What follows belongs to an exercise in optimizing a design on an open flow for small area; a production flow would make more cautious choices. RTL that was checked went through simulation tests only; none was proved equivalent to the original. Some runs may be left out. An edit can pass the tests and still lose a function that they never use. Function not checked in runs 5 and 6: the RTL went through the layout flow alone.

$ cat flow/run.sh
#!/bin/bash
# synth_recipe.tcl (not shown) runs the flow's synth.tcl, then flattens the netlist and writes it again
# the make line also repeats each setting of config.mk as NAME=value (left out here)
make -C /OpenROAD-flow-scripts/flow DESIGN_CONFIG=/design/flow/config.mk WORK_HOME=/design/flow/orfs CLKGATE_MAP_FILE= SYNTH_SCRIPT=/design/flow/synth_recipe.tcl finish
$ cat flow/config.mk
export PLATFORM = sky130hd
export DESIGN_NAME = riscv_cpu
export DESIGN_NICKNAME = riscv_cpu
export VERILOG_FILES = /design/flow/design.v
export SDC_FILE = /design/flow/constraint.sdc
export NUM_CORES = 4
export LEC_CHECK = 0
export CAP_MARGIN = 20
export CORE_MARGIN = 2
export CORE_UTILIZATION = 40
export SLEW_MARGIN = 20
export SYNTH_HIERARCHICAL = 1
$ cat flow/constraint.sdc
create_clock -name core_clock -period 8.0 [get_ports {clk}]
set_input_delay 1.6000 -clock core_clock [delete_from_list [all_inputs] [get_ports {clk}]]
set_output_delay 1.6000 -clock core_clock [all_outputs]
set_load 0.01 [all_outputs]
$ cat flow/design.v
module riscv_cpu (
    input clk,
    input rst,
    output logic [31:0] instr_addr_o,
    input  logic [31:0] instr_data_i,
    output logic [31:0] data_addr_o,
    output logic [31:0] data_wdata_o,
    output logic [3:0]  data_we_o,
    input  logic [31:0] data_rdata_i
);
    wire [31:0] ins = instr_data_i;
    wire [6:0]  op  = ins[6:0];
    wire [4:0]  rd  = ins[11:7];
    wire [2:0]  f3  = ins[14:12];
    wire [4:0]  ra  = ins[19:15];
    wire [4:0]  rb  = ins[24:20];
    wire is_r    = (op == 7'b0110011);
    wire is_i    = (op == 7'b0010011);
    wire is_ld   = (op == 7'b0000011);
    wire is_st   = (op == 7'b0100011);
    wire is_br   = (op == 7'b1100011);
    wire is_lui  = (op == 7'b0110111);
    wire is_aui  = (op == 7'b0010111);
    wire is_jal  = (op == 7'b1101111);
    wire is_jalr = (op == 7'b1100111);
    logic [31:0] imm;
    always_comb begin
        imm = 32'b0;
        if (is_i | is_ld | is_jalr) imm = {{20{ins[31]}}, ins[31:20]};
        if (is_st)                  imm = {{20{ins[31]}}, ins[31:25], ins[11:7]};
        if (is_br)                  imm = {{20{ins[31]}}, ins[7], ins[30:25], ins[11:8], 1'b0};
        if (is_lui | is_aui)        imm = {ins[31:12], 12'b0};
        if (is_jal)                 imm = {{12{ins[31]}}, ins[19:12], ins[20], ins[30:21], 1'b0};
    end
    logic [31:0] rf [1:31];
    logic        w_we;
    logic [4:0]  w_rd;
    logic [31:0] w_data;
    wire [31:1] wsel, rsel1, rsel2;
    rf_dec5 u_wdec  (.a(w_rd), .en(w_we), .s(wsel));
    rf_dec5 u_rdec1 (.a(ra),   .en(1'b1), .s(rsel1));
    rf_dec5 u_rdec2 (.a(rb),   .en(1'b1), .s(rsel2));
    genvar gi, gb;
    generate
        for (gi = 1; gi < 32; gi = gi + 1) begin : g_rf
            wire we  = wsel[gi];
            wire wen = ~wsel[gi];
            for (gb = 0; gb < 32; gb = gb + 1) begin : g_bit
                wire nxt;
                rf_hold u_h (.d(w_data[gb]), .we(we), .q(rf[gi][gb]), .wen(wen), .y(nxt));
                always_ff @(posedge clk) rf[gi][gb] <= nxt;
            end
        end
    endgenerate
    logic [31:0] rs1, rs2;
    generate
        for (gb = 0; gb < 32; gb = gb + 1) begin : g_rd
            wire [31:1] col;
            for (gi = 1; gi < 32; gi = gi + 1) begin : g_col
                assign col[gi] = rf[gi][gb];
            end
            rf_rdbit u_r1 (.s(rsel1), .d(col), .y(rs1[gb]));
            rf_rdbit u_r2 (.s(rsel2), .d(col), .y(rs2[gb]));
        end
    endgenerate
    logic [31:0] pc;
    wire [31:0] opb   = op[5] ? rs2 : imm;           
    wire        sub   = (f3 != 3'b000) | op[6] | (op[5] & ins[30]);
    wire [32:0] sum2  = {1'b0, rs1} + {1'b0, opb ^ {32{sub}}} + {32'b0, sub};
    wire [31:0] diff  = sum2[31:0];
    wire        ltu   = ~sum2[32];
    wire        lts   = (rs1[31] != opb[31]) ? rs1[31] : diff[31];
    wire        eq    = (rs1 == rs2);
    wire [31:0] jt    = rs1 + imm;           
    wire [31:0] pcimm = pc + imm;            
    wire [31:0] pc4   = pc + 32'd4;
    wire        shl   = ~f3[2];
    logic [31:0] shin, shout, shrev;
    always_comb begin
        for (int i = 0; i < 32; i++) shin[i] = shl ? rs1[31 - i] : rs1[i];
    end
    wire        fill  = ins[30] & rs1[31] & ~shl;
    assign shout = $signed({fill, shin}) >>> opb[4:0];
    always_comb begin
        for (int i = 0; i < 32; i++) shrev[i] = shout[31 - i];
    end
    logic [31:0] alu;
    always_comb begin
        case (f3)
            3'b000: alu = diff;
            3'b001: alu = shrev;
            3'b010: alu = {31'b0, lts};
            3'b011: alu = {31'b0, ltu};
            3'b100: alu = rs1 ^ opb;
            3'b101: alu = shout;
            3'b110: alu = rs1 | opb;
            default: alu = rs1 & opb;
        endcase
    end
    logic [31:0] res;
    always_comb begin
        if (is_st)                  res = rs2;
        else if (is_br | is_aui)    res = pcimm;
        else if (is_jal | is_jalr)  res = pc4;
        else if (is_lui)            res = 32'b0;
        else                        res = alu;
    end
    logic taken;
    always_comb begin
        case (f3)
            3'b000: taken = eq;
            3'b001: taken = ~eq;
            3'b100: taken = diff[31];
            3'b101: taken = ~diff[31];
            3'b110: taken = ltu;
            3'b111: taken = ~ltu;
            default: taken = 1'b0;
        endcase
        taken = taken & is_br;
    end
    wire wr = (is_r | is_i | is_ld | is_lui | is_aui | is_jal | is_jalr) & (rd != 5'd0);
    logic [31:0] e_jt, e_res, m_addr, m_res;
    logic        e_taken, e_we, e_ld, e_st, m_we, m_ld, m_st;
    logic [4:0]  e_rd, m_rd;
    always_ff @(posedge clk or posedge rst) begin
        if (rst) begin
            pc      <= 32'b0;
            e_jt    <= 32'b0;
            e_taken <= 1'b0;
            e_we    <= 1'b0;
            e_st    <= 1'b0;
            m_we    <= 1'b0;
            m_st    <= 1'b0;
            w_we    <= 1'b0;
        end else begin
            pc      <= is_jal ? pcimm : is_jalr ? e_jt : e_taken ? e_res : pc4;
            e_jt    <= jt;
            e_taken <= taken;
            e_we    <= wr;
            e_st    <= is_st;
            m_we    <= e_we;
            m_st    <= e_st;
            w_we    <= m_we;
        end
    end
    always_ff @(posedge clk) begin
        e_res  <= res;
        e_rd   <= rd;
        e_ld   <= is_ld;
        m_addr <= e_jt;
        m_res  <= e_res;
        m_rd   <= e_rd;
        m_ld   <= e_ld;
        w_data <= m_ld ? data_rdata_i : m_res;
        w_rd   <= m_rd;
    end
    assign instr_addr_o = pc;
    assign data_addr_o  = m_addr;
    assign data_wdata_o = m_res;
    assign data_we_o    = {4{m_st}};
endmodule
module rf_hold (input d, input we, input q, input wen, output y);
    assign y = (d & we) | (q & wen);
endmodule
module rf_dec5 (input [4:0] a, input en, output [31:1] s);
    genvar k;
    generate
        for (k = 1; k < 32; k = k + 1) begin : g
            assign s[k] = en & (a == k);
        end
    endgenerate
endmodule
module rf_ao3 (input a1, input b1, input a2, input b2, input a3, input b3, output y);
    assign y = ~((a1 & b1) | (a2 & b2) | (a3 & b3));
endmodule
module rf_rdbit (input [31:1] s, input [31:1] d, output y);
    wire [9:0] t;
    genvar k;
    generate
        for (k = 0; k < 10; k = k + 1) begin : g
            rf_ao3 u (.a1(s[3*k+1]), .b1(d[3*k+1]), .a2(s[3*k+2]), .b2(d[3*k+2]),
                      .a3(s[3*k+3]), .b3(d[3*k+3]), .y(t[k]));
        end
    endgenerate
    assign y = ~(&t) | (s[31] & d[31]);
endmodule
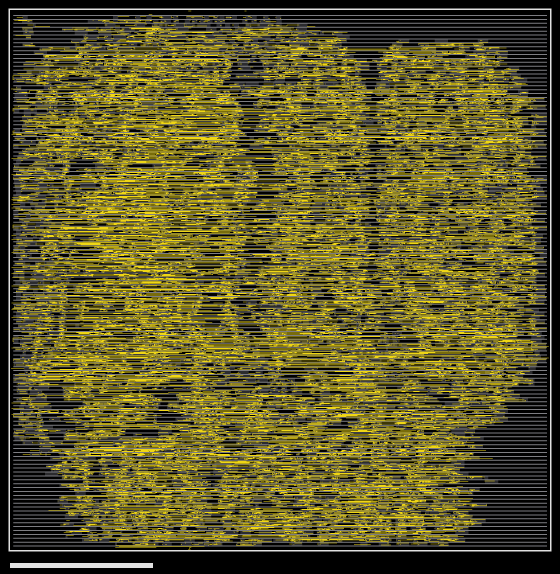
Fig. 1. Met1 routing (run 1).
The bar under the picture is 100 µm long. Supply wires on this layer in grey.
The longest straight run is 128 µm. The layer carries 113 mm of wire. 5,843 nets have wire on it. The wires run mostly horizontal. The layer holds 39% of the routed length.

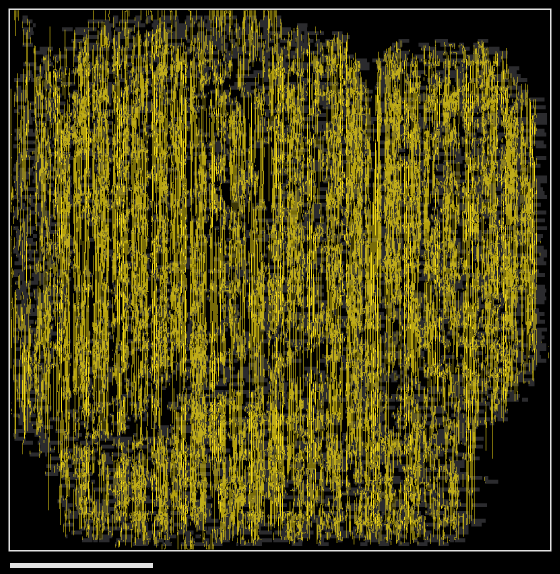
Fig. 2. Metal 2 (run 1).
The bar under the picture is 100 µm long.
5,130 nets have wire on it. The layer carries 119 mm of wire.

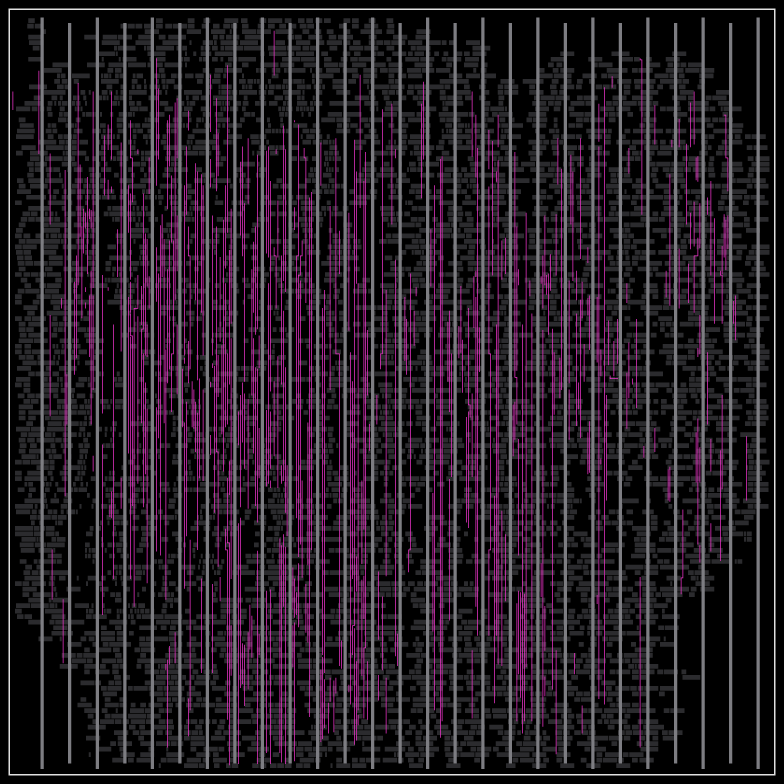
Fig. 3. M4 wires (run 1).
Supply wires on this layer in grey.
The layer holds 7.5% of the routed length. The layer carries 21.7 mm of wire.

## run 1: cell families (layout without fill, tap and decap cells)
family,Yosys count,count (layout),synth area share
AOI/OAI and AO/OA,2355,2355,0.3643
other,1,27,0.00006756
xor gates and xnor gates,175,175,0.02761
and+or+nand+nor,841,841,0.07515
muxes,181,181,0.03512
adders and majority gates,161,161,0.03670
buffers and inverters,263,1036,0.01943
DFF,1207,1207,0.4416
## run 1: routing by layer
layer,wire length (µm),GRT usage
met1,113100,0.5241
met2,119500,0.5782
met3,36500,0.1013
met4,21700,0.2301
met5,125,0.004460
## run 1: modules after synthesis, one instance, submodules excluded
module,cell area [µm²],times used,flip-flops and latches,cells
rf_ao3,10.01,640,0,1
rf_dec5,230.2,3,0,46
rf_hold,8.758,992,0,1
rf_rdbit,27.53,64,0,4
riscv_cpu,37960,1,1207,3158
==> reports/results.ini, run 1 <==
[final_layout]
final_cell_mix=1,133 x dfxtp_1, 999 x a22o_1, 643 x a222oi_1
clock_buffers=190
fin_util=0.4938
nNonClkBuffers=661
layout_commonest_cell=dfxtp_1
fill_cells=12455
n_sequential_cell=1207
final_nets=6099
final_cells=7777
largest_register_ffs=992
inverters=141
area_delta_synth_final_pct=22.46
sh_seq_area=0.3607
multi_input_area_share=0.4493
buffer_area_frac=0.08473
registers.top_by_ff_count=rf
diodes=11

[worst_setup_path]
criticalPathCategory=input port to flip-flop
cp.depth=22
crit_top_cell=nand4_1
cp-startpoint=instr_data_i[23]
required_ps=8620
path_cells=clkdlybuf4s50_1 > nand4_1 > nor2_4 > a222oi_1 > nand4_1 > a2111o_1 > a32oi_4 > nand2_1 > o21ai_0 > fa_1 > a211o_1 > a211oi_2 > o211ai_2 > a41oi_2 > o21a_1 > o221a_2 > o311ai_2 > a221oi_2 > buf_4 > xnor2_1 > a221oi_1 > a2111oi_0
crit_family=compound AO/OA/AOI/OAI gates
crit_buf_inv=2
r2r-end=e_res[30]$_DFF_P_
slowest_stage=nor2_4
worstReg2RegStart=rf[19][1]$_DFF_P_
r2r.worst_path.cells=18
critPathMaxFanout=24

[timing]
slew_headroom=0.2141
fin_crit_sh=0.9297
hold_viol_final=0
setup_viol_count_final=0
hold_slack_ps=323.5
rsz0062_at_grt=no
fin_setup_tns_ps=0
fmax_mhz=134.5
worst_pin_slew_ps=1171
setup_slack_ps=562.3
min_period_ps=7438

[global_route]
grt_pass1_wl_mm=407.4
grtUsageTotal=0.3952
grt_start_max_net_pins=52
grt_pass1_vias=52807
antenna_found_initial=18

[die]
io_pins=166
tapCellCount=1794
start_util=0.4032
rows=136
dieArea_um2=141800
fp.dieH_um=376.5
die_x_um=376.5

[synth]
synth.cell_area_um2=55510
async_flop_share=0.05800
synth_top_area_frac=0.4101
yosysMostFrequentCell=dfxtp_1
yosys.cell_types.count=99
ys_warn_count=9
synth_seq_cells=1207
avgSynthCellArea_um2=10.71
netlist_instances=5184
synth_edf_count=0
synth.area.top_cells=dfxtp_1 41%, a22o_1 16%, a222oi_1 12%, ha_1 3.6%, dfrtp_1 3.2%
synth_common_cells=1,137 x dfxtp_1, 999 x a22o_1, 643 x a222oi_1, 237 x nand2_1, 233 x nor2_1

[clock_network]
postCtsSetupRepairBufs=0
cts-root-buf=clkbuf_16
cts_buffer_depth=3
cts_buffers=132
clk_latency_ps=800
path_clk_slew_ps=70
cts.sinks=1207
cts_resized=0

[routing]
drcViolationCount=0
vias_per_cell=7.285
wl_per_cell_um=37.41
drtIter0Drc=11758
detail-route-antenna-nets=0
wirelength_mm=290.9
num_vias=56653
dr.pass1.iters=13

[job]
maxCapViolCount=0

[outcome]
status=complete, no violations

[placed_design]
post-place-ws_ps=-107.6
placed_cell_area_um2=63570
io_buffers=165
routabilityCongestion=1.086
dp.cells=7531

[worst_hold_path]
min_to=w_rd[0]$_DFF_P_
hp-class=flip-flop to flip-flop
min_path_cells=0
min_from=m_rd[0]$_DFF_P_

Fig. 4: run 1, sequential cells coloured by netlist name
The bar under the picture is 100 µm long. Other sequential cells in the stronger grey, the rest of the logic in the fainter grey.
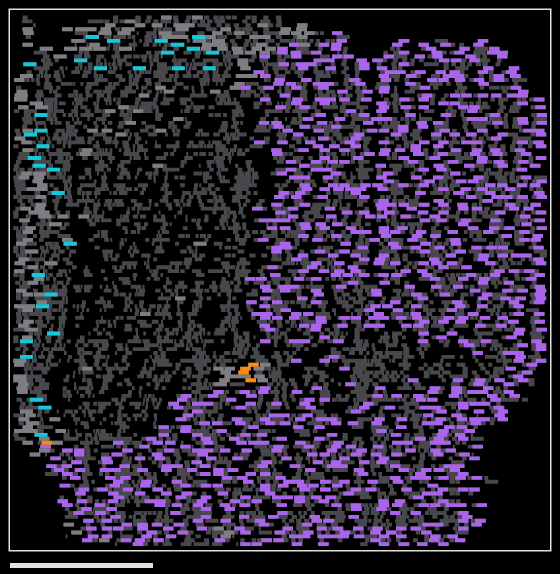

==> inputs of run 2 (changes only) <==
--- a/flow/design.v
+++ b/flow/design.v
@@ -122,10 +122,19 @@
     logic [31:0] e_jt, e_res, m_addr, m_res;
     logic        e_taken, e_we, e_ld, e_st, m_we, m_ld, m_st;
     logic [4:0]  e_rd, m_rd;
+    logic e_first;
+    wire  sel_jal  = is_jal;
+    wire  sel_jalr = is_jalr & ~e_first;
+    wire  sel_br   = ~is_jal & ~is_jalr & e_taken;
+    wire  sel_inc  = ~is_jal & ~is_jalr & ~e_taken;
+    wire [31:0] next_pc = ({32{sel_jal}}  & pcimm) |
+                          ({32{sel_jalr}} & e_jt)  |
+                          ({32{sel_br}}   & e_res) |
+                          ({32{sel_inc}}  & pc4);
     always_ff @(posedge clk or posedge rst) begin
         if (rst) begin
             pc      <= 32'b0;
-            e_jt    <= 32'b0;
+            e_first <= 1'b1;
             e_taken <= 1'b0;
             e_we    <= 1'b0;
             e_st    <= 1'b0;
@@ -133,8 +142,8 @@
             m_st    <= 1'b0;
             w_we    <= 1'b0;
         end else begin
-            pc      <= is_jal ? pcimm : is_jalr ? e_jt : e_taken ? e_res : pc4;
-            e_jt    <= jt;
+            pc      <= next_pc;
+            e_first <= 1'b0;
             e_taken <= taken;
             e_we    <= wr;
             e_st    <= is_st;
@@ -144,6 +153,7 @@
         end
     end
     always_ff @(posedge clk) begin
+        e_jt   <= jt;
         e_res  <= res;
         e_rd   <= rd;
         e_ld   <= is_ld;
==> flow/flow/run.sh (new file) <==
#!/bin/bash
# Layout flow: the standard ORFS flow (standard.sh, unchanged synthesis),
# with these layout settings passed to make:
#  - port buffers use buf_1 instead of the default choice
#  - CTS without dummy loads (clustering as in config.mk)
#  - power recovery after global routing (downsizes non-critical gates)
set -uo pipefail
bash standard.sh \
  "BUFFER_PORTS_ARGS=-buffer_cell sky130_fd_sc_hd__buf_1" \
  "CTS_ARGS=-sink_clustering_enable -repair_clock_nets -sink_clustering_size 20 -sink_clustering_max_diameter 100 -dont_use_dummy_load" \
  "RECOVER_POWER=100" \
  finish > flow_make.log 2>&1
status=$?
cp -f orfs/logs/sky130hd/riscv_cpu/base/*.log . 2>/dev/null || true
exit $status
==> flow/standard.sh (new file) <==
#!/bin/bash
# synth_recipe.tcl (not shown) runs the flow's synth.tcl, then flattens the netlist and writes it again
# the make line also repeats each setting of config.mk as NAME=value (left out here)
make -C /OpenROAD-flow-scripts/flow DESIGN_CONFIG=/design/flow/config.mk WORK_HOME=/design/flow/orfs CLKGATE_MAP_FILE= SYNTH_SCRIPT=/design/flow/synth_recipe.tcl "${@:-finish}"
--- a/flow/config.mk
+++ b/flow/config.mk
@@ -5,8 +5,10 @@
 export SDC_FILE = /design/flow/constraint.sdc
 export NUM_CORES = 4
 export LEC_CHECK = 0
-export CAP_MARGIN = 20
+export CAP_MARGIN = 10
 export CORE_MARGIN = 2
 export CORE_UTILIZATION = 40
-export SLEW_MARGIN = 20
+export CTS_CLUSTER_DIAMETER = 100
+export CTS_CLUSTER_SIZE = 20
+export SLEW_MARGIN = 10
 export SYNTH_HIERARCHICAL = 1
removed: flow/run.sh
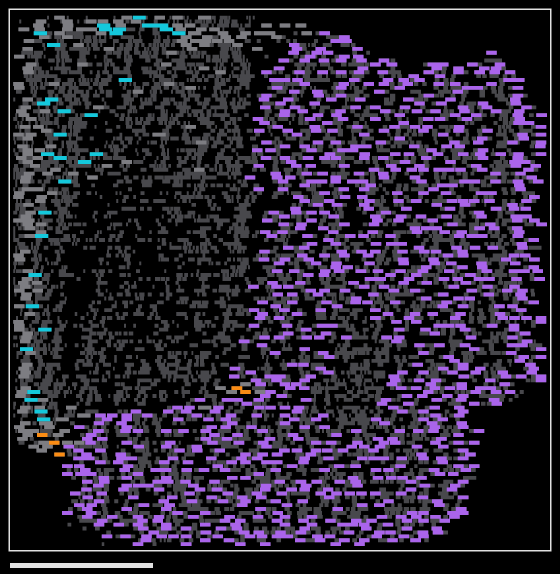
Fig. 5. Sequential cells coloured by netlist name (run 2).
The bar under the picture is 100 µm long. Other sequential cells in the stronger grey, the rest of the logic in the fainter grey.
Key: purple = rf [sequential cells 992]; orange = m_rd [sequential cells 5]; cyan = pc [sequential cells 32, where a vertical strip on the left]
Another 179 sequential cells are not coloured.

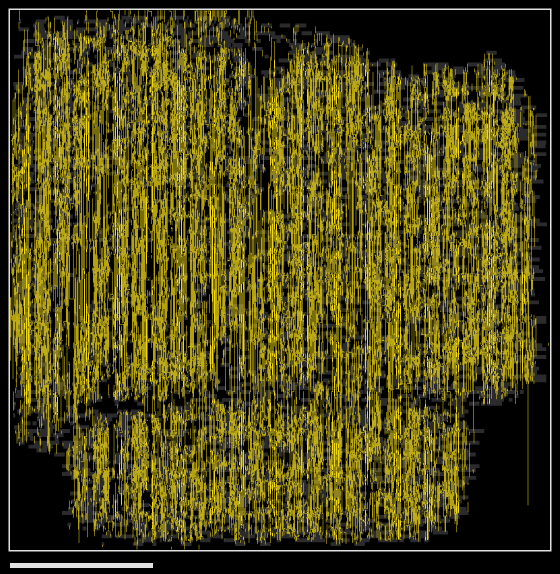
Fig. 6. Metal 2 (run 2).
The bar under the picture is 100 µm long.
5,109 nets have wire on it. The wires run mostly vertical. The layer carries 121 mm of wire. The longest straight run is 184 µm.

==> run 2 against run 1 <==
Now fails the layout checks on capacitance limit, slew limit; hold slack got worse by 6.3 ps; routed wire length rose by 2.2%; via count rose by 0.85%; flip-flop and latch count rose by 1; register-to-register slack got worse by 860 ps; fmax fell by 4.9%; clock-buffer cell count fell by 117; non-clock buffer count fell by 80; first-iteration DRC count rose by 7.4%; critical path depth fell by 3.
==> reports/results.ini, run 2 <==
[timing]
drv_slew=1839
fin_crit_sh=0.9771
hold_slack_ps=317.3
worst_pin_slew_ps=3754
hold_viol_final=0
fin_setup_tns_ps=0

[placed_design]
post-place-ws_ps=180.1
dp.cells=7526
placed_cell_area_um2=61860
routabilityCongestion=1.058

[job]
maxCapViolCount=60

[final_layout]
clock_buffers=73
final_cells=7605
layout_commonest_cell=dfxtp_1
largest_register_ffs=992
buffer_area_frac=0.05725
diodes=6
fin_util=0.4602
fill_cells=12971
registers.top_by_ff_count=rf
area_delta_synth_final_pct=14.08

[global_route]
gr-usage-met1=0.5190
grtUsageTotal=0.4004
grt.busiest_layer=met2

[outcome]
violations=capacitance limit, slew limit
status=complete, but fails checks

[synth]
synth_compound_gate_area_share=0.3722
async_flop_share=0.03228
yosys.cell_types.count=86
synth.area.top_cells=dfxtp_1 42%, a22o_1 16%, a222oi_1 12%, ha_1 3.6%, nand2_1 1.8%
yosysMostFrequentCell=dfxtp_1
synth-simple-area-share=0.07854
synth_xor_area_frac=0.02744

[die]
rows=136
die_x_um=376.6
io_pins=166
fp.dieH_um=376.6

[worst_hold_path]
min_path_cells=0

[routing]
num_vias=57136
top_layer_used=met5
vias_per_cell=7.513
dr.pass1.iters=13

[worst_setup_path]
r2r.worst_path.cells=5
required_ps=8610

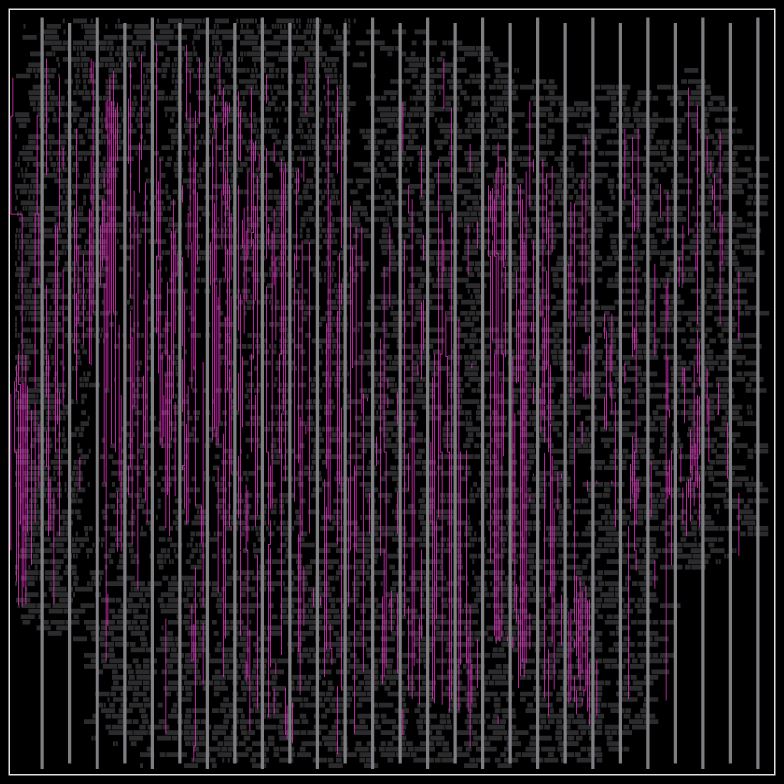
Fig. 7. M4 wires (run 2).
Supply wires on this layer in grey.
315 nets have wire on it. The longest straight run is 246 µm. The layer carries 24.4 mm of wire. The wires run mostly vertical.

## run 2: changes by cell type in the layout (fill, tap and decap cells not counted), moves of 37 or more
cell             previous run  this run
clkbuf_1                   32        74
buf_4                     465       336
clkdlybuf4s50_1           163         0
clkbuf_16                 135        73
buf_1                       0       153
mux2i_1                   116        64
nor2_1                    139       176
## run 2: worst paths after layout
kind | from | endpoint | slack (ps)
min in group asynchronous | rst | pc[16]$_DFF_PP0_ | 2040
setup / recovery | instr_data_i[19] | e_res[3]$_DFF_P_ | 180
setup reg to reg | w_rd[3]$_DFF_P_ | rf[1][19]$_DFF_P_ | 1740
hold reg to reg | e_jt[7]$_DFF_P_ | m_addr[7]$_DFF_P_ | 320
max in group asynchronous | rst | pc[2]$_DFF_PP0_ | 4170
hold / removal | e_jt[7]$_DFF_P_ | m_addr[7]$_DFF_P_ | 320
## run 2: worst max-delay path: cells and delay by family
kind / cells / cell delay (ps)
AOI/OAI and AO/OA: 10 / 3080
buffers and inverters: 5 / 1960
muxes: 1 / 300
and+or+nand+nor: 3 / 1450
==> inputs of run 3 (changes only) <==
==> flow/flow/run.sh (replaced) <==
#!/bin/bash
# Layout flow: the standard ORFS flow (standard.sh, unchanged synthesis),
# with these layout settings passed to make:
#  - port buffers use buf_1 instead of the default choice
#  - CTS without dummy loads (clustering as in config.mk)
set -uo pipefail
bash standard.sh \
  "BUFFER_PORTS_ARGS=-buffer_cell sky130_fd_sc_hd__buf_1" \
  "CTS_ARGS=-sink_clustering_enable -repair_clock_nets -sink_clustering_size 20 -sink_clustering_max_diameter 100 -dont_use_dummy_load" \
  finish > flow_make.log 2>&1
status=$?
cp -f orfs/logs/sky130hd/riscv_cpu/base/*.log . 2>/dev/null || true
exit $status
==> run 3 against run 2 <==
Die area unchanged; fmax grew 0.83%; critical endpoint unchanged; the run now finishes clean; area after synthesis is the same.
==> reports/results.ini, run 3 <==
[worst_setup_path]
required_ps=8620
crit_top_cell=buf_4
crit_buf_inv=5
criticalPathCategory=input port to flip-flop
path_cells=buf_1 > nand4b_1 > nor2_4 > buf_4 > a222oi_1 > nand4_1 > buf_4 > a2111o_1 > mux2i_1 > o311a_1 > a211oi_1 > a21oi_1 > a21oi_1 > a21oi_1 > a2111oi_0 > buf_4 > o22ai_1 > o21ai_0 > buf_4
crit_family=compound AO/OA/AOI/OAI gates
slowest_stage=buf_1

[clock_network]
cts-root-buf=clkbuf_16
cts_buffers=73
postCtsSetupRepairBufs=0
path_clk_slew_ps=80
cts_hold_buf=0
cts_resized=0
clk_latency_ps=700
cts_tree=yes
cts.sinks=1208
cts_buffer_depth=3

[routing]
num_vias=57190
detail-route-antenna-nets=0
wl_per_cell_um=39.08
drcViolationCount=0
drtIter0Drc=12766
vias_per_cell=7.518
dr.pass1.iters=14
wirelength_mm=297.3

[final_layout]
final_cells=7607
registers.top_by_ff_count=rf
buffer_area_frac=0.06082
nNonClkBuffers=581
fin_util=0.4628
n_sequential_cell=1208
final_nets=6034
largest_register_ffs=992
layout_commonest_cell=dfxtp_1
diodes=8
multi_input_area_um2=30860
sh_seq_area=0.3827
multi_input_area_share=0.4844
fill_cells=12889
final_cell_mix=1,168 x dfxtp_1, 1,007 x a22o_1, 641 x a222oi_1
inverters=133
dominant_cells=multi-input gates

[synth]
synth_edf_count=0
synthMuxAreaShare=0.02719
yosys.cell_types.count=86
ys_warn_count=9
synth_xor_area_frac=0.02744
synth.area.top_cells=dfxtp_1 42%, a22o_1 16%, a222oi_1 12%, ha_1 3.6%, nand2_1 1.8%
async_flop_share=0.03228
synth_compound_gate_area_share=0.3722
synth_seq_cells=1208
synth.cell_area_um2=55540
synth_common_cells=1,169 x dfxtp_1, 1,007 x a22o_1, 641 x a222oi_1, 272 x nand2_1, 260 x nor2_1
avgSynthCellArea_um2=10.54
synth_top_area_frac=0.4214
synth_fa_ha_area_frac=0.03668
synth_top_family_by_area=compound AO/OA/AOI/OAI gates
synth-simple-area-share=0.07854
yosysMostFrequentCell=dfxtp_1

[timing]
min_period_ps=7753
hold_viol_final=0
hold_slack_ps=315.2
fin_crit_sh=0.9691
fin_setup_tns_ps=0
slew_headroom=0.1204
setup_slack_ps=247.5
worst_pin_slew_ps=1316
setup_viol_count_final=0
rsz0062_at_grt=no
drv_slew=0

[die]
core_area_um2=137700
fp.dieH_um=376.6
io_pins=166
tapCellCount=1794
dieArea_um2=141800
start_util=0.4034
rows=136
die_x_um=376.6

[global_route]
grtUsageTotal=0.4004
antenna_found_initial=19
grt_pass1_wl_mm=412.1
grt_pass1_vias=52661

[placed_design]
post-place-ws_ps=180.1
routabilityCongestion=1.058
io_buffers=165
dp.cells=7526
placed_cell_area_um2=61860

[outcome]
status=complete, no violations

[job]
maxCapViolCount=0

[worst_hold_path]
hp-class=flip-flop to flip-flop

## run 3: cell counts after synthesis
Identical to the previous run, type by type.
## run 3: final timing paths
| check | startpoint | endpoint | slack, ps | cells past startpoint |
|---|---|---|---|---|
| setup / recovery | instr_data_i[19] | e_res[3]$_DFF_P_ | 250 | 19 |
| hold / removal | e_jt[7]$_DFF_P_ | m_addr[7]$_DFF_P_ | 320 | 0 |
| setup reg to reg | rf[28][1]$_DFF_P_ | e_res[3]$_DFF_P_ | 2410 | 17 |
| hold reg to reg | e_jt[7]$_DFF_P_ | m_addr[7]$_DFF_P_ | 320 | 0 |
| max in group asynchronous | rst | pc[2]$_DFF_PP0_ | 6390 | 3 |
| min in group asynchronous | rst | pc[16]$_DFF_PP0_ | 1070 | 3 |
## run 3: layer usage
layer / vias up / global-route usage / wire (µm)
met4: 14 / 0.2625 / 24230
met5: - / 0 / 83
met3: 927 / 0.1187 / 40240
met2: 4812 / 0.5747 / 120600
met1: 27978 / 0.5190 / 112100
li1: 23459 / - / -
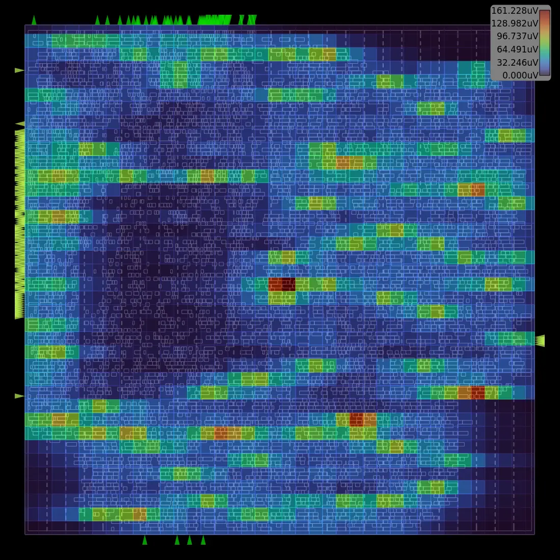
Fig. 8. IR drop over the die (run 3).

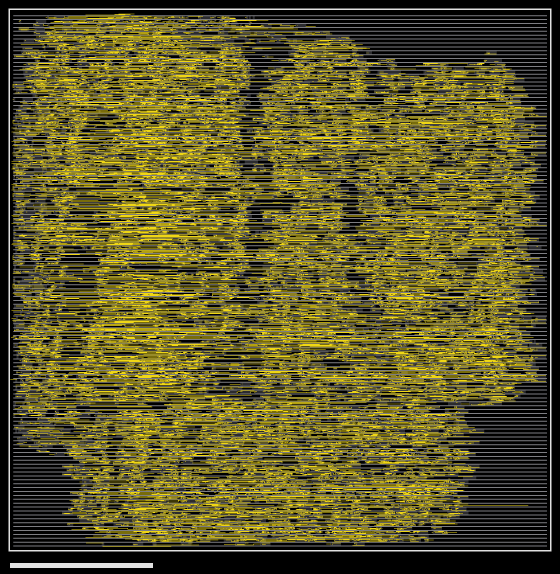
Fig. 9. Met1 routing (run 3).
The bar under the picture is 100 µm long. Supply wires on this layer in grey.
The layer carries 112 mm of wire. The layer holds 38% of the routed length. 5,766 nets have wire on it. The wires run mostly horizontal.

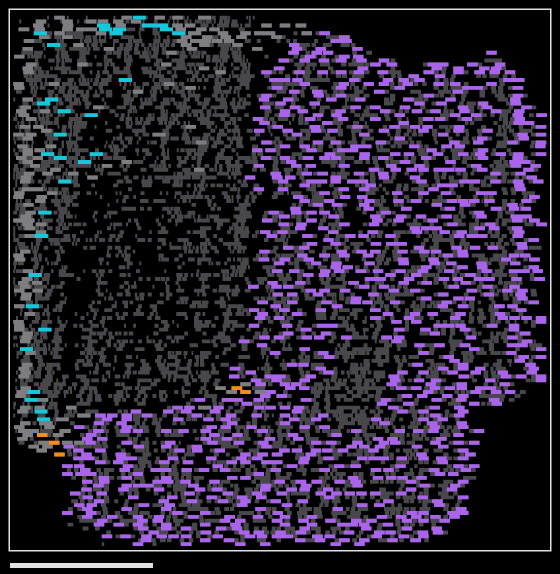
Fig. 10. Sequential cells coloured by netlist name (run 3).
The bar under the picture is 100 µm long. Other sequential cells in the stronger grey, the rest of the logic in the fainter grey.
Key: purple = rf [sequential cells 992]; cyan = pc [sequential cells 32, where a vertical strip on the left]; orange = m_rd [sequential cells 5]
Another 179 sequential cells are not coloured.

Fig. 11: run 3, M4 wires
Supply wires on this layer in grey.
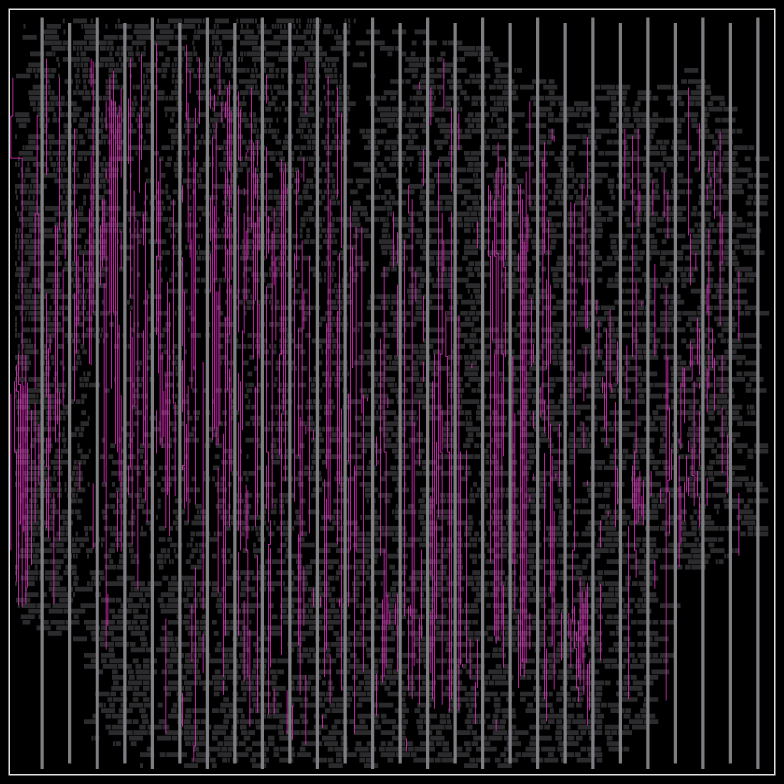

==> inputs of run 4 (changes only) <==
==> flow/flow/run.sh (replaced) <==
#!/bin/bash
# Layout flow: the standard ORFS flow (standard.sh, unchanged synthesis),
# with these layout settings passed to make:
#  - port buffers use buf_2 instead of the default choice
#  - CTS without dummy loads (clustering as in config.mk)
set -uo pipefail
bash standard.sh \
  "BUFFER_PORTS_ARGS=-buffer_cell sky130_fd_sc_hd__buf_2" \
  "CTS_ARGS=-sink_clustering_enable -repair_clock_nets -sink_clustering_size 20 -sink_clustering_max_diameter 100 -dont_use_dummy_load" \
  finish > flow_make.log 2>&1
status=$?
cp -f orfs/logs/sky130hd/riscv_cpu/base/*.log . 2>/dev/null || true
exit $status
--- a/flow/config.mk
+++ b/flow/config.mk
@@ -7,7 +7,7 @@
 export LEC_CHECK = 0
 export CAP_MARGIN = 10
 export CORE_MARGIN = 2
-export CORE_UTILIZATION = 40
+export CORE_UTILIZATION = 45
 export CTS_CLUSTER_DIAMETER = 100
 export CTS_CLUSTER_SIZE = 20
 export SLEW_MARGIN = 10
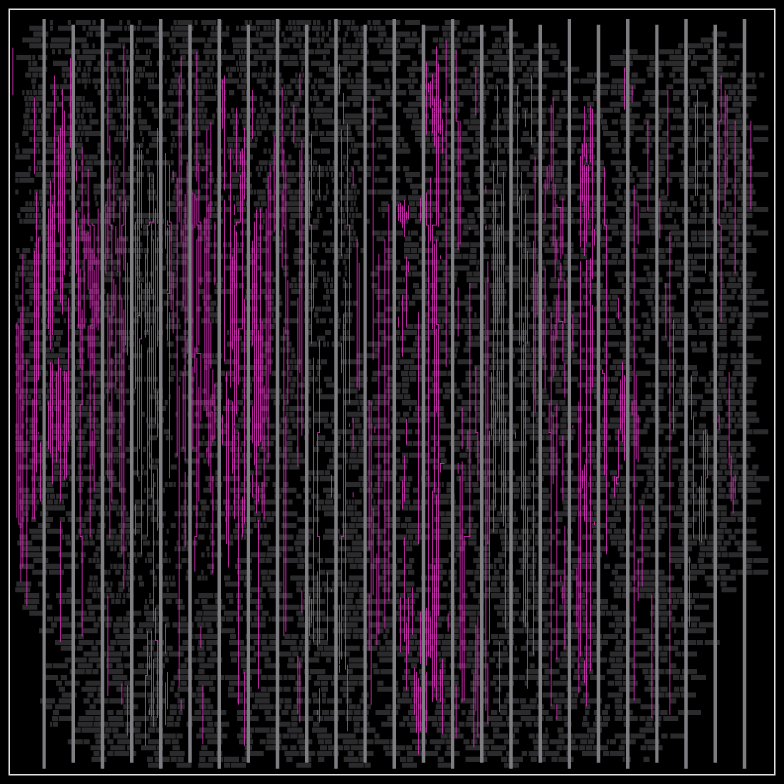
Fig. 12. M4 wires (run 4).
Supply wires on this layer in grey.
The longest straight run is 224 µm. The layer holds 8.2% of the routed length.

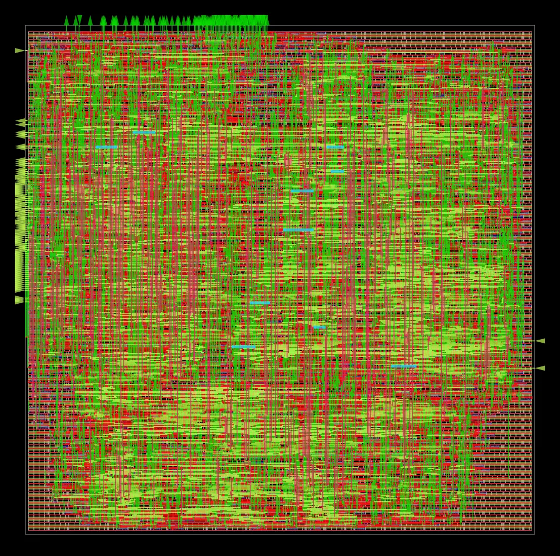
Fig. 13. Routing view (run 4).
GRT Total Usage: 0.4284
max layer used: met5
Avg WL per Cell: 38.59 µm
DR vias: 56,727
Met2 Wirelength: 116.0 mm

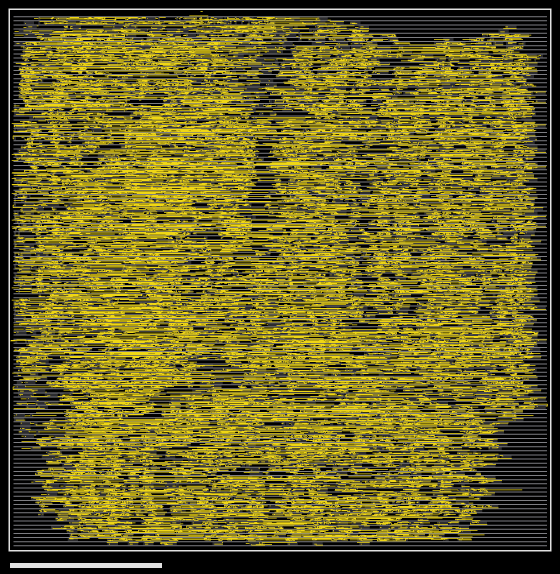
Fig. 14. Met1 routing (run 4).
The bar under the picture is 100 µm long. Supply wires on this layer in grey.
5,717 nets have wire on it. The layer holds 37% of the routed length. The wires run mostly horizontal. The layer carries 106 mm of wire.

==> run 4 against run 3 <==
Core utilization increased by 5.3 points; clock skew decreased by 9.7 ps; hold slack improved by 13 ps; fmax increased by 4.8%; flip-flop and latch count unchanged; routed wire length decreased by 4.5%; synthesized cell count unchanged; via count decreased by 0.81%; final cell count decreased by 3.2%; global-route usage increased by 2.8 points; area after synthesis unchanged; critical endpoint is now e_res[0]$_DFF_P_; highest routed layer unchanged.
==> reports/results.ini, run 4 <==
[die]
dieArea_um2=126200
die_x_um=355.3
fp.dieH_um=355.3

[worst_setup_path]
slowest_stage=nor2_4
path_cells=buf_2 > nand4_1 > nor2_4 > a222oi_1 > nand4_1 > a2111o_1 > nand2_1 > o21ai_0 > xor2_1 > ha_1 > nand4_1 > nor3_1 > nand4_1 > a211oi_1 > buf_4 > o21ai_0 > a31oi_1 > buf_4 > xnor2_1 > nor4b_1 > a2111oi_0 > o21ai_0
criticalPathCategory=input port to flip-flop
r2r.worst_path.cells=19
critPathMaxFanout=32
crit_top_cell=nand4_1
required_ps=8520

[timing]
drv_slew=0
rsz0062_at_grt=no
fin_setup_tns_ps=0
hold_slack_ps=328.0
hold_viol_final=0
setup_slack_ps=603.1
setup_viol_count_final=0
worst_pin_slew_ps=1283

[worst_hold_path]
hp-class=flip-flop to flip-flop
min_path_cells=0

[final_layout]
inverters=133
buffer_area_frac=0.05421
multi_input_area_um2=30880
final_cell_mix=1,168 x dfxtp_1, 1,007 x a22o_1, 641 x a222oi_1
area_delta_synth_final_pct=13.54
largest_register_ffs=992
nNonClkBuffers=505
dominant_cells=multi-input gates
n_sequential_cell=1208
multi_input_area_share=0.4897
clock_buffers=73
layout_commonest_cell=dfxtp_1

[clock_network]
cts_buffers=73
cts_buffer_depth=3
cts_resized=0
postCtsSetupRepairBufs=0
cts_hold_buf=0
cts-root-buf=clkbuf_16
cts_tree=yes
cts.sinks=1208

[synth]
synth_xor_area_frac=0.02744
yosys.cell_types.count=86
synth_top_area_frac=0.4214
synth_edf_count=0
synth-simple-area-share=0.07854
synth_compound_gate_area_share=0.3722
async_flop_share=0.03228
yosysMostFrequentCell=dfxtp_1
netlist_instances=5268
synth.cell_area_um2=55540

[outcome]
status=complete, no violations

[routing]
drcViolationCount=0
dr.pass1.iters=14
drtIter0Drc=12507
vias_per_cell=7.706

[placed_design]
routabilityCongestion=1.085

[global_route]
grt_pass1_wl_mm=394.9
antenna_found_initial=26

run 4: changes by cell type in the layout (fill, tap and decap cells not counted), sizes merged:
cell | before | now
diode | 8 | 7
buf | 577 | 505
clkbuf | 77 | 73
run 4: Yosys stat by module (local to each module, per instance):
module,cells inside,flops+latches,times used,area [µm²]
rf_ao3,1,0,640,10.01
rf_dec5,46,0,3,230.2
rf_hold,1,0,992,8.758
rf_rdbit,4,0,64,27.53
riscv_cpu,3242,1208,1,37990
run 4: layer usage:
layer | routed length (µm) | part of all wire
met1 | 106300 | 0.37
met2 | 116000 | 0.41
met3 | 38280 | 0.13
met4 | 23310 | 0.082
met5 | 126 | 0.00044
run 4: final timing paths:
path	from	to	slack, ps
max	instr_data_i[22]	e_res[0]$_DFF_P_	600
min	e_rd[4]$_DFF_P_	m_rd[4]$_DFF_P_	330
max reg2reg	rf[10][10]$_DFF_P_	e_res[0]$_DFF_P_	2450
min reg2reg	e_rd[4]$_DFF_P_	m_rd[4]$_DFF_P_	330
max in group asynchronous	rst	m_we$_DFF_PP0_	6080
min in group asynchronous	rst	pc[8]$_DFF_PP0_	1180
==> run 5: a larger rewrite; changed files in full <==
removed: flow/flow/run.sh
removed: flow/standard.sh
==> flow/design.v <==
module riscv_cpu (
    input clk,
    input rst,
    output logic [31:0] instr_addr_o,
    input  logic [31:0] instr_data_i,
    output logic [31:0] data_addr_o,
    output logic [31:0] data_wdata_o,
    output logic [3:0]  data_we_o,
    input  logic [31:0] data_rdata_i
);
    wire [31:0] ins = instr_data_i;
    wire [6:0]  op  = ins[6:0];
    wire [4:0]  rd  = ins[11:7];
    wire [2:0]  f3  = ins[14:12];
    wire [4:0]  ra  = ins[19:15];
    wire [4:0]  rb  = ins[24:20];
    wire is_r    = (op == 7'b0110011);
    wire is_i    = (op == 7'b0010011);
    wire is_ld   = (op == 7'b0000011);
    wire is_st   = (op == 7'b0100011);
    wire is_br   = (op == 7'b1100011);
    wire is_lui  = (op == 7'b0110111);
    wire is_aui  = (op == 7'b0010111);
    wire is_jal  = (op == 7'b1101111);
    wire is_jalr = (op == 7'b1100111);
    logic [31:0] imm;
    always_comb begin
        imm = 32'b0;
        if (is_i | is_ld | is_jalr) imm = {{20{ins[31]}}, ins[31:20]};
        if (is_st)                  imm = {{20{ins[31]}}, ins[31:25], ins[11:7]};
        if (is_br)                  imm = {{20{ins[31]}}, ins[7], ins[30:25], ins[11:8], 1'b0};
        if (is_lui | is_aui)        imm = {ins[31:12], 12'b0};
        if (is_jal)                 imm = {{12{ins[31]}}, ins[19:12], ins[20], ins[30:21], 1'b0};
    end
    logic [31:0] rf [1:31];
    logic        w_we;
    logic [4:0]  w_rd;
    logic [31:0] w_data;
    genvar gi;
    generate
        for (gi = 1; gi < 32; gi = gi + 1) begin : g_rf
            always_ff @(posedge clk)
                if (w_we && w_rd == gi) rf[gi] <= w_data;
        end
    endgenerate
    logic [31:0] rs1, rs2;
    always_comb begin
        rs1 = 32'b0;
        rs2 = 32'b0;
        for (int i = 1; i < 32; i++) begin
            rs1 = rs1 | ({32{ra == i}} & rf[i]);
            rs2 = rs2 | ({32{rb == i}} & rf[i]);
        end
    end
    logic [31:0] pc;
    wire [31:0] opb   = op[5] ? rs2 : imm;           
    wire        sub   = (f3 != 3'b000) | op[6] | (op[5] & ins[30]);
    wire [32:0] sum2  = {1'b0, rs1} + {1'b0, opb ^ {32{sub}}} + {32'b0, sub};
    wire [31:0] diff  = sum2[31:0];
    wire        ltu   = ~sum2[32];
    wire        lts   = (rs1[31] != opb[31]) ? rs1[31] : diff[31];
    wire        eq    = (rs1 == rs2);
    wire [31:0] jt    = rs1 + imm;           
    wire [31:0] pcimm = pc + imm;            
    wire [31:0] pc4   = pc + 32'd4;
    wire        shl   = ~f3[2];
    logic [31:0] shin, shout, shrev;
    always_comb begin
        for (int i = 0; i < 32; i++) shin[i] = shl ? rs1[31 - i] : rs1[i];
    end
    wire        fill  = ins[30] & rs1[31] & ~shl;
    assign shout = $signed({fill, shin}) >>> opb[4:0];
    always_comb begin
        for (int i = 0; i < 32; i++) shrev[i] = shout[31 - i];
    end
    logic [31:0] alu;
    always_comb begin
        case (f3)
            3'b000: alu = diff;
            3'b001: alu = shrev;
            3'b010: alu = {31'b0, lts};
            3'b011: alu = {31'b0, ltu};
            3'b100: alu = rs1 ^ opb;
            3'b101: alu = shout;
            3'b110: alu = rs1 | opb;
            default: alu = rs1 & opb;
        endcase
    end
    logic [31:0] res;
    always_comb begin
        if (is_st)                  res = rs2;
        else if (is_br | is_aui)    res = pcimm;
        else if (is_jal | is_jalr)  res = pc4;
        else if (is_lui)            res = 32'b0;
        else                        res = alu;
    end
    logic taken;
    always_comb begin
        case (f3)
            3'b000: taken = eq;
            3'b001: taken = ~eq;
            3'b100: taken = diff[31];
            3'b101: taken = ~diff[31];
            3'b110: taken = ltu;
            3'b111: taken = ~ltu;
            default: taken = 1'b0;
        endcase
        taken = taken & is_br;
    end
    wire wr = (is_r | is_i | is_ld | is_lui | is_aui | is_jal | is_jalr) & (rd != 5'd0);
    logic [31:0] e_jt, e_res, m_addr, m_res;
    logic        e_taken, e_we, e_ld, e_st, m_we, m_ld, m_st;
    logic [4:0]  e_rd, m_rd;
    always_ff @(posedge clk or posedge rst) begin
        if (rst) begin
            pc      <= 32'b0;
            e_jt    <= 32'b0;
            e_taken <= 1'b0;
            e_we    <= 1'b0;
            e_st    <= 1'b0;
            m_we    <= 1'b0;
            m_st    <= 1'b0;
            w_we    <= 1'b0;
        end else begin
            pc      <= is_jal ? pcimm : is_jalr ? e_jt : e_taken ? e_res : pc4;
            e_jt    <= jt;
            e_taken <= taken;
            e_we    <= wr;
            e_st    <= is_st;
            m_we    <= e_we;
            m_st    <= e_st;
            w_we    <= m_we;
        end
    end
    always_ff @(posedge clk) begin
        e_res  <= res;
        e_rd   <= rd;
        e_ld   <= is_ld;
        m_addr <= e_jt;
        m_res  <= e_res;
        m_rd   <= e_rd;
        m_ld   <= e_ld;
        w_data <= m_ld ? data_rdata_i : m_res;
        w_rd   <= m_rd;
    end
    assign instr_addr_o = pc;
    assign data_addr_o  = m_addr;
    assign data_wdata_o = m_res;
    assign data_we_o    = {4{m_st}};
endmodule
==> flow/run.sh <==
#!/bin/bash
# synth_recipe.tcl (not shown) runs the flow's synth.tcl, then flattens the netlist and writes it again
# the make line also repeats each setting of config.mk as NAME=value (left out here)
make -C /OpenROAD-flow-scripts/flow DESIGN_CONFIG=/design/flow/config.mk WORK_HOME=/design/flow/orfs CLKGATE_MAP_FILE= SYNTH_SCRIPT=/design/flow/synth_recipe.tcl finish
==> flow/config.mk <==
export PLATFORM = sky130hd
export DESIGN_NAME = riscv_cpu
export DESIGN_NICKNAME = riscv_cpu
export VERILOG_FILES = /design/flow/design.v
export SDC_FILE = /design/flow/constraint.sdc
export NUM_CORES = 4
export LEC_CHECK = 0
export CAP_MARGIN = 20
export CORE_MARGIN = 2
export CORE_UTILIZATION = 40
export SLEW_MARGIN = 20
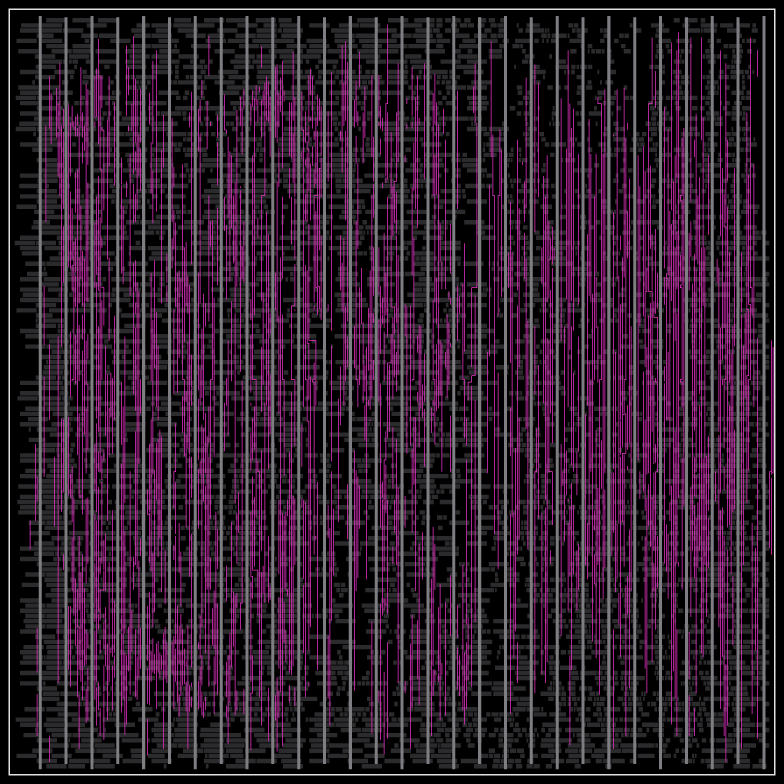
Fig. 15. M4 wires (run 5).
Supply wires on this layer in grey.
The longest straight run is 257 µm. The wires run mostly vertical.

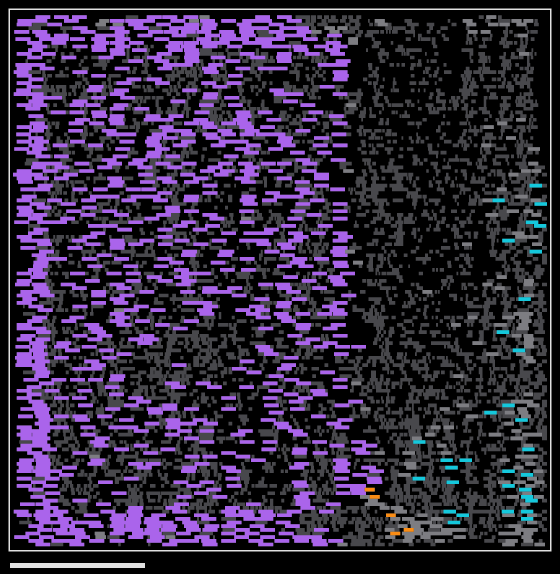
Fig. 16. Sequential cells coloured by netlist name (run 5).
The bar under the picture is 100 µm long. Other sequential cells in the stronger grey, the rest of the logic in the fainter grey.
Key: cyan = pc [sequential cells 32]; orange = m_rd [sequential cells 5]; purple = rf [sequential cells 992]
Another 178 sequential cells are not coloured.

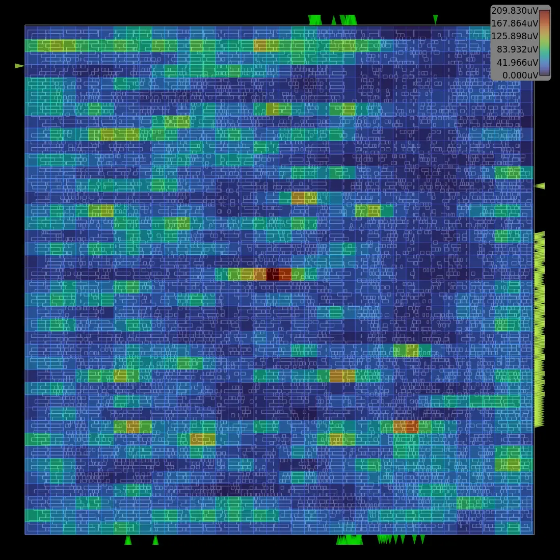
Fig. 17. IR drop over the die (run 5).

==> run 5 against run 4 <==
Final cell count grew 12%; via count up 8.7%; fmax grew 0.41%; register-to-register slack got worse by 300 ps; routed wire length up 44%; die area grew 27%; global-route usage is 6.4 points higher; core utilization is 2.6 points lower.
==> reports/results.ini, run 5 <==
[worst_setup_path]
regToRegSetupSlack_ps=2150
crit_top_cell=buf_4
worstReg2RegStart=rf[1][22]$_DFFE_PP_
crit_buf_inv=8
required_ps=8710
r2r.worst_path.cells=21
critPathMaxFanout=15
r2r-end=e_res[0]$_DFF_P_

[synth]
synthMuxAreaShare=0.03281
synth.area.top_cells=edfxtp_1 47%, and3_1 5.8%, a22oi_1 4.8%, dfxtp_1 4.6%, ha_1 3.1%
synth_fa_ha_area_frac=0.03229
synth_top_area_frac=0.4722
synth_edf_count=992
synth_top_family_by_area=compound AO/OA/AOI/OAI gates
synth_seq_cells=1207
synth_compound_gate_area_share=0.1723
synth-simple-area-share=0.1606
avgSynthCellArea_um2=11.43
yosys.cell_types.count=94
synth_common_cells=992 x edfxtp_1, 585 x and3_1, 403 x a22oi_1, 328 x clkbuf_1, 275 x nor2_1
synth.cell_area_um2=63080
ys_warn_count=2
synth_xor_area_frac=0.02305
async_flop_share=0.05800

[clock_network]
cts.sinks=1207
postCtsSetupRepairBufs=0
cts_buffers=136
cts_hold_buf=0
cts-root-buf=clkbuf_16
cts_resized=0
clk_latency_ps=820
path_clk_slew_ps=60
cts_tree=yes

[timing]
setup_viol_count_final=0
drv_slew=0
slew_headroom=0.1641
fin_skew_ps=37.78
hold_viol_final=0
rsz0062_at_grt=no
worst_pin_slew_ps=1251
fin_setup_tns_ps=0
hold_slack_ps=327.2
fmax_mhz=135.8
fin_crit_sh=0.9208
min_period_ps=7366
setup_slack_ps=633.7

[placed_design]
routabilityCongestion=1.074
post-place-ws_ps=169.3
io_buffers=165
placed_cell_area_um2=71780

[die]
dieArea_um2=160900
die_x_um=401.1
core_area_um2=156400
fp.dieH_um=401.1
io_pins=166
rows=145
start_util=0.4034

[worst_hold_path]
min_from=e_rd[3]$_DFF_P_
min_to=m_rd[3]$_DFF_P_
hp-class=flip-flop to flip-flop
min_path_cells=0

[routing]
wl_per_cell_um=49.45
met1Wirelength_mm=137.4
wl_met3_mm=55.57
detail-route-antenna-nets=0
drtIter0Drc=11907
drcViolationCount=0
dr.pass1.iters=7
met2_length_mm=170.4
top_layer_used=met5
num_vias=61687
vias_per_cell=7.476

[outcome]
status=complete, no violations

[final_layout]
layout_commonest_cell=edfxtp_1
final_cells=8251
final_nets=6273
fin_util=0.4901
area_delta_synth_final_pct=21.51
largest_register_ffs=992

[global_route]
antenna_found_initial=40
grtUsageTotal=0.4921
grt_start_max_net_pins=71

[job]
maxCapViolCount=0

==> run 5: cell type report <==
| type | instances | area [µm²] |
|---|---|---|
| diodes | 34 | 85.08 |
| clock buffers | 168 | 3626 |
| clock inverters | 83 | 1124 |
| fillers | 14062 | 79740 |
| inverters | 111 | 420.4 |
| multi-input cells | 3789 | 27250 |
| flip-flops and latches | 1207 | 34450 |
| well taps | 2058 | 2575 |
| repair buffers | 801 | 7118 |
==> run 5: how the worst max path moves through the flow <==
stage | from | end | cells after the start
6_report | instr_data_i[20] | e_res[23]$_DFF_P_ | 27
5_1_grt | instr_data_i[23] | e_res[21]$_DFF_P_ | 25
4_1_cts | instr_data_i[18] | e_jt[31]$_DFF_PP0_ | 22
3_5_place_dp | instr_data_i[18] | e_jt[31]$_DFF_PP0_ | 22
3_3_place_gp | instr_data_i[22] | e_res[30]$_DFF_P_ | 24
2_1_floorplan | instr_data_i[21] | e_res[30]$_DFF_P_ | 26
==> run 5: routing by layer <==
metal / track usage / vias up
met1: 0.5701 / 30280
met4: 0.4354 / 28
met2: 0.7162 / 6238
met3: 0.1782 / 2061
li1: - / 23080
met5: 0 / -
==> run 6: a larger rewrite; changed files in full <==
==> flow/design.v <==
module alu (
    input  logic [31:0] operand_a_i,  
    input  logic [31:0] operand_b_i,  
    input  logic [3:0]  alu_op_i,     
    output logic [31:0] result_o,     
    output logic        zero_o        
);
    localparam ALU_OP_ADD  = 4'b0000;
    localparam ALU_OP_SUB  = 4'b0001;
    localparam ALU_OP_SLL  = 4'b0010;  
    localparam ALU_OP_SLT  = 4'b0011;  
    localparam ALU_OP_SLTU = 4'b0100;  
    localparam ALU_OP_XOR  = 4'b0101;
    localparam ALU_OP_SRL  = 4'b0110;  
    localparam ALU_OP_SRA  = 4'b0111;  
    localparam ALU_OP_OR   = 4'b1000;
    localparam ALU_OP_AND  = 4'b1001;
    logic [31:0] result_comb;  
    always @(*) begin
        case (alu_op_i)
            ALU_OP_ADD:  result_comb = operand_a_i + operand_b_i;
            ALU_OP_SUB:  result_comb = operand_a_i - operand_b_i;
            ALU_OP_SLL:  result_comb = operand_a_i << operand_b_i[4:0];  
            ALU_OP_SLT:  result_comb = ($signed(operand_a_i) < $signed(operand_b_i)) ? 32'd1 : 32'd0;
            ALU_OP_SLTU: result_comb = (operand_a_i < operand_b_i) ? 32'd1 : 32'd0;
            ALU_OP_XOR:  result_comb = operand_a_i ^ operand_b_i;
            ALU_OP_SRL:  result_comb = operand_a_i >> operand_b_i[4:0];  
            ALU_OP_SRA:  result_comb = $signed(operand_a_i) >>> operand_b_i[4:0];  
            ALU_OP_OR:   result_comb = operand_a_i | operand_b_i;
            ALU_OP_AND:  result_comb = operand_a_i & operand_b_i;
            default:     result_comb = 32'b0;  
        endcase
    end
    assign result_o = result_comb;
    assign zero_o = (result_comb == 32'b0);  
endmodule
module control_unit (
    input  logic [6:0] opcode_i,     
    input  logic [2:0] funct3_i,     
    input  logic       funct7_b5_i,  
    output logic       alu_src_a_sel_o,  
    output logic [1:0] alu_src_b_sel_o,  
    output logic [3:0] alu_op_o,         
    output logic       mem_read_o,       
    output logic       mem_write_o,      
    output logic       reg_we_o,         
    output logic [1:0] wb_mux_sel_o,     
    output logic       branch_o,         
    output logic       jump_o            
);
    localparam OPCODE_R_TYPE  = 7'b0110011;  
    localparam OPCODE_I_TYPE  = 7'b0010011;  
    localparam OPCODE_LOAD    = 7'b0000011;  
    localparam OPCODE_STORE   = 7'b0100011;  
    localparam OPCODE_BRANCH  = 7'b1100011;  
    localparam OPCODE_LUI     = 7'b0110111;  
    localparam OPCODE_AUIPC   = 7'b0010111;  
    localparam OPCODE_JAL     = 7'b1101111;  
    localparam OPCODE_JALR    = 7'b1100111;  
    localparam ALU_OP_ADD  = 4'b0000;
    localparam ALU_OP_SUB  = 4'b0001;
    localparam ALU_OP_SLL  = 4'b0010;
    localparam ALU_OP_SLT  = 4'b0011;
    localparam ALU_OP_SLTU = 4'b0100;
    localparam ALU_OP_XOR  = 4'b0101;
    localparam ALU_OP_SRL  = 4'b0110;
    localparam ALU_OP_SRA  = 4'b0111;
    localparam ALU_OP_OR   = 4'b1000;
    localparam ALU_OP_AND  = 4'b1001;
    localparam ALU_OP_PASS_B = 4'b1010;  
    localparam DEFAULT_ALU_SRC_A = 1'b1;  
    localparam DEFAULT_ALU_SRC_B = 2'b00;  
    localparam DEFAULT_ALU_OP  = 4'b0000;  
    localparam DEFAULT_MEM_READ = 1'b0;
    localparam DEFAULT_MEM_WRITE= 1'b0;
    localparam DEFAULT_REG_WE  = 1'b0;
    localparam DEFAULT_WB_MUX  = 2'b00;  
    localparam DEFAULT_BRANCH = 1'b0;
    localparam DEFAULT_JUMP   = 1'b0;
    always_comb begin
        alu_src_a_sel_o = DEFAULT_ALU_SRC_A;
        alu_src_b_sel_o = DEFAULT_ALU_SRC_B;
        alu_op_o        = DEFAULT_ALU_OP;
        mem_read_o      = DEFAULT_MEM_READ;
        mem_write_o     = DEFAULT_MEM_WRITE;
        reg_we_o        = DEFAULT_REG_WE;
        wb_mux_sel_o    = DEFAULT_WB_MUX;
        branch_o        = DEFAULT_BRANCH;
        jump_o          = DEFAULT_JUMP;
        case (opcode_i)
            OPCODE_R_TYPE: begin
                alu_src_a_sel_o = 1'b1;  
                alu_src_b_sel_o = 2'b00;  
                reg_we_o        = 1'b1;
                wb_mux_sel_o    = 2'b00;  
                case (funct3_i)
                    3'b000: alu_op_o = funct7_b5_i ? ALU_OP_SUB : ALU_OP_ADD;  
                    3'b001: alu_op_o = ALU_OP_SLL;
                    3'b010: alu_op_o = ALU_OP_SLT;
                    3'b011: alu_op_o = ALU_OP_SLTU;
                    3'b100: alu_op_o = ALU_OP_XOR;
                    3'b101: alu_op_o = funct7_b5_i ? ALU_OP_SRA : ALU_OP_SRL;  
                    3'b110: alu_op_o = ALU_OP_OR;
                    3'b111: alu_op_o = ALU_OP_AND;
                    default: alu_op_o = DEFAULT_ALU_OP;  
                endcase
            end
            OPCODE_I_TYPE: begin
                alu_src_a_sel_o = 1'b1;  
                alu_src_b_sel_o = 2'b01;  
                reg_we_o        = 1'b1;
                wb_mux_sel_o    = 2'b00;  
                case (funct3_i)
                    3'b000: alu_op_o = ALU_OP_ADD;   
                    3'b010: alu_op_o = ALU_OP_SLT;   
                    3'b011: alu_op_o = ALU_OP_SLTU;  
                    3'b100: alu_op_o = ALU_OP_XOR;   
                    3'b110: alu_op_o = ALU_OP_OR;    
                    3'b111: alu_op_o = ALU_OP_AND;   
                    3'b001: alu_op_o = ALU_OP_SLL;   
                    3'b101: alu_op_o = funct7_b5_i ? ALU_OP_SRA : ALU_OP_SRL;  
                    default: alu_op_o = DEFAULT_ALU_OP;  
                endcase
            end
            OPCODE_LOAD: begin
                alu_src_a_sel_o = 1'b1;  
                alu_src_b_sel_o = 2'b01;  
                alu_op_o        = 4'b0000;  
                mem_read_o      = 1'b1;
                reg_we_o        = 1'b1;
                wb_mux_sel_o    = 2'b01;  
            end
            OPCODE_STORE: begin
                alu_src_a_sel_o = 1'b1;  
                alu_src_b_sel_o = 2'b01;  
                alu_op_o        = 4'b0000;  
                mem_write_o     = 1'b1;
            end
            OPCODE_BRANCH: begin
                alu_src_a_sel_o = 1'b1;  
                alu_src_b_sel_o = 2'b00;  
                alu_op_o        = ALU_OP_SUB;
                branch_o        = 1'b1;  
            end
            OPCODE_LUI: begin
                alu_src_a_sel_o = 1'b0;  
                alu_src_b_sel_o = 2'b01;  
                alu_op_o        = ALU_OP_PASS_B;  
                reg_we_o        = 1'b1;
                wb_mux_sel_o    = 2'b00;  
            end
            OPCODE_AUIPC: begin
                alu_src_a_sel_o = 1'b0;  
                alu_src_b_sel_o = 2'b01;  
                alu_op_o        = ALU_OP_ADD;  
                reg_we_o        = 1'b1;
                wb_mux_sel_o    = 2'b00;  
            end
            OPCODE_JAL: begin
                reg_we_o        = 1'b1;
                wb_mux_sel_o    = 2'b10;  
                alu_op_o        = DEFAULT_ALU_OP;  
                jump_o          = 1'b1;  
            end
            OPCODE_JALR: begin
                alu_src_a_sel_o = 1'b1;  
                alu_src_b_sel_o = 2'b01;  
                alu_op_o        = ALU_OP_ADD;  
                reg_we_o        = 1'b1;
                wb_mux_sel_o    = 2'b10;  
                jump_o          = 1'b1;  
            end
            default: begin
            end
        endcase
    end
endmodule
module if_stage (
    input  logic        clk,           
    input  logic        rst,           
    input  logic        jump_i,        
    input  logic        branch_i,      
    input  logic        branch_condition_met_i,  
    input  logic [31:0] jal_target_addr_i,     
    input  logic [31:0] jalr_target_addr_i,    
    input  logic [31:0] branch_target_addr_i,  
    input  logic        is_jalr_i,     
    output logic [31:0] pc_o,          
    output logic [31:0] pc_plus4_o     
);
    logic [31:0] pc_reg;       
    logic [31:0] next_pc;      
    logic [31:0] pc_plus_4;    
    assign pc_plus_4 = pc_reg + 4;
    always_comb begin
        if (jump_i) begin
            next_pc = is_jalr_i ? jalr_target_addr_i : jal_target_addr_i;  
        end else if (branch_condition_met_i) begin  
            next_pc = branch_target_addr_i;  
        end else begin
            next_pc = pc_plus_4;  
        end
    end
    always_ff @(posedge clk or posedge rst) begin
        if (rst) begin
            pc_reg <= 32'b0;  
        end else begin
            pc_reg <= next_pc;  
        end
    end
    assign pc_o = pc_reg;        
    assign pc_plus4_o = pc_plus_4;  
endmodule
module id_stage (
    input  logic        clk,           
    input  logic        rst,           
    input  logic [31:0] pc_i,          
    input  logic [31:0] instr_i,       
    input  logic [31:0] pc_plus4_i,    
    input  logic        wb_reg_we_i,   
    input  logic [4:0]  wb_rd_addr_i,  
    input  logic [31:0] wb_rd_data_i,  
    output logic [31:0] rs1_data_o,    
    output logic [31:0] rs2_data_o,    
    output logic [31:0] imm_o,         
    output logic [4:0]  rd_addr_o,     
    output logic [6:0]  opcode_o,      
    output logic [2:0]  funct3_o,      
    output logic [6:0]  funct7_o,      
    output logic [31:0] pc_o,          
    output logic [31:0] pc_plus4_o     
);
    logic [4:0] rs1_addr;
    logic [4:0] rs2_addr;
    assign opcode_o = instr_i[6:0];
    assign rd_addr_o = instr_i[11:7];
    assign funct3_o = instr_i[14:12];
    assign rs1_addr = instr_i[19:15];
    assign rs2_addr = instr_i[24:20];
    assign funct7_o = instr_i[31:25];
    logic [31:0] rf [31:0];  
    assign rs1_data_o = (rs1_addr == 5'b0) ? 32'b0 : rf[rs1_addr];
    assign rs2_data_o = (rs2_addr == 5'b0) ? 32'b0 : rf[rs2_addr];
    always_ff @(posedge clk) begin
        if (wb_reg_we_i && (wb_rd_addr_i != 5'b0)) begin  
            rf[wb_rd_addr_i] <= wb_rd_data_i;
        end
    end
    logic [31:0] imm_i_type;
    logic [31:0] imm_s_type;
    logic [31:0] imm_b_type;
    logic [31:0] imm_u_type;
    logic [31:0] imm_j_type;
    assign imm_i_type = {{20{instr_i[31]}}, instr_i[31:20]};  
    assign imm_s_type = {{20{instr_i[31]}}, instr_i[31:25], instr_i[11:7]};  
    assign imm_b_type = {{20{instr_i[31]}}, instr_i[7], instr_i[30:25], instr_i[11:8], 1'b0};  
    assign imm_u_type = {instr_i[31:12], 12'b0};  
    assign imm_j_type = {{12{instr_i[31]}}, instr_i[19:12], instr_i[20], instr_i[30:21], 1'b0};  
    always_comb begin
        case (opcode_o)
            7'b0110011: imm_o = 32'b0;  
            7'b0010011: imm_o = imm_i_type;  
            7'b0000011: imm_o = imm_i_type;  
            7'b1100111: imm_o = imm_i_type;  
            7'b0100011: imm_o = imm_s_type;  
            7'b1100011: imm_o = imm_b_type;  
            7'b0110111: imm_o = imm_u_type;  
            7'b0010111: imm_o = imm_u_type;  
            7'b1101111: imm_o = imm_j_type;  
            default: imm_o = 32'b0;  
        endcase
    end
    assign pc_o = pc_i;                
    assign pc_plus4_o = pc_plus4_i;
endmodule
module ex_stage (
    input  logic        clk,           
    input  logic        rst,           
    input  logic [31:0] pc_i,          
    input  logic [31:0] rs1_data_i,    
    input  logic [31:0] rs2_data_i,    
    input  logic [31:0] imm_i,         
    input  logic [4:0]  rd_addr_i,     
    input  logic [31:0] pc_plus4_i,    
    input  logic        alu_src_a_sel_i,  
    input  logic [1:0]  alu_src_b_sel_i,  
    input  logic [3:0]  alu_op_i,      
    input  logic [2:0]  funct3_i,      
    input  logic        branch_i,      
    output logic [31:0] alu_result_o,  
    output logic        alu_zero_o,    
    output logic [31:0] rs2_data_o,    
    output logic [4:0]  rd_addr_o,     
    output logic [31:0] pc_plus4_o,    
    output logic [31:0] branch_target_addr_o,  
    output logic [31:0] jalr_target_addr_o,    
    output logic        branch_condition_met_o  
);
    logic [31:0] alu_operand_a;
    logic [31:0] alu_operand_b;
    logic [31:0] alu_result;
    logic        alu_zero;
    logic        alu_sign;  
    assign alu_operand_a = alu_src_a_sel_i ? rs1_data_i : pc_i;
    assign alu_operand_b = (alu_src_b_sel_i == 2'b01) ? imm_i : rs2_data_i;  
    alu alu_inst (
        .operand_a_i(alu_operand_a),
        .operand_b_i(alu_operand_b),
        .alu_op_i   (alu_op_i),
        .result_o   (alu_result),
        .zero_o     (alu_zero)
    );
    assign branch_target_addr_o = pc_i + imm_i;
    assign jalr_target_addr_o   = rs1_data_i + imm_i;  
    assign alu_sign = alu_result[31];  
    always_comb begin
        branch_condition_met_o = 1'b0;  
        if (branch_i) begin
            case (funct3_i)
                3'b000: branch_condition_met_o = alu_zero;          
                3'b001: branch_condition_met_o = ~alu_zero;         
                3'b100: branch_condition_met_o = alu_sign;          
                3'b101: branch_condition_met_o = ~alu_sign | alu_zero;  
                3'b110: branch_condition_met_o = ~(rs1_data_i >= rs2_data_i);  
                3'b111: branch_condition_met_o = (rs1_data_i >= rs2_data_i);   
                default: branch_condition_met_o = 1'b0;
            endcase
        end
    end
    assign alu_result_o = alu_result;
    assign alu_zero_o   = alu_zero;
    assign rs2_data_o   = rs2_data_i;  
    assign rd_addr_o    = rd_addr_i;   
    assign pc_plus4_o   = pc_plus4_i;  
endmodule
module mem_stage (
    input  logic        clk,           
    input  logic        rst,           
    input  logic [31:0] alu_result_i,  
    input  logic [31:0] rs2_data_i,    
    input  logic [4:0]  rd_addr_i,     
    input  logic [31:0] pc_plus4_i,    
    input  logic        mem_read_i,    
    input  logic        mem_write_i,   
    input  logic [1:0]  mem_op_size_i, 
    output logic [31:0] data_addr_o,   
    output logic [31:0] data_wdata_o,  
    output logic [3:0]  data_we_o,     
    input  logic [31:0] data_rdata_i,  
    output logic [31:0] mem_rdata_o,   
    output logic [31:0] alu_result_o,  
    output logic [4:0]  rd_addr_o,     
    output logic [31:0] pc_plus4_o     
);
    assign data_addr_o = alu_result_i;  
    assign data_wdata_o = rs2_data_i;   
    assign data_we_o = mem_write_i ? 4'b1111 : 4'b0000;  
    assign mem_rdata_o = data_rdata_i;  
    assign alu_result_o = alu_result_i;
    assign rd_addr_o = rd_addr_i;
    assign pc_plus4_o = pc_plus4_i;
endmodule
module wb_stage (
    input  logic        clk,           
    input  logic        rst,           
    input  logic [31:0] mem_rdata_i,   
    input  logic [31:0] alu_result_i,  
    input  logic [4:0]  rd_addr_i,     
    input  logic [31:0] pc_plus4_i,    
    input  logic        reg_we_i,      
    input  logic [1:0]  wb_mux_sel_i,  
    output logic        wb_reg_we_o,   
    output logic [4:0]  wb_rd_addr_o,  
    output logic [31:0] wb_rd_data_o   
);
    logic [31:0] write_data;
    always_comb begin
        case (wb_mux_sel_i)
            2'b00:  write_data = alu_result_i;  
            2'b01:  write_data = mem_rdata_i;   
            2'b10:  write_data = pc_plus4_i;    
            default: write_data = alu_result_i;  
        endcase
    end
    assign wb_reg_we_o  = reg_we_i;      
    assign wb_rd_addr_o = rd_addr_i;     
    assign wb_rd_data_o = write_data;    
endmodule
module riscv_cpu (
    input clk,           
    input rst,           
    output logic [31:0] instr_addr_o,  
    input  logic [31:0] instr_data_i,  
    output logic [31:0] data_addr_o,   
    output logic [31:0] data_wdata_o,  
    output logic [3:0]  data_we_o,     
    input  logic [31:0] data_rdata_i   
);
    logic [31:0] if_pc;
    logic [31:0] if_pc_plus4;
    logic [31:0] id_rs1_data;
    logic [31:0] id_rs2_data;
    logic [31:0] id_imm;
    logic [4:0]  id_rd_addr;
    logic [6:0]  id_opcode;
    logic [2:0]  id_funct3;
    logic [6:0]  id_funct7;
    logic [31:0] id_pc;           
    logic [31:0] id_pc_plus4;     
    logic        ctrl_alu_src_a_sel;
    logic [1:0]  ctrl_alu_src_b_sel;
    logic [3:0]  ctrl_alu_op;
    logic        ctrl_mem_read;
    logic        ctrl_mem_write;
    logic        ctrl_reg_we;
    logic [1:0]  ctrl_wb_mux_sel;
    logic        ctrl_branch;  
    logic        ctrl_jump;    
    logic [31:0] ex_alu_result;
    logic        ex_alu_zero;
    logic [31:0] ex_rs2_data;
    logic [4:0]  ex_rd_addr;
    logic [31:0] ex_pc_plus4;
    logic [31:0] ex_branch_target_addr;  
    logic [31:0] ex_jalr_target_addr;    
    logic        ex_branch_condition_met;  
    logic        id_ex_alu_src_a_sel_reg;
    logic [1:0]  id_ex_alu_src_b_sel_reg;
    logic [3:0]  id_ex_alu_op_reg;
    logic        id_ex_mem_read_reg;
    logic        id_ex_mem_write_reg;
    logic        id_ex_reg_we_reg;
    logic [1:0]  id_ex_wb_mux_sel_reg;
    logic        id_ex_branch_reg;  
    logic [31:0] id_ex_pc_reg;
    logic [31:0] id_ex_pc_plus4_reg;
    logic [31:0] id_ex_rs1_data_reg;
    logic [31:0] id_ex_rs2_data_reg;
    logic [31:0] id_ex_imm_reg;
    logic [4:0]  id_ex_rd_addr_reg;
    logic [2:0]  id_ex_funct3_reg;  
    logic        ex_mem_mem_read_reg;
    logic        ex_mem_mem_write_reg;
    logic        ex_mem_reg_we_reg;
    logic [1:0]  ex_mem_wb_mux_sel_reg;
    logic [31:0] ex_mem_alu_result_reg;
    logic [31:0] ex_mem_rs2_data_reg;  
    logic [4:0]  ex_mem_rd_addr_reg;
    logic [31:0] ex_mem_pc_plus4_reg;  
    logic [31:0] mem_rdata;
    logic [31:0] mem_alu_result;
    logic [4:0]  mem_rd_addr;
    logic [31:0] mem_pc_plus4;
    logic        mem_wb_reg_we_reg;
    logic [1:0]  mem_wb_wb_mux_sel_reg;
    logic [31:0] mem_wb_mem_rdata_reg;
    logic [31:0] mem_wb_alu_result_reg;
    logic [4:0]  mem_wb_rd_addr_reg;
    logic [31:0] mem_wb_pc_plus4_reg;
    logic        wb_reg_we;
    logic [4:0]  wb_rd_addr;
    logic [31:0] wb_rd_data;
    logic [31:0] jal_target_addr;  
    logic        is_jalr;          
    if_stage if_stage_inst (
        .clk                    (clk),
        .rst                    (rst),
        .jump_i                 (ctrl_jump),                  
        .branch_i               (ctrl_branch),                
        .branch_condition_met_i (ex_branch_condition_met),  
        .jal_target_addr_i      (jal_target_addr),          
        .jalr_target_addr_i     (ex_jalr_target_addr),      
        .branch_target_addr_i   (ex_branch_target_addr),    
        .is_jalr_i              (is_jalr),                  
        .pc_o                   (if_pc),
        .pc_plus4_o             (if_pc_plus4)
    );
    id_stage id_stage_inst (
        .clk            (clk),
        .rst            (rst),
        .pc_i           (if_pc),         
        .instr_i        (instr_data_i),  
        .pc_plus4_i     (if_pc_plus4),   
        .wb_reg_we_i    (wb_reg_we),     
        .wb_rd_addr_i   (wb_rd_addr),    
        .wb_rd_data_i   (wb_rd_data),    
        .rs1_data_o     (id_rs1_data),
        .rs2_data_o     (id_rs2_data),
        .imm_o          (id_imm),
        .rd_addr_o      (id_rd_addr),
        .opcode_o       (id_opcode),
        .funct3_o       (id_funct3),
        .funct7_o       (id_funct7),
        .pc_o           (id_pc),         
        .pc_plus4_o     (id_pc_plus4)
    );
    control_unit control_unit_inst (
        .opcode_i       (id_opcode),
        .funct3_i       (id_funct3),      
        .funct7_b5_i    (id_funct7[5]),   
        .alu_src_a_sel_o(ctrl_alu_src_a_sel),
        .alu_src_b_sel_o(ctrl_alu_src_b_sel),
        .alu_op_o       (ctrl_alu_op),
        .mem_read_o     (ctrl_mem_read),
        .mem_write_o    (ctrl_mem_write),
        .reg_we_o       (ctrl_reg_we),
        .wb_mux_sel_o   (ctrl_wb_mux_sel),
        .branch_o       (ctrl_branch),  
        .jump_o         (ctrl_jump)     
    );
    assign jal_target_addr = id_pc + id_imm;  
    assign is_jalr = (id_opcode == 7'b1100111);  
    always_ff @(posedge clk or posedge rst) begin
        if (rst) begin
            id_ex_pc_reg            <= 32'b0;
            id_ex_pc_plus4_reg      <= 32'b0;
            id_ex_rs1_data_reg      <= 32'b0;
            id_ex_rs2_data_reg      <= 32'b0;
            id_ex_imm_reg           <= 32'b0;
            id_ex_rd_addr_reg       <= 5'b0;
            id_ex_funct3_reg        <= 3'b0;
            id_ex_alu_src_a_sel_reg <= 1'b1;  
            id_ex_alu_src_b_sel_reg <= 2'b00;  
            id_ex_alu_op_reg        <= 4'b0000;  
            id_ex_mem_read_reg      <= 1'b0;
            id_ex_mem_write_reg     <= 1'b0;
            id_ex_reg_we_reg        <= 1'b0;  
            id_ex_wb_mux_sel_reg    <= 2'b00;  
            id_ex_branch_reg        <= 1'b0;  
        end else begin  
            id_ex_pc_reg            <= id_pc;
            id_ex_pc_plus4_reg      <= id_pc_plus4;
            id_ex_rs1_data_reg      <= id_rs1_data;
            id_ex_rs2_data_reg      <= id_rs2_data;
            id_ex_imm_reg           <= id_imm;
            id_ex_rd_addr_reg       <= id_rd_addr;
            id_ex_funct3_reg        <= id_funct3;
            id_ex_alu_src_a_sel_reg <= ctrl_alu_src_a_sel;
            id_ex_alu_src_b_sel_reg <= ctrl_alu_src_b_sel;
            id_ex_alu_op_reg        <= ctrl_alu_op;
            id_ex_mem_read_reg      <= ctrl_mem_read;
            id_ex_mem_write_reg     <= ctrl_mem_write;
            id_ex_reg_we_reg        <= ctrl_reg_we;
            id_ex_wb_mux_sel_reg    <= ctrl_wb_mux_sel;
            id_ex_branch_reg        <= ctrl_branch;  
        end
    end
    ex_stage ex_stage_inst (
        .clk            (clk),
        .rst            (rst),
        .pc_i           (id_ex_pc_reg),         
        .rs1_data_i     (id_ex_rs1_data_reg),   
        .rs2_data_i     (id_ex_rs2_data_reg),   
        .imm_i          (id_ex_imm_reg),        
        .rd_addr_i      (id_ex_rd_addr_reg),    
        .pc_plus4_i     (id_ex_pc_plus4_reg),   
        .alu_src_a_sel_i(id_ex_alu_src_a_sel_reg),  
        .alu_src_b_sel_i(id_ex_alu_src_b_sel_reg),  
        .alu_op_i       (id_ex_alu_op_reg),        
        .funct3_i       (id_ex_funct3_reg),        
        .branch_i       (id_ex_branch_reg),        
        .alu_result_o   (ex_alu_result),
        .alu_zero_o     (ex_alu_zero),
        .rs2_data_o     (ex_rs2_data),          
        .rd_addr_o      (ex_rd_addr),           
        .pc_plus4_o     (ex_pc_plus4),          
        .branch_target_addr_o (ex_branch_target_addr),
        .jalr_target_addr_o   (ex_jalr_target_addr),
        .branch_condition_met_o(ex_branch_condition_met)
    );
    always_ff @(posedge clk or posedge rst) begin
        if (rst) begin
            ex_mem_alu_result_reg <= 32'b0;
            ex_mem_rs2_data_reg   <= 32'b0;
            ex_mem_rd_addr_reg    <= 5'b0;
            ex_mem_pc_plus4_reg   <= 32'b0;
            ex_mem_mem_read_reg   <= 1'b0;
            ex_mem_mem_write_reg  <= 1'b0;
            ex_mem_reg_we_reg     <= 1'b0;
            ex_mem_wb_mux_sel_reg <= 2'b00;
        end else begin  
            ex_mem_alu_result_reg <= ex_alu_result;
            ex_mem_rs2_data_reg   <= ex_rs2_data;  
            ex_mem_rd_addr_reg    <= ex_rd_addr;   
            ex_mem_pc_plus4_reg   <= ex_pc_plus4;  
            ex_mem_mem_read_reg   <= id_ex_mem_read_reg;
            ex_mem_mem_write_reg  <= id_ex_mem_write_reg;
            ex_mem_reg_we_reg     <= id_ex_reg_we_reg;
            ex_mem_wb_mux_sel_reg <= id_ex_wb_mux_sel_reg;
        end
    end
    mem_stage mem_stage_inst (
        .clk            (clk),
        .rst            (rst),
        .alu_result_i   (ex_mem_alu_result_reg),  
        .rs2_data_i     (ex_mem_rs2_data_reg),    
        .rd_addr_i      (ex_mem_rd_addr_reg),     
        .pc_plus4_i     (ex_mem_pc_plus4_reg),    
        .mem_read_i     (ex_mem_mem_read_reg),    
        .mem_write_i    (ex_mem_mem_write_reg),   
        .data_addr_o    (data_addr_o),
        .data_wdata_o   (data_wdata_o),
        .data_we_o      (data_we_o),
        .data_rdata_i   (data_rdata_i),
        .mem_rdata_o    (mem_rdata),              
        .alu_result_o   (mem_alu_result),         
        .rd_addr_o      (mem_rd_addr),            
        .pc_plus4_o     (mem_pc_plus4)            
    );
    always_ff @(posedge clk or posedge rst) begin
        if (rst) begin
            mem_wb_mem_rdata_reg    <= 32'b0;
            mem_wb_alu_result_reg <= 32'b0;
            mem_wb_rd_addr_reg    <= 5'b0;
            mem_wb_pc_plus4_reg   <= 32'b0;
            mem_wb_reg_we_reg     <= 1'b0;
            mem_wb_wb_mux_sel_reg <= 2'b00;
        end else begin  
            mem_wb_mem_rdata_reg    <= mem_rdata;       
            mem_wb_alu_result_reg <= mem_alu_result;   
            mem_wb_rd_addr_reg    <= mem_rd_addr;      
            mem_wb_pc_plus4_reg   <= mem_pc_plus4;     
            mem_wb_reg_we_reg     <= ex_mem_reg_we_reg;
            mem_wb_wb_mux_sel_reg <= ex_mem_wb_mux_sel_reg;
        end
    end
    wb_stage wb_stage_inst (
        .clk            (clk),
        .rst            (rst),
        .mem_rdata_i    (mem_wb_mem_rdata_reg),     
        .alu_result_i   (mem_wb_alu_result_reg),  
        .rd_addr_i      (mem_wb_rd_addr_reg),     
        .pc_plus4_i     (mem_wb_pc_plus4_reg),    
        .reg_we_i       (mem_wb_reg_we_reg),      
        .wb_mux_sel_i   (mem_wb_wb_mux_sel_reg),  
        .wb_reg_we_o    (wb_reg_we),
        .wb_rd_addr_o   (wb_rd_addr),
        .wb_rd_data_o   (wb_rd_data)
    );
    assign instr_addr_o = if_pc;
endmodule
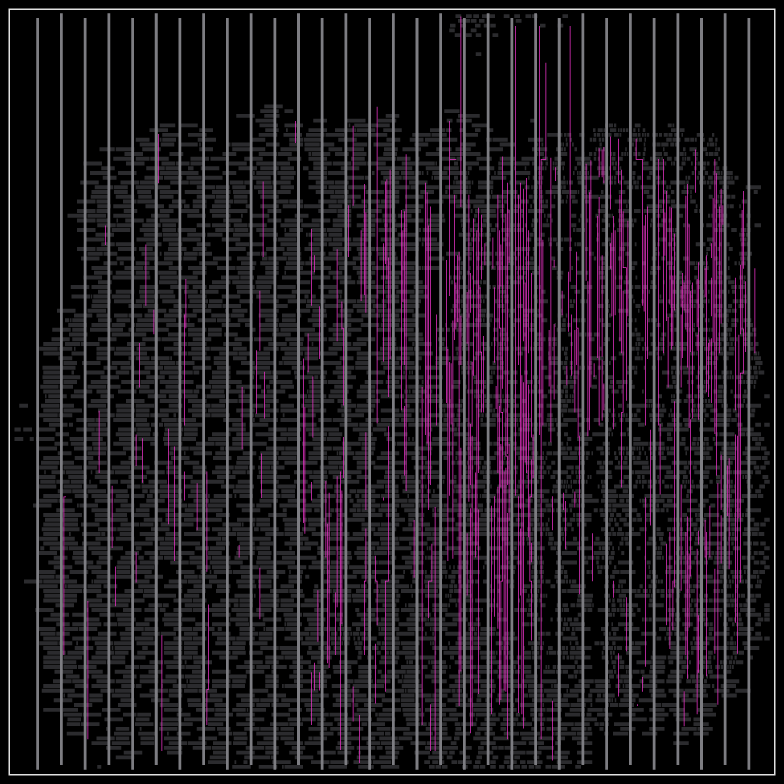
Fig. 18. M4 wires (run 6).
Supply wires on this layer in grey.
The layer holds 6.7% of the routed length. The longest straight run is 332 µm. 211 nets have wire on it. The layer carries 19,200 µm of wire.

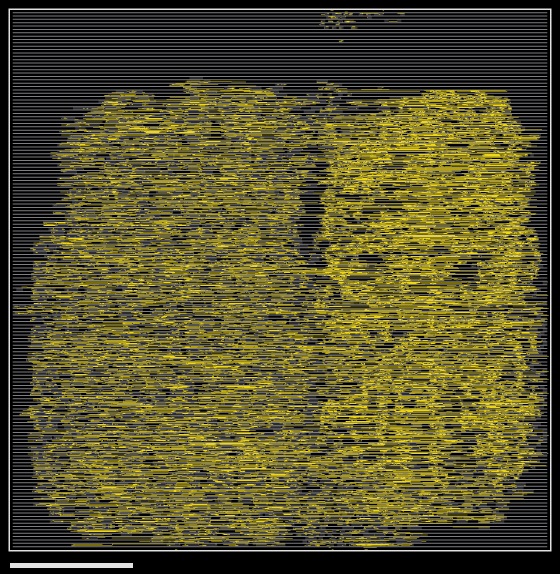
Fig. 19. Met1 routing (run 6).
The bar under the picture is 100 µm long. Supply wires on this layer in grey.
5,363 nets have wire on it. The wires run mostly horizontal. The layer holds 38% of the routed length. The longest straight run is 130 µm. The layer carries 109 mm of wire.

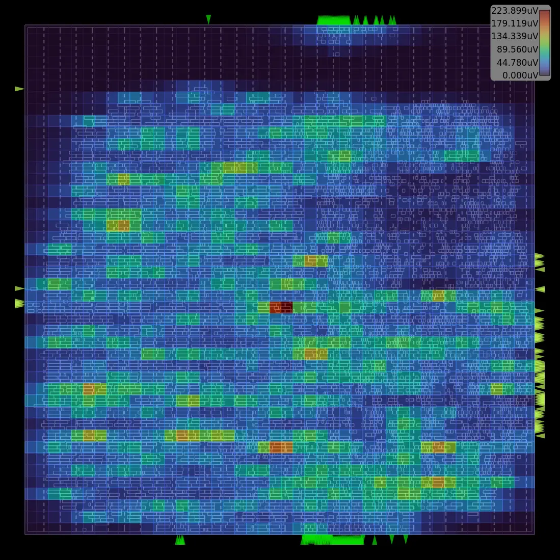
Fig. 20. IR drop over the die (run 6).

==> run 6 against run 5 <==
Final area rose by 12%; setup slack gained 29 ps; synthesized cell count is 7.4% lower; area after synthesis increased by 19%; register-to-register slack got worse by 1500 ps; critical endpoint is now if_stage_inst.pc_reg[30]$_DFF_PP0_; core utilization down 3.2 points; flip-flop and latch count increased by 235; still clean; routed wire length decreased by 30%; largest cell class unchanged; highest routed layer unchanged; sequential share of layout area increased by 3.1 points.
==> reports/results.ini, run 6 <==
[synth]
yosys.cell_types.count=92
synth_xor_area_frac=0.01318
avgSynthCellArea_um2=14.69
synth_fa_ha_area_frac=0.03931
synth-simple-area-share=0.05990
yosysMostFrequentCell=edfxtp_1
ys_warn_count=7
synth_compound_gate_area_share=0.08962
synth_top_area_frac=0.4094
synth_top_family_by_area=multiplexers
synth.area.top_cells=edfxtp_1 41%, mux4_2 19%, dfrtp_1 14%, ha_1 3.8%, mux2i_1 2.6%
synth.cell_area_um2=75110
netlist_instances=5113

[timing]
fin_skew_ps=42.83
fmax_mhz=136.3
fin_crit_sh=0.9172
slew_headroom=0.2442
setup_viol_count_final=0
worst_pin_slew_ps=1123
hold_viol_final=0
fin_setup_tns_ps=0
rsz0062_at_grt=no
drv_slew=0

[worst_setup_path]
r2r-end=if_stage_inst.pc_reg[30]$_DFF_PP0_
slowest_stage=dfrtp_2
crit_buf_inv=7
critPathCapture=if_stage_inst.pc_reg[30]$_DFF_PP0_
r2r.worst_path.cells=24
required_ps=8670
worstReg2RegStart=id_ex_alu_src_b_sel_reg[0]$_DFF_PP0_
criticalPathCategory=flip-flop to flip-flop
crit_top_cell=buf_4
critPathMaxFanout=28

[clock_network]
cts_buffer_depth=3
path_clk_slew_ps=70
cts-root-buf=clkbuf_16
clk_latency_ps=810
cts_buffers=152
cts.sinks=1442
cts_hold_buf=0

[global_route]
grtUsageTotal=0.2968
grt_start_max_net_pins=158
use_met2=0.4584
grt_pass1_wl_mm=399.0
grt_pass1_vias=51005
grt_use_met3=0.06378

[routing]
detail-route-antenna-nets=0
met1Wirelength_mm=109.3
wirelength_mm=285.9
top_layer_used=met5
met2_length_mm=130.3
num_vias=51436
wl_per_cell_um=35.85
wl_met3_mm=27.10
drcViolationCount=0

[placed_design]
io_buffers=165

[final_layout]
final_nets=5653
largest_register_ffs=1024
final_cell_mix=1,024 x edfxtp_1, 646 x mux4_2, 416 x dfrtp_1
area_delta_synth_final_pct=14.19

[die]
rows=159
io_pins=166
dieArea_um2=191300
core_area_um2=187200
fp.dieH_um=437.3
start_util=0.4012
die_x_um=437.3

[job]
maxCapViolCount=0

[outcome]
status=complete, no violations

[worst_hold_path]
min_path_cells=0

## run 6: cell families (layout without fill, tap and decap cells)
logic type                 after synthesis  count (layout)
DFF                                   1442            1442
AOI/OAI and AO/OA                      987             987
xor gates and xnor gates               113             113
muxes                                  859             859
adders and majority gates              233             233
buffers and inverters                  503             834
and+or+nand+nor                        975             975
other                                    1              37
## run 6: layout make-up
cell class | count | area (µm²)
sequential | 1442 | 41210
tap | 2495 | 3122
timing repair buffer | 383 | 3379
clock buffer | 198 | 4170
inverter | 176 | 664.4
clock inverter | 77 | 666.9
fill | 16196 | 101400
antenna | 5 | 12.51
multi-input combinational | 3199 | 32540
## run 6: through the flow
stage,setup slack [ps],cells,util,area (µm²)
finish,662.7,7975,0.4582,85770
global route,541.5,7970,0.4581,85760
CTS,1104,7968,0.4579,85720
detailed placement,900.5,7693,0.4321,80880
global placement,835.8,7692,0.4319,80850
floorplan,763.3,5144,-,75230

==> layout pictures side by side <==
Routing view.
(a)
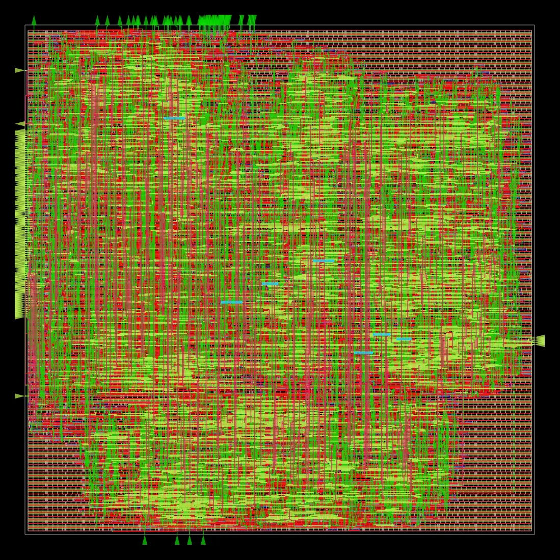
(b)
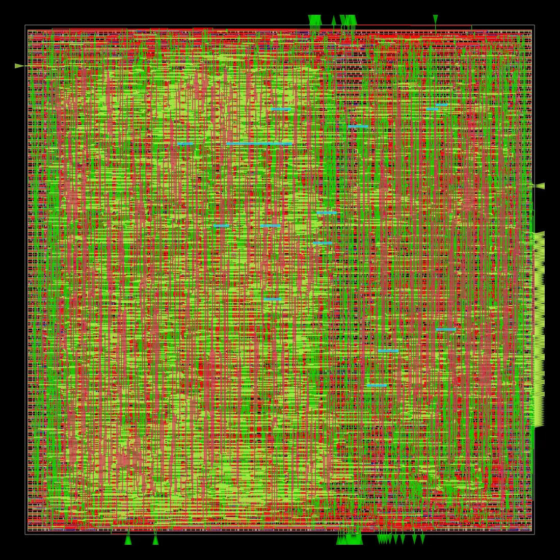
(c)
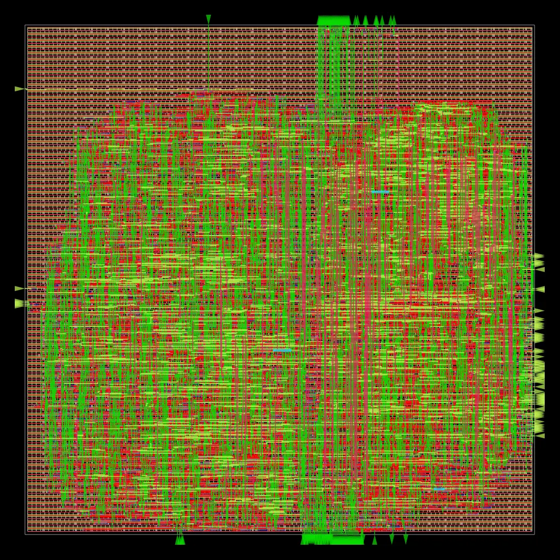
- (c) = run 6
- (a) = run 3
- (b) = run 5
The one with the lowest track usage is (c).
The one with the most wire per cell is (b).


## Gallery

Metal 2.
The bar under the picture is 100 µm long.
image #1
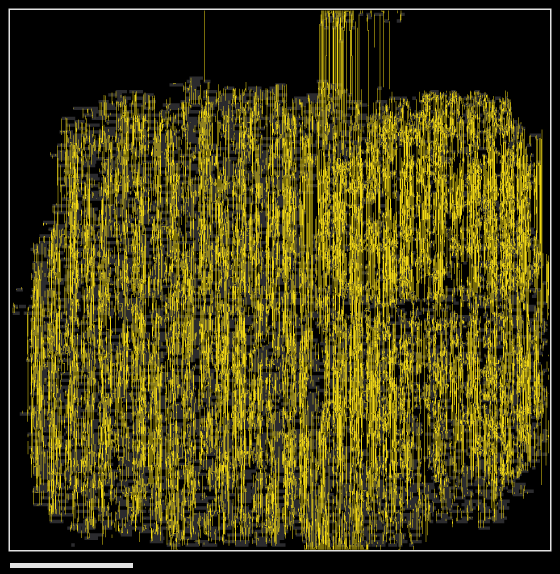
image #2
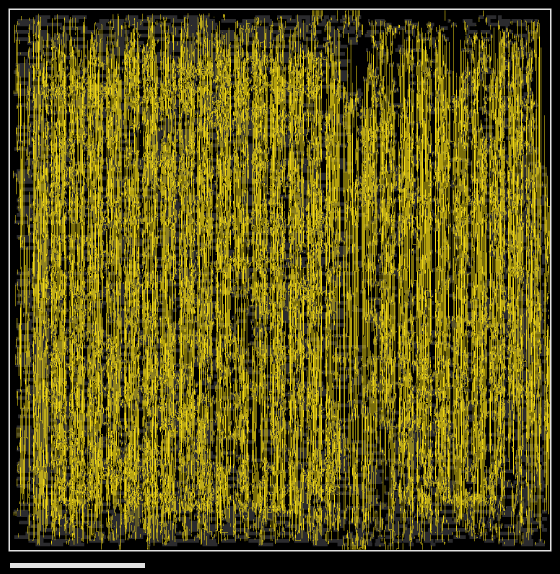
image #3
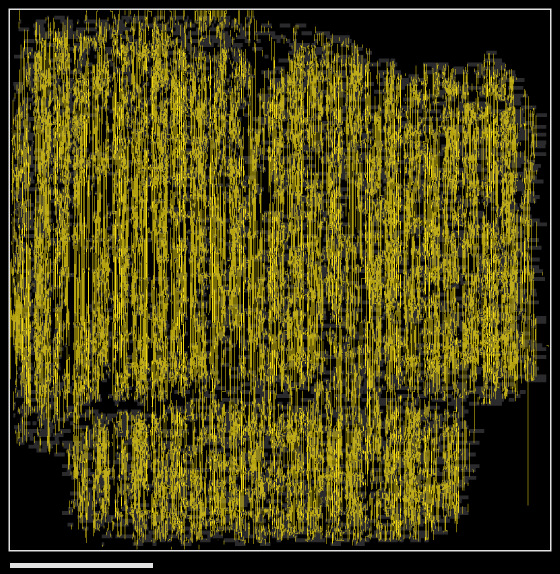
image #3 -> run 3
image #1 -> run 6
image #2 -> run 5
- largest die: image #1

[afterwards: timing with drivers on the ports]
The flow's constraints put no driver on any port. The routed layouts listed below were extracted and timed again, unchanged, in two steps. Step 1 assumes that a clkbuf_16 drives the clock port and a buf_2 every other input. Step 2 times the ports against the registers' clock, not the clock port: input delays grow and output delays shrink by t, the midpoint of the rising clock arrivals with the driver on. a / b / c = ideal / step 1 / step 2; a / b = the first two.
| run | t (ns) | setup slack, ns | hold slack, ns | latest minus earliest clock arrival (ns) | pins driven straight from the clock port |
|---|---|---|---|---|---|
| run 1 | 0.863 | 0.562 / 0.596 / -0.267 | 0.324 / 0.324 / 0.324 | 0.042 / 0.043 | 1 |
| run 2 | 0.757 | 0.183 / 0.235 / -0.523 | 0.317 / 0.317 / 0.317 | 0.121 / 0.121 | 1 |
| run 3 | 0.760 | 0.247 / 0.298 / -0.462 | 0.315 / 0.315 / 0.315 | 0.120 / 0.120 | 1 |
| run 4 | 0.763 | 0.603 / 0.654 / -0.109 | 0.328 / 0.328 / 0.328 | 0.087 / 0.088 | 1 |
| run 5 | 0.897 | 0.634 / 0.561 / -0.337 | 0.327 / 0.327 / 0.327 | 0.042 / 0.041 | 1 |
| run 6 | 0.869 | 0.663 / 0.663 / 0.663 | 0.336 / 0.336 / 0.336 | 0.043 / 0.044 | 1 |
The setup slack of run 5, which loses most, moves by -0.073 ns with the drivers and by -0.971 ns with both steps.
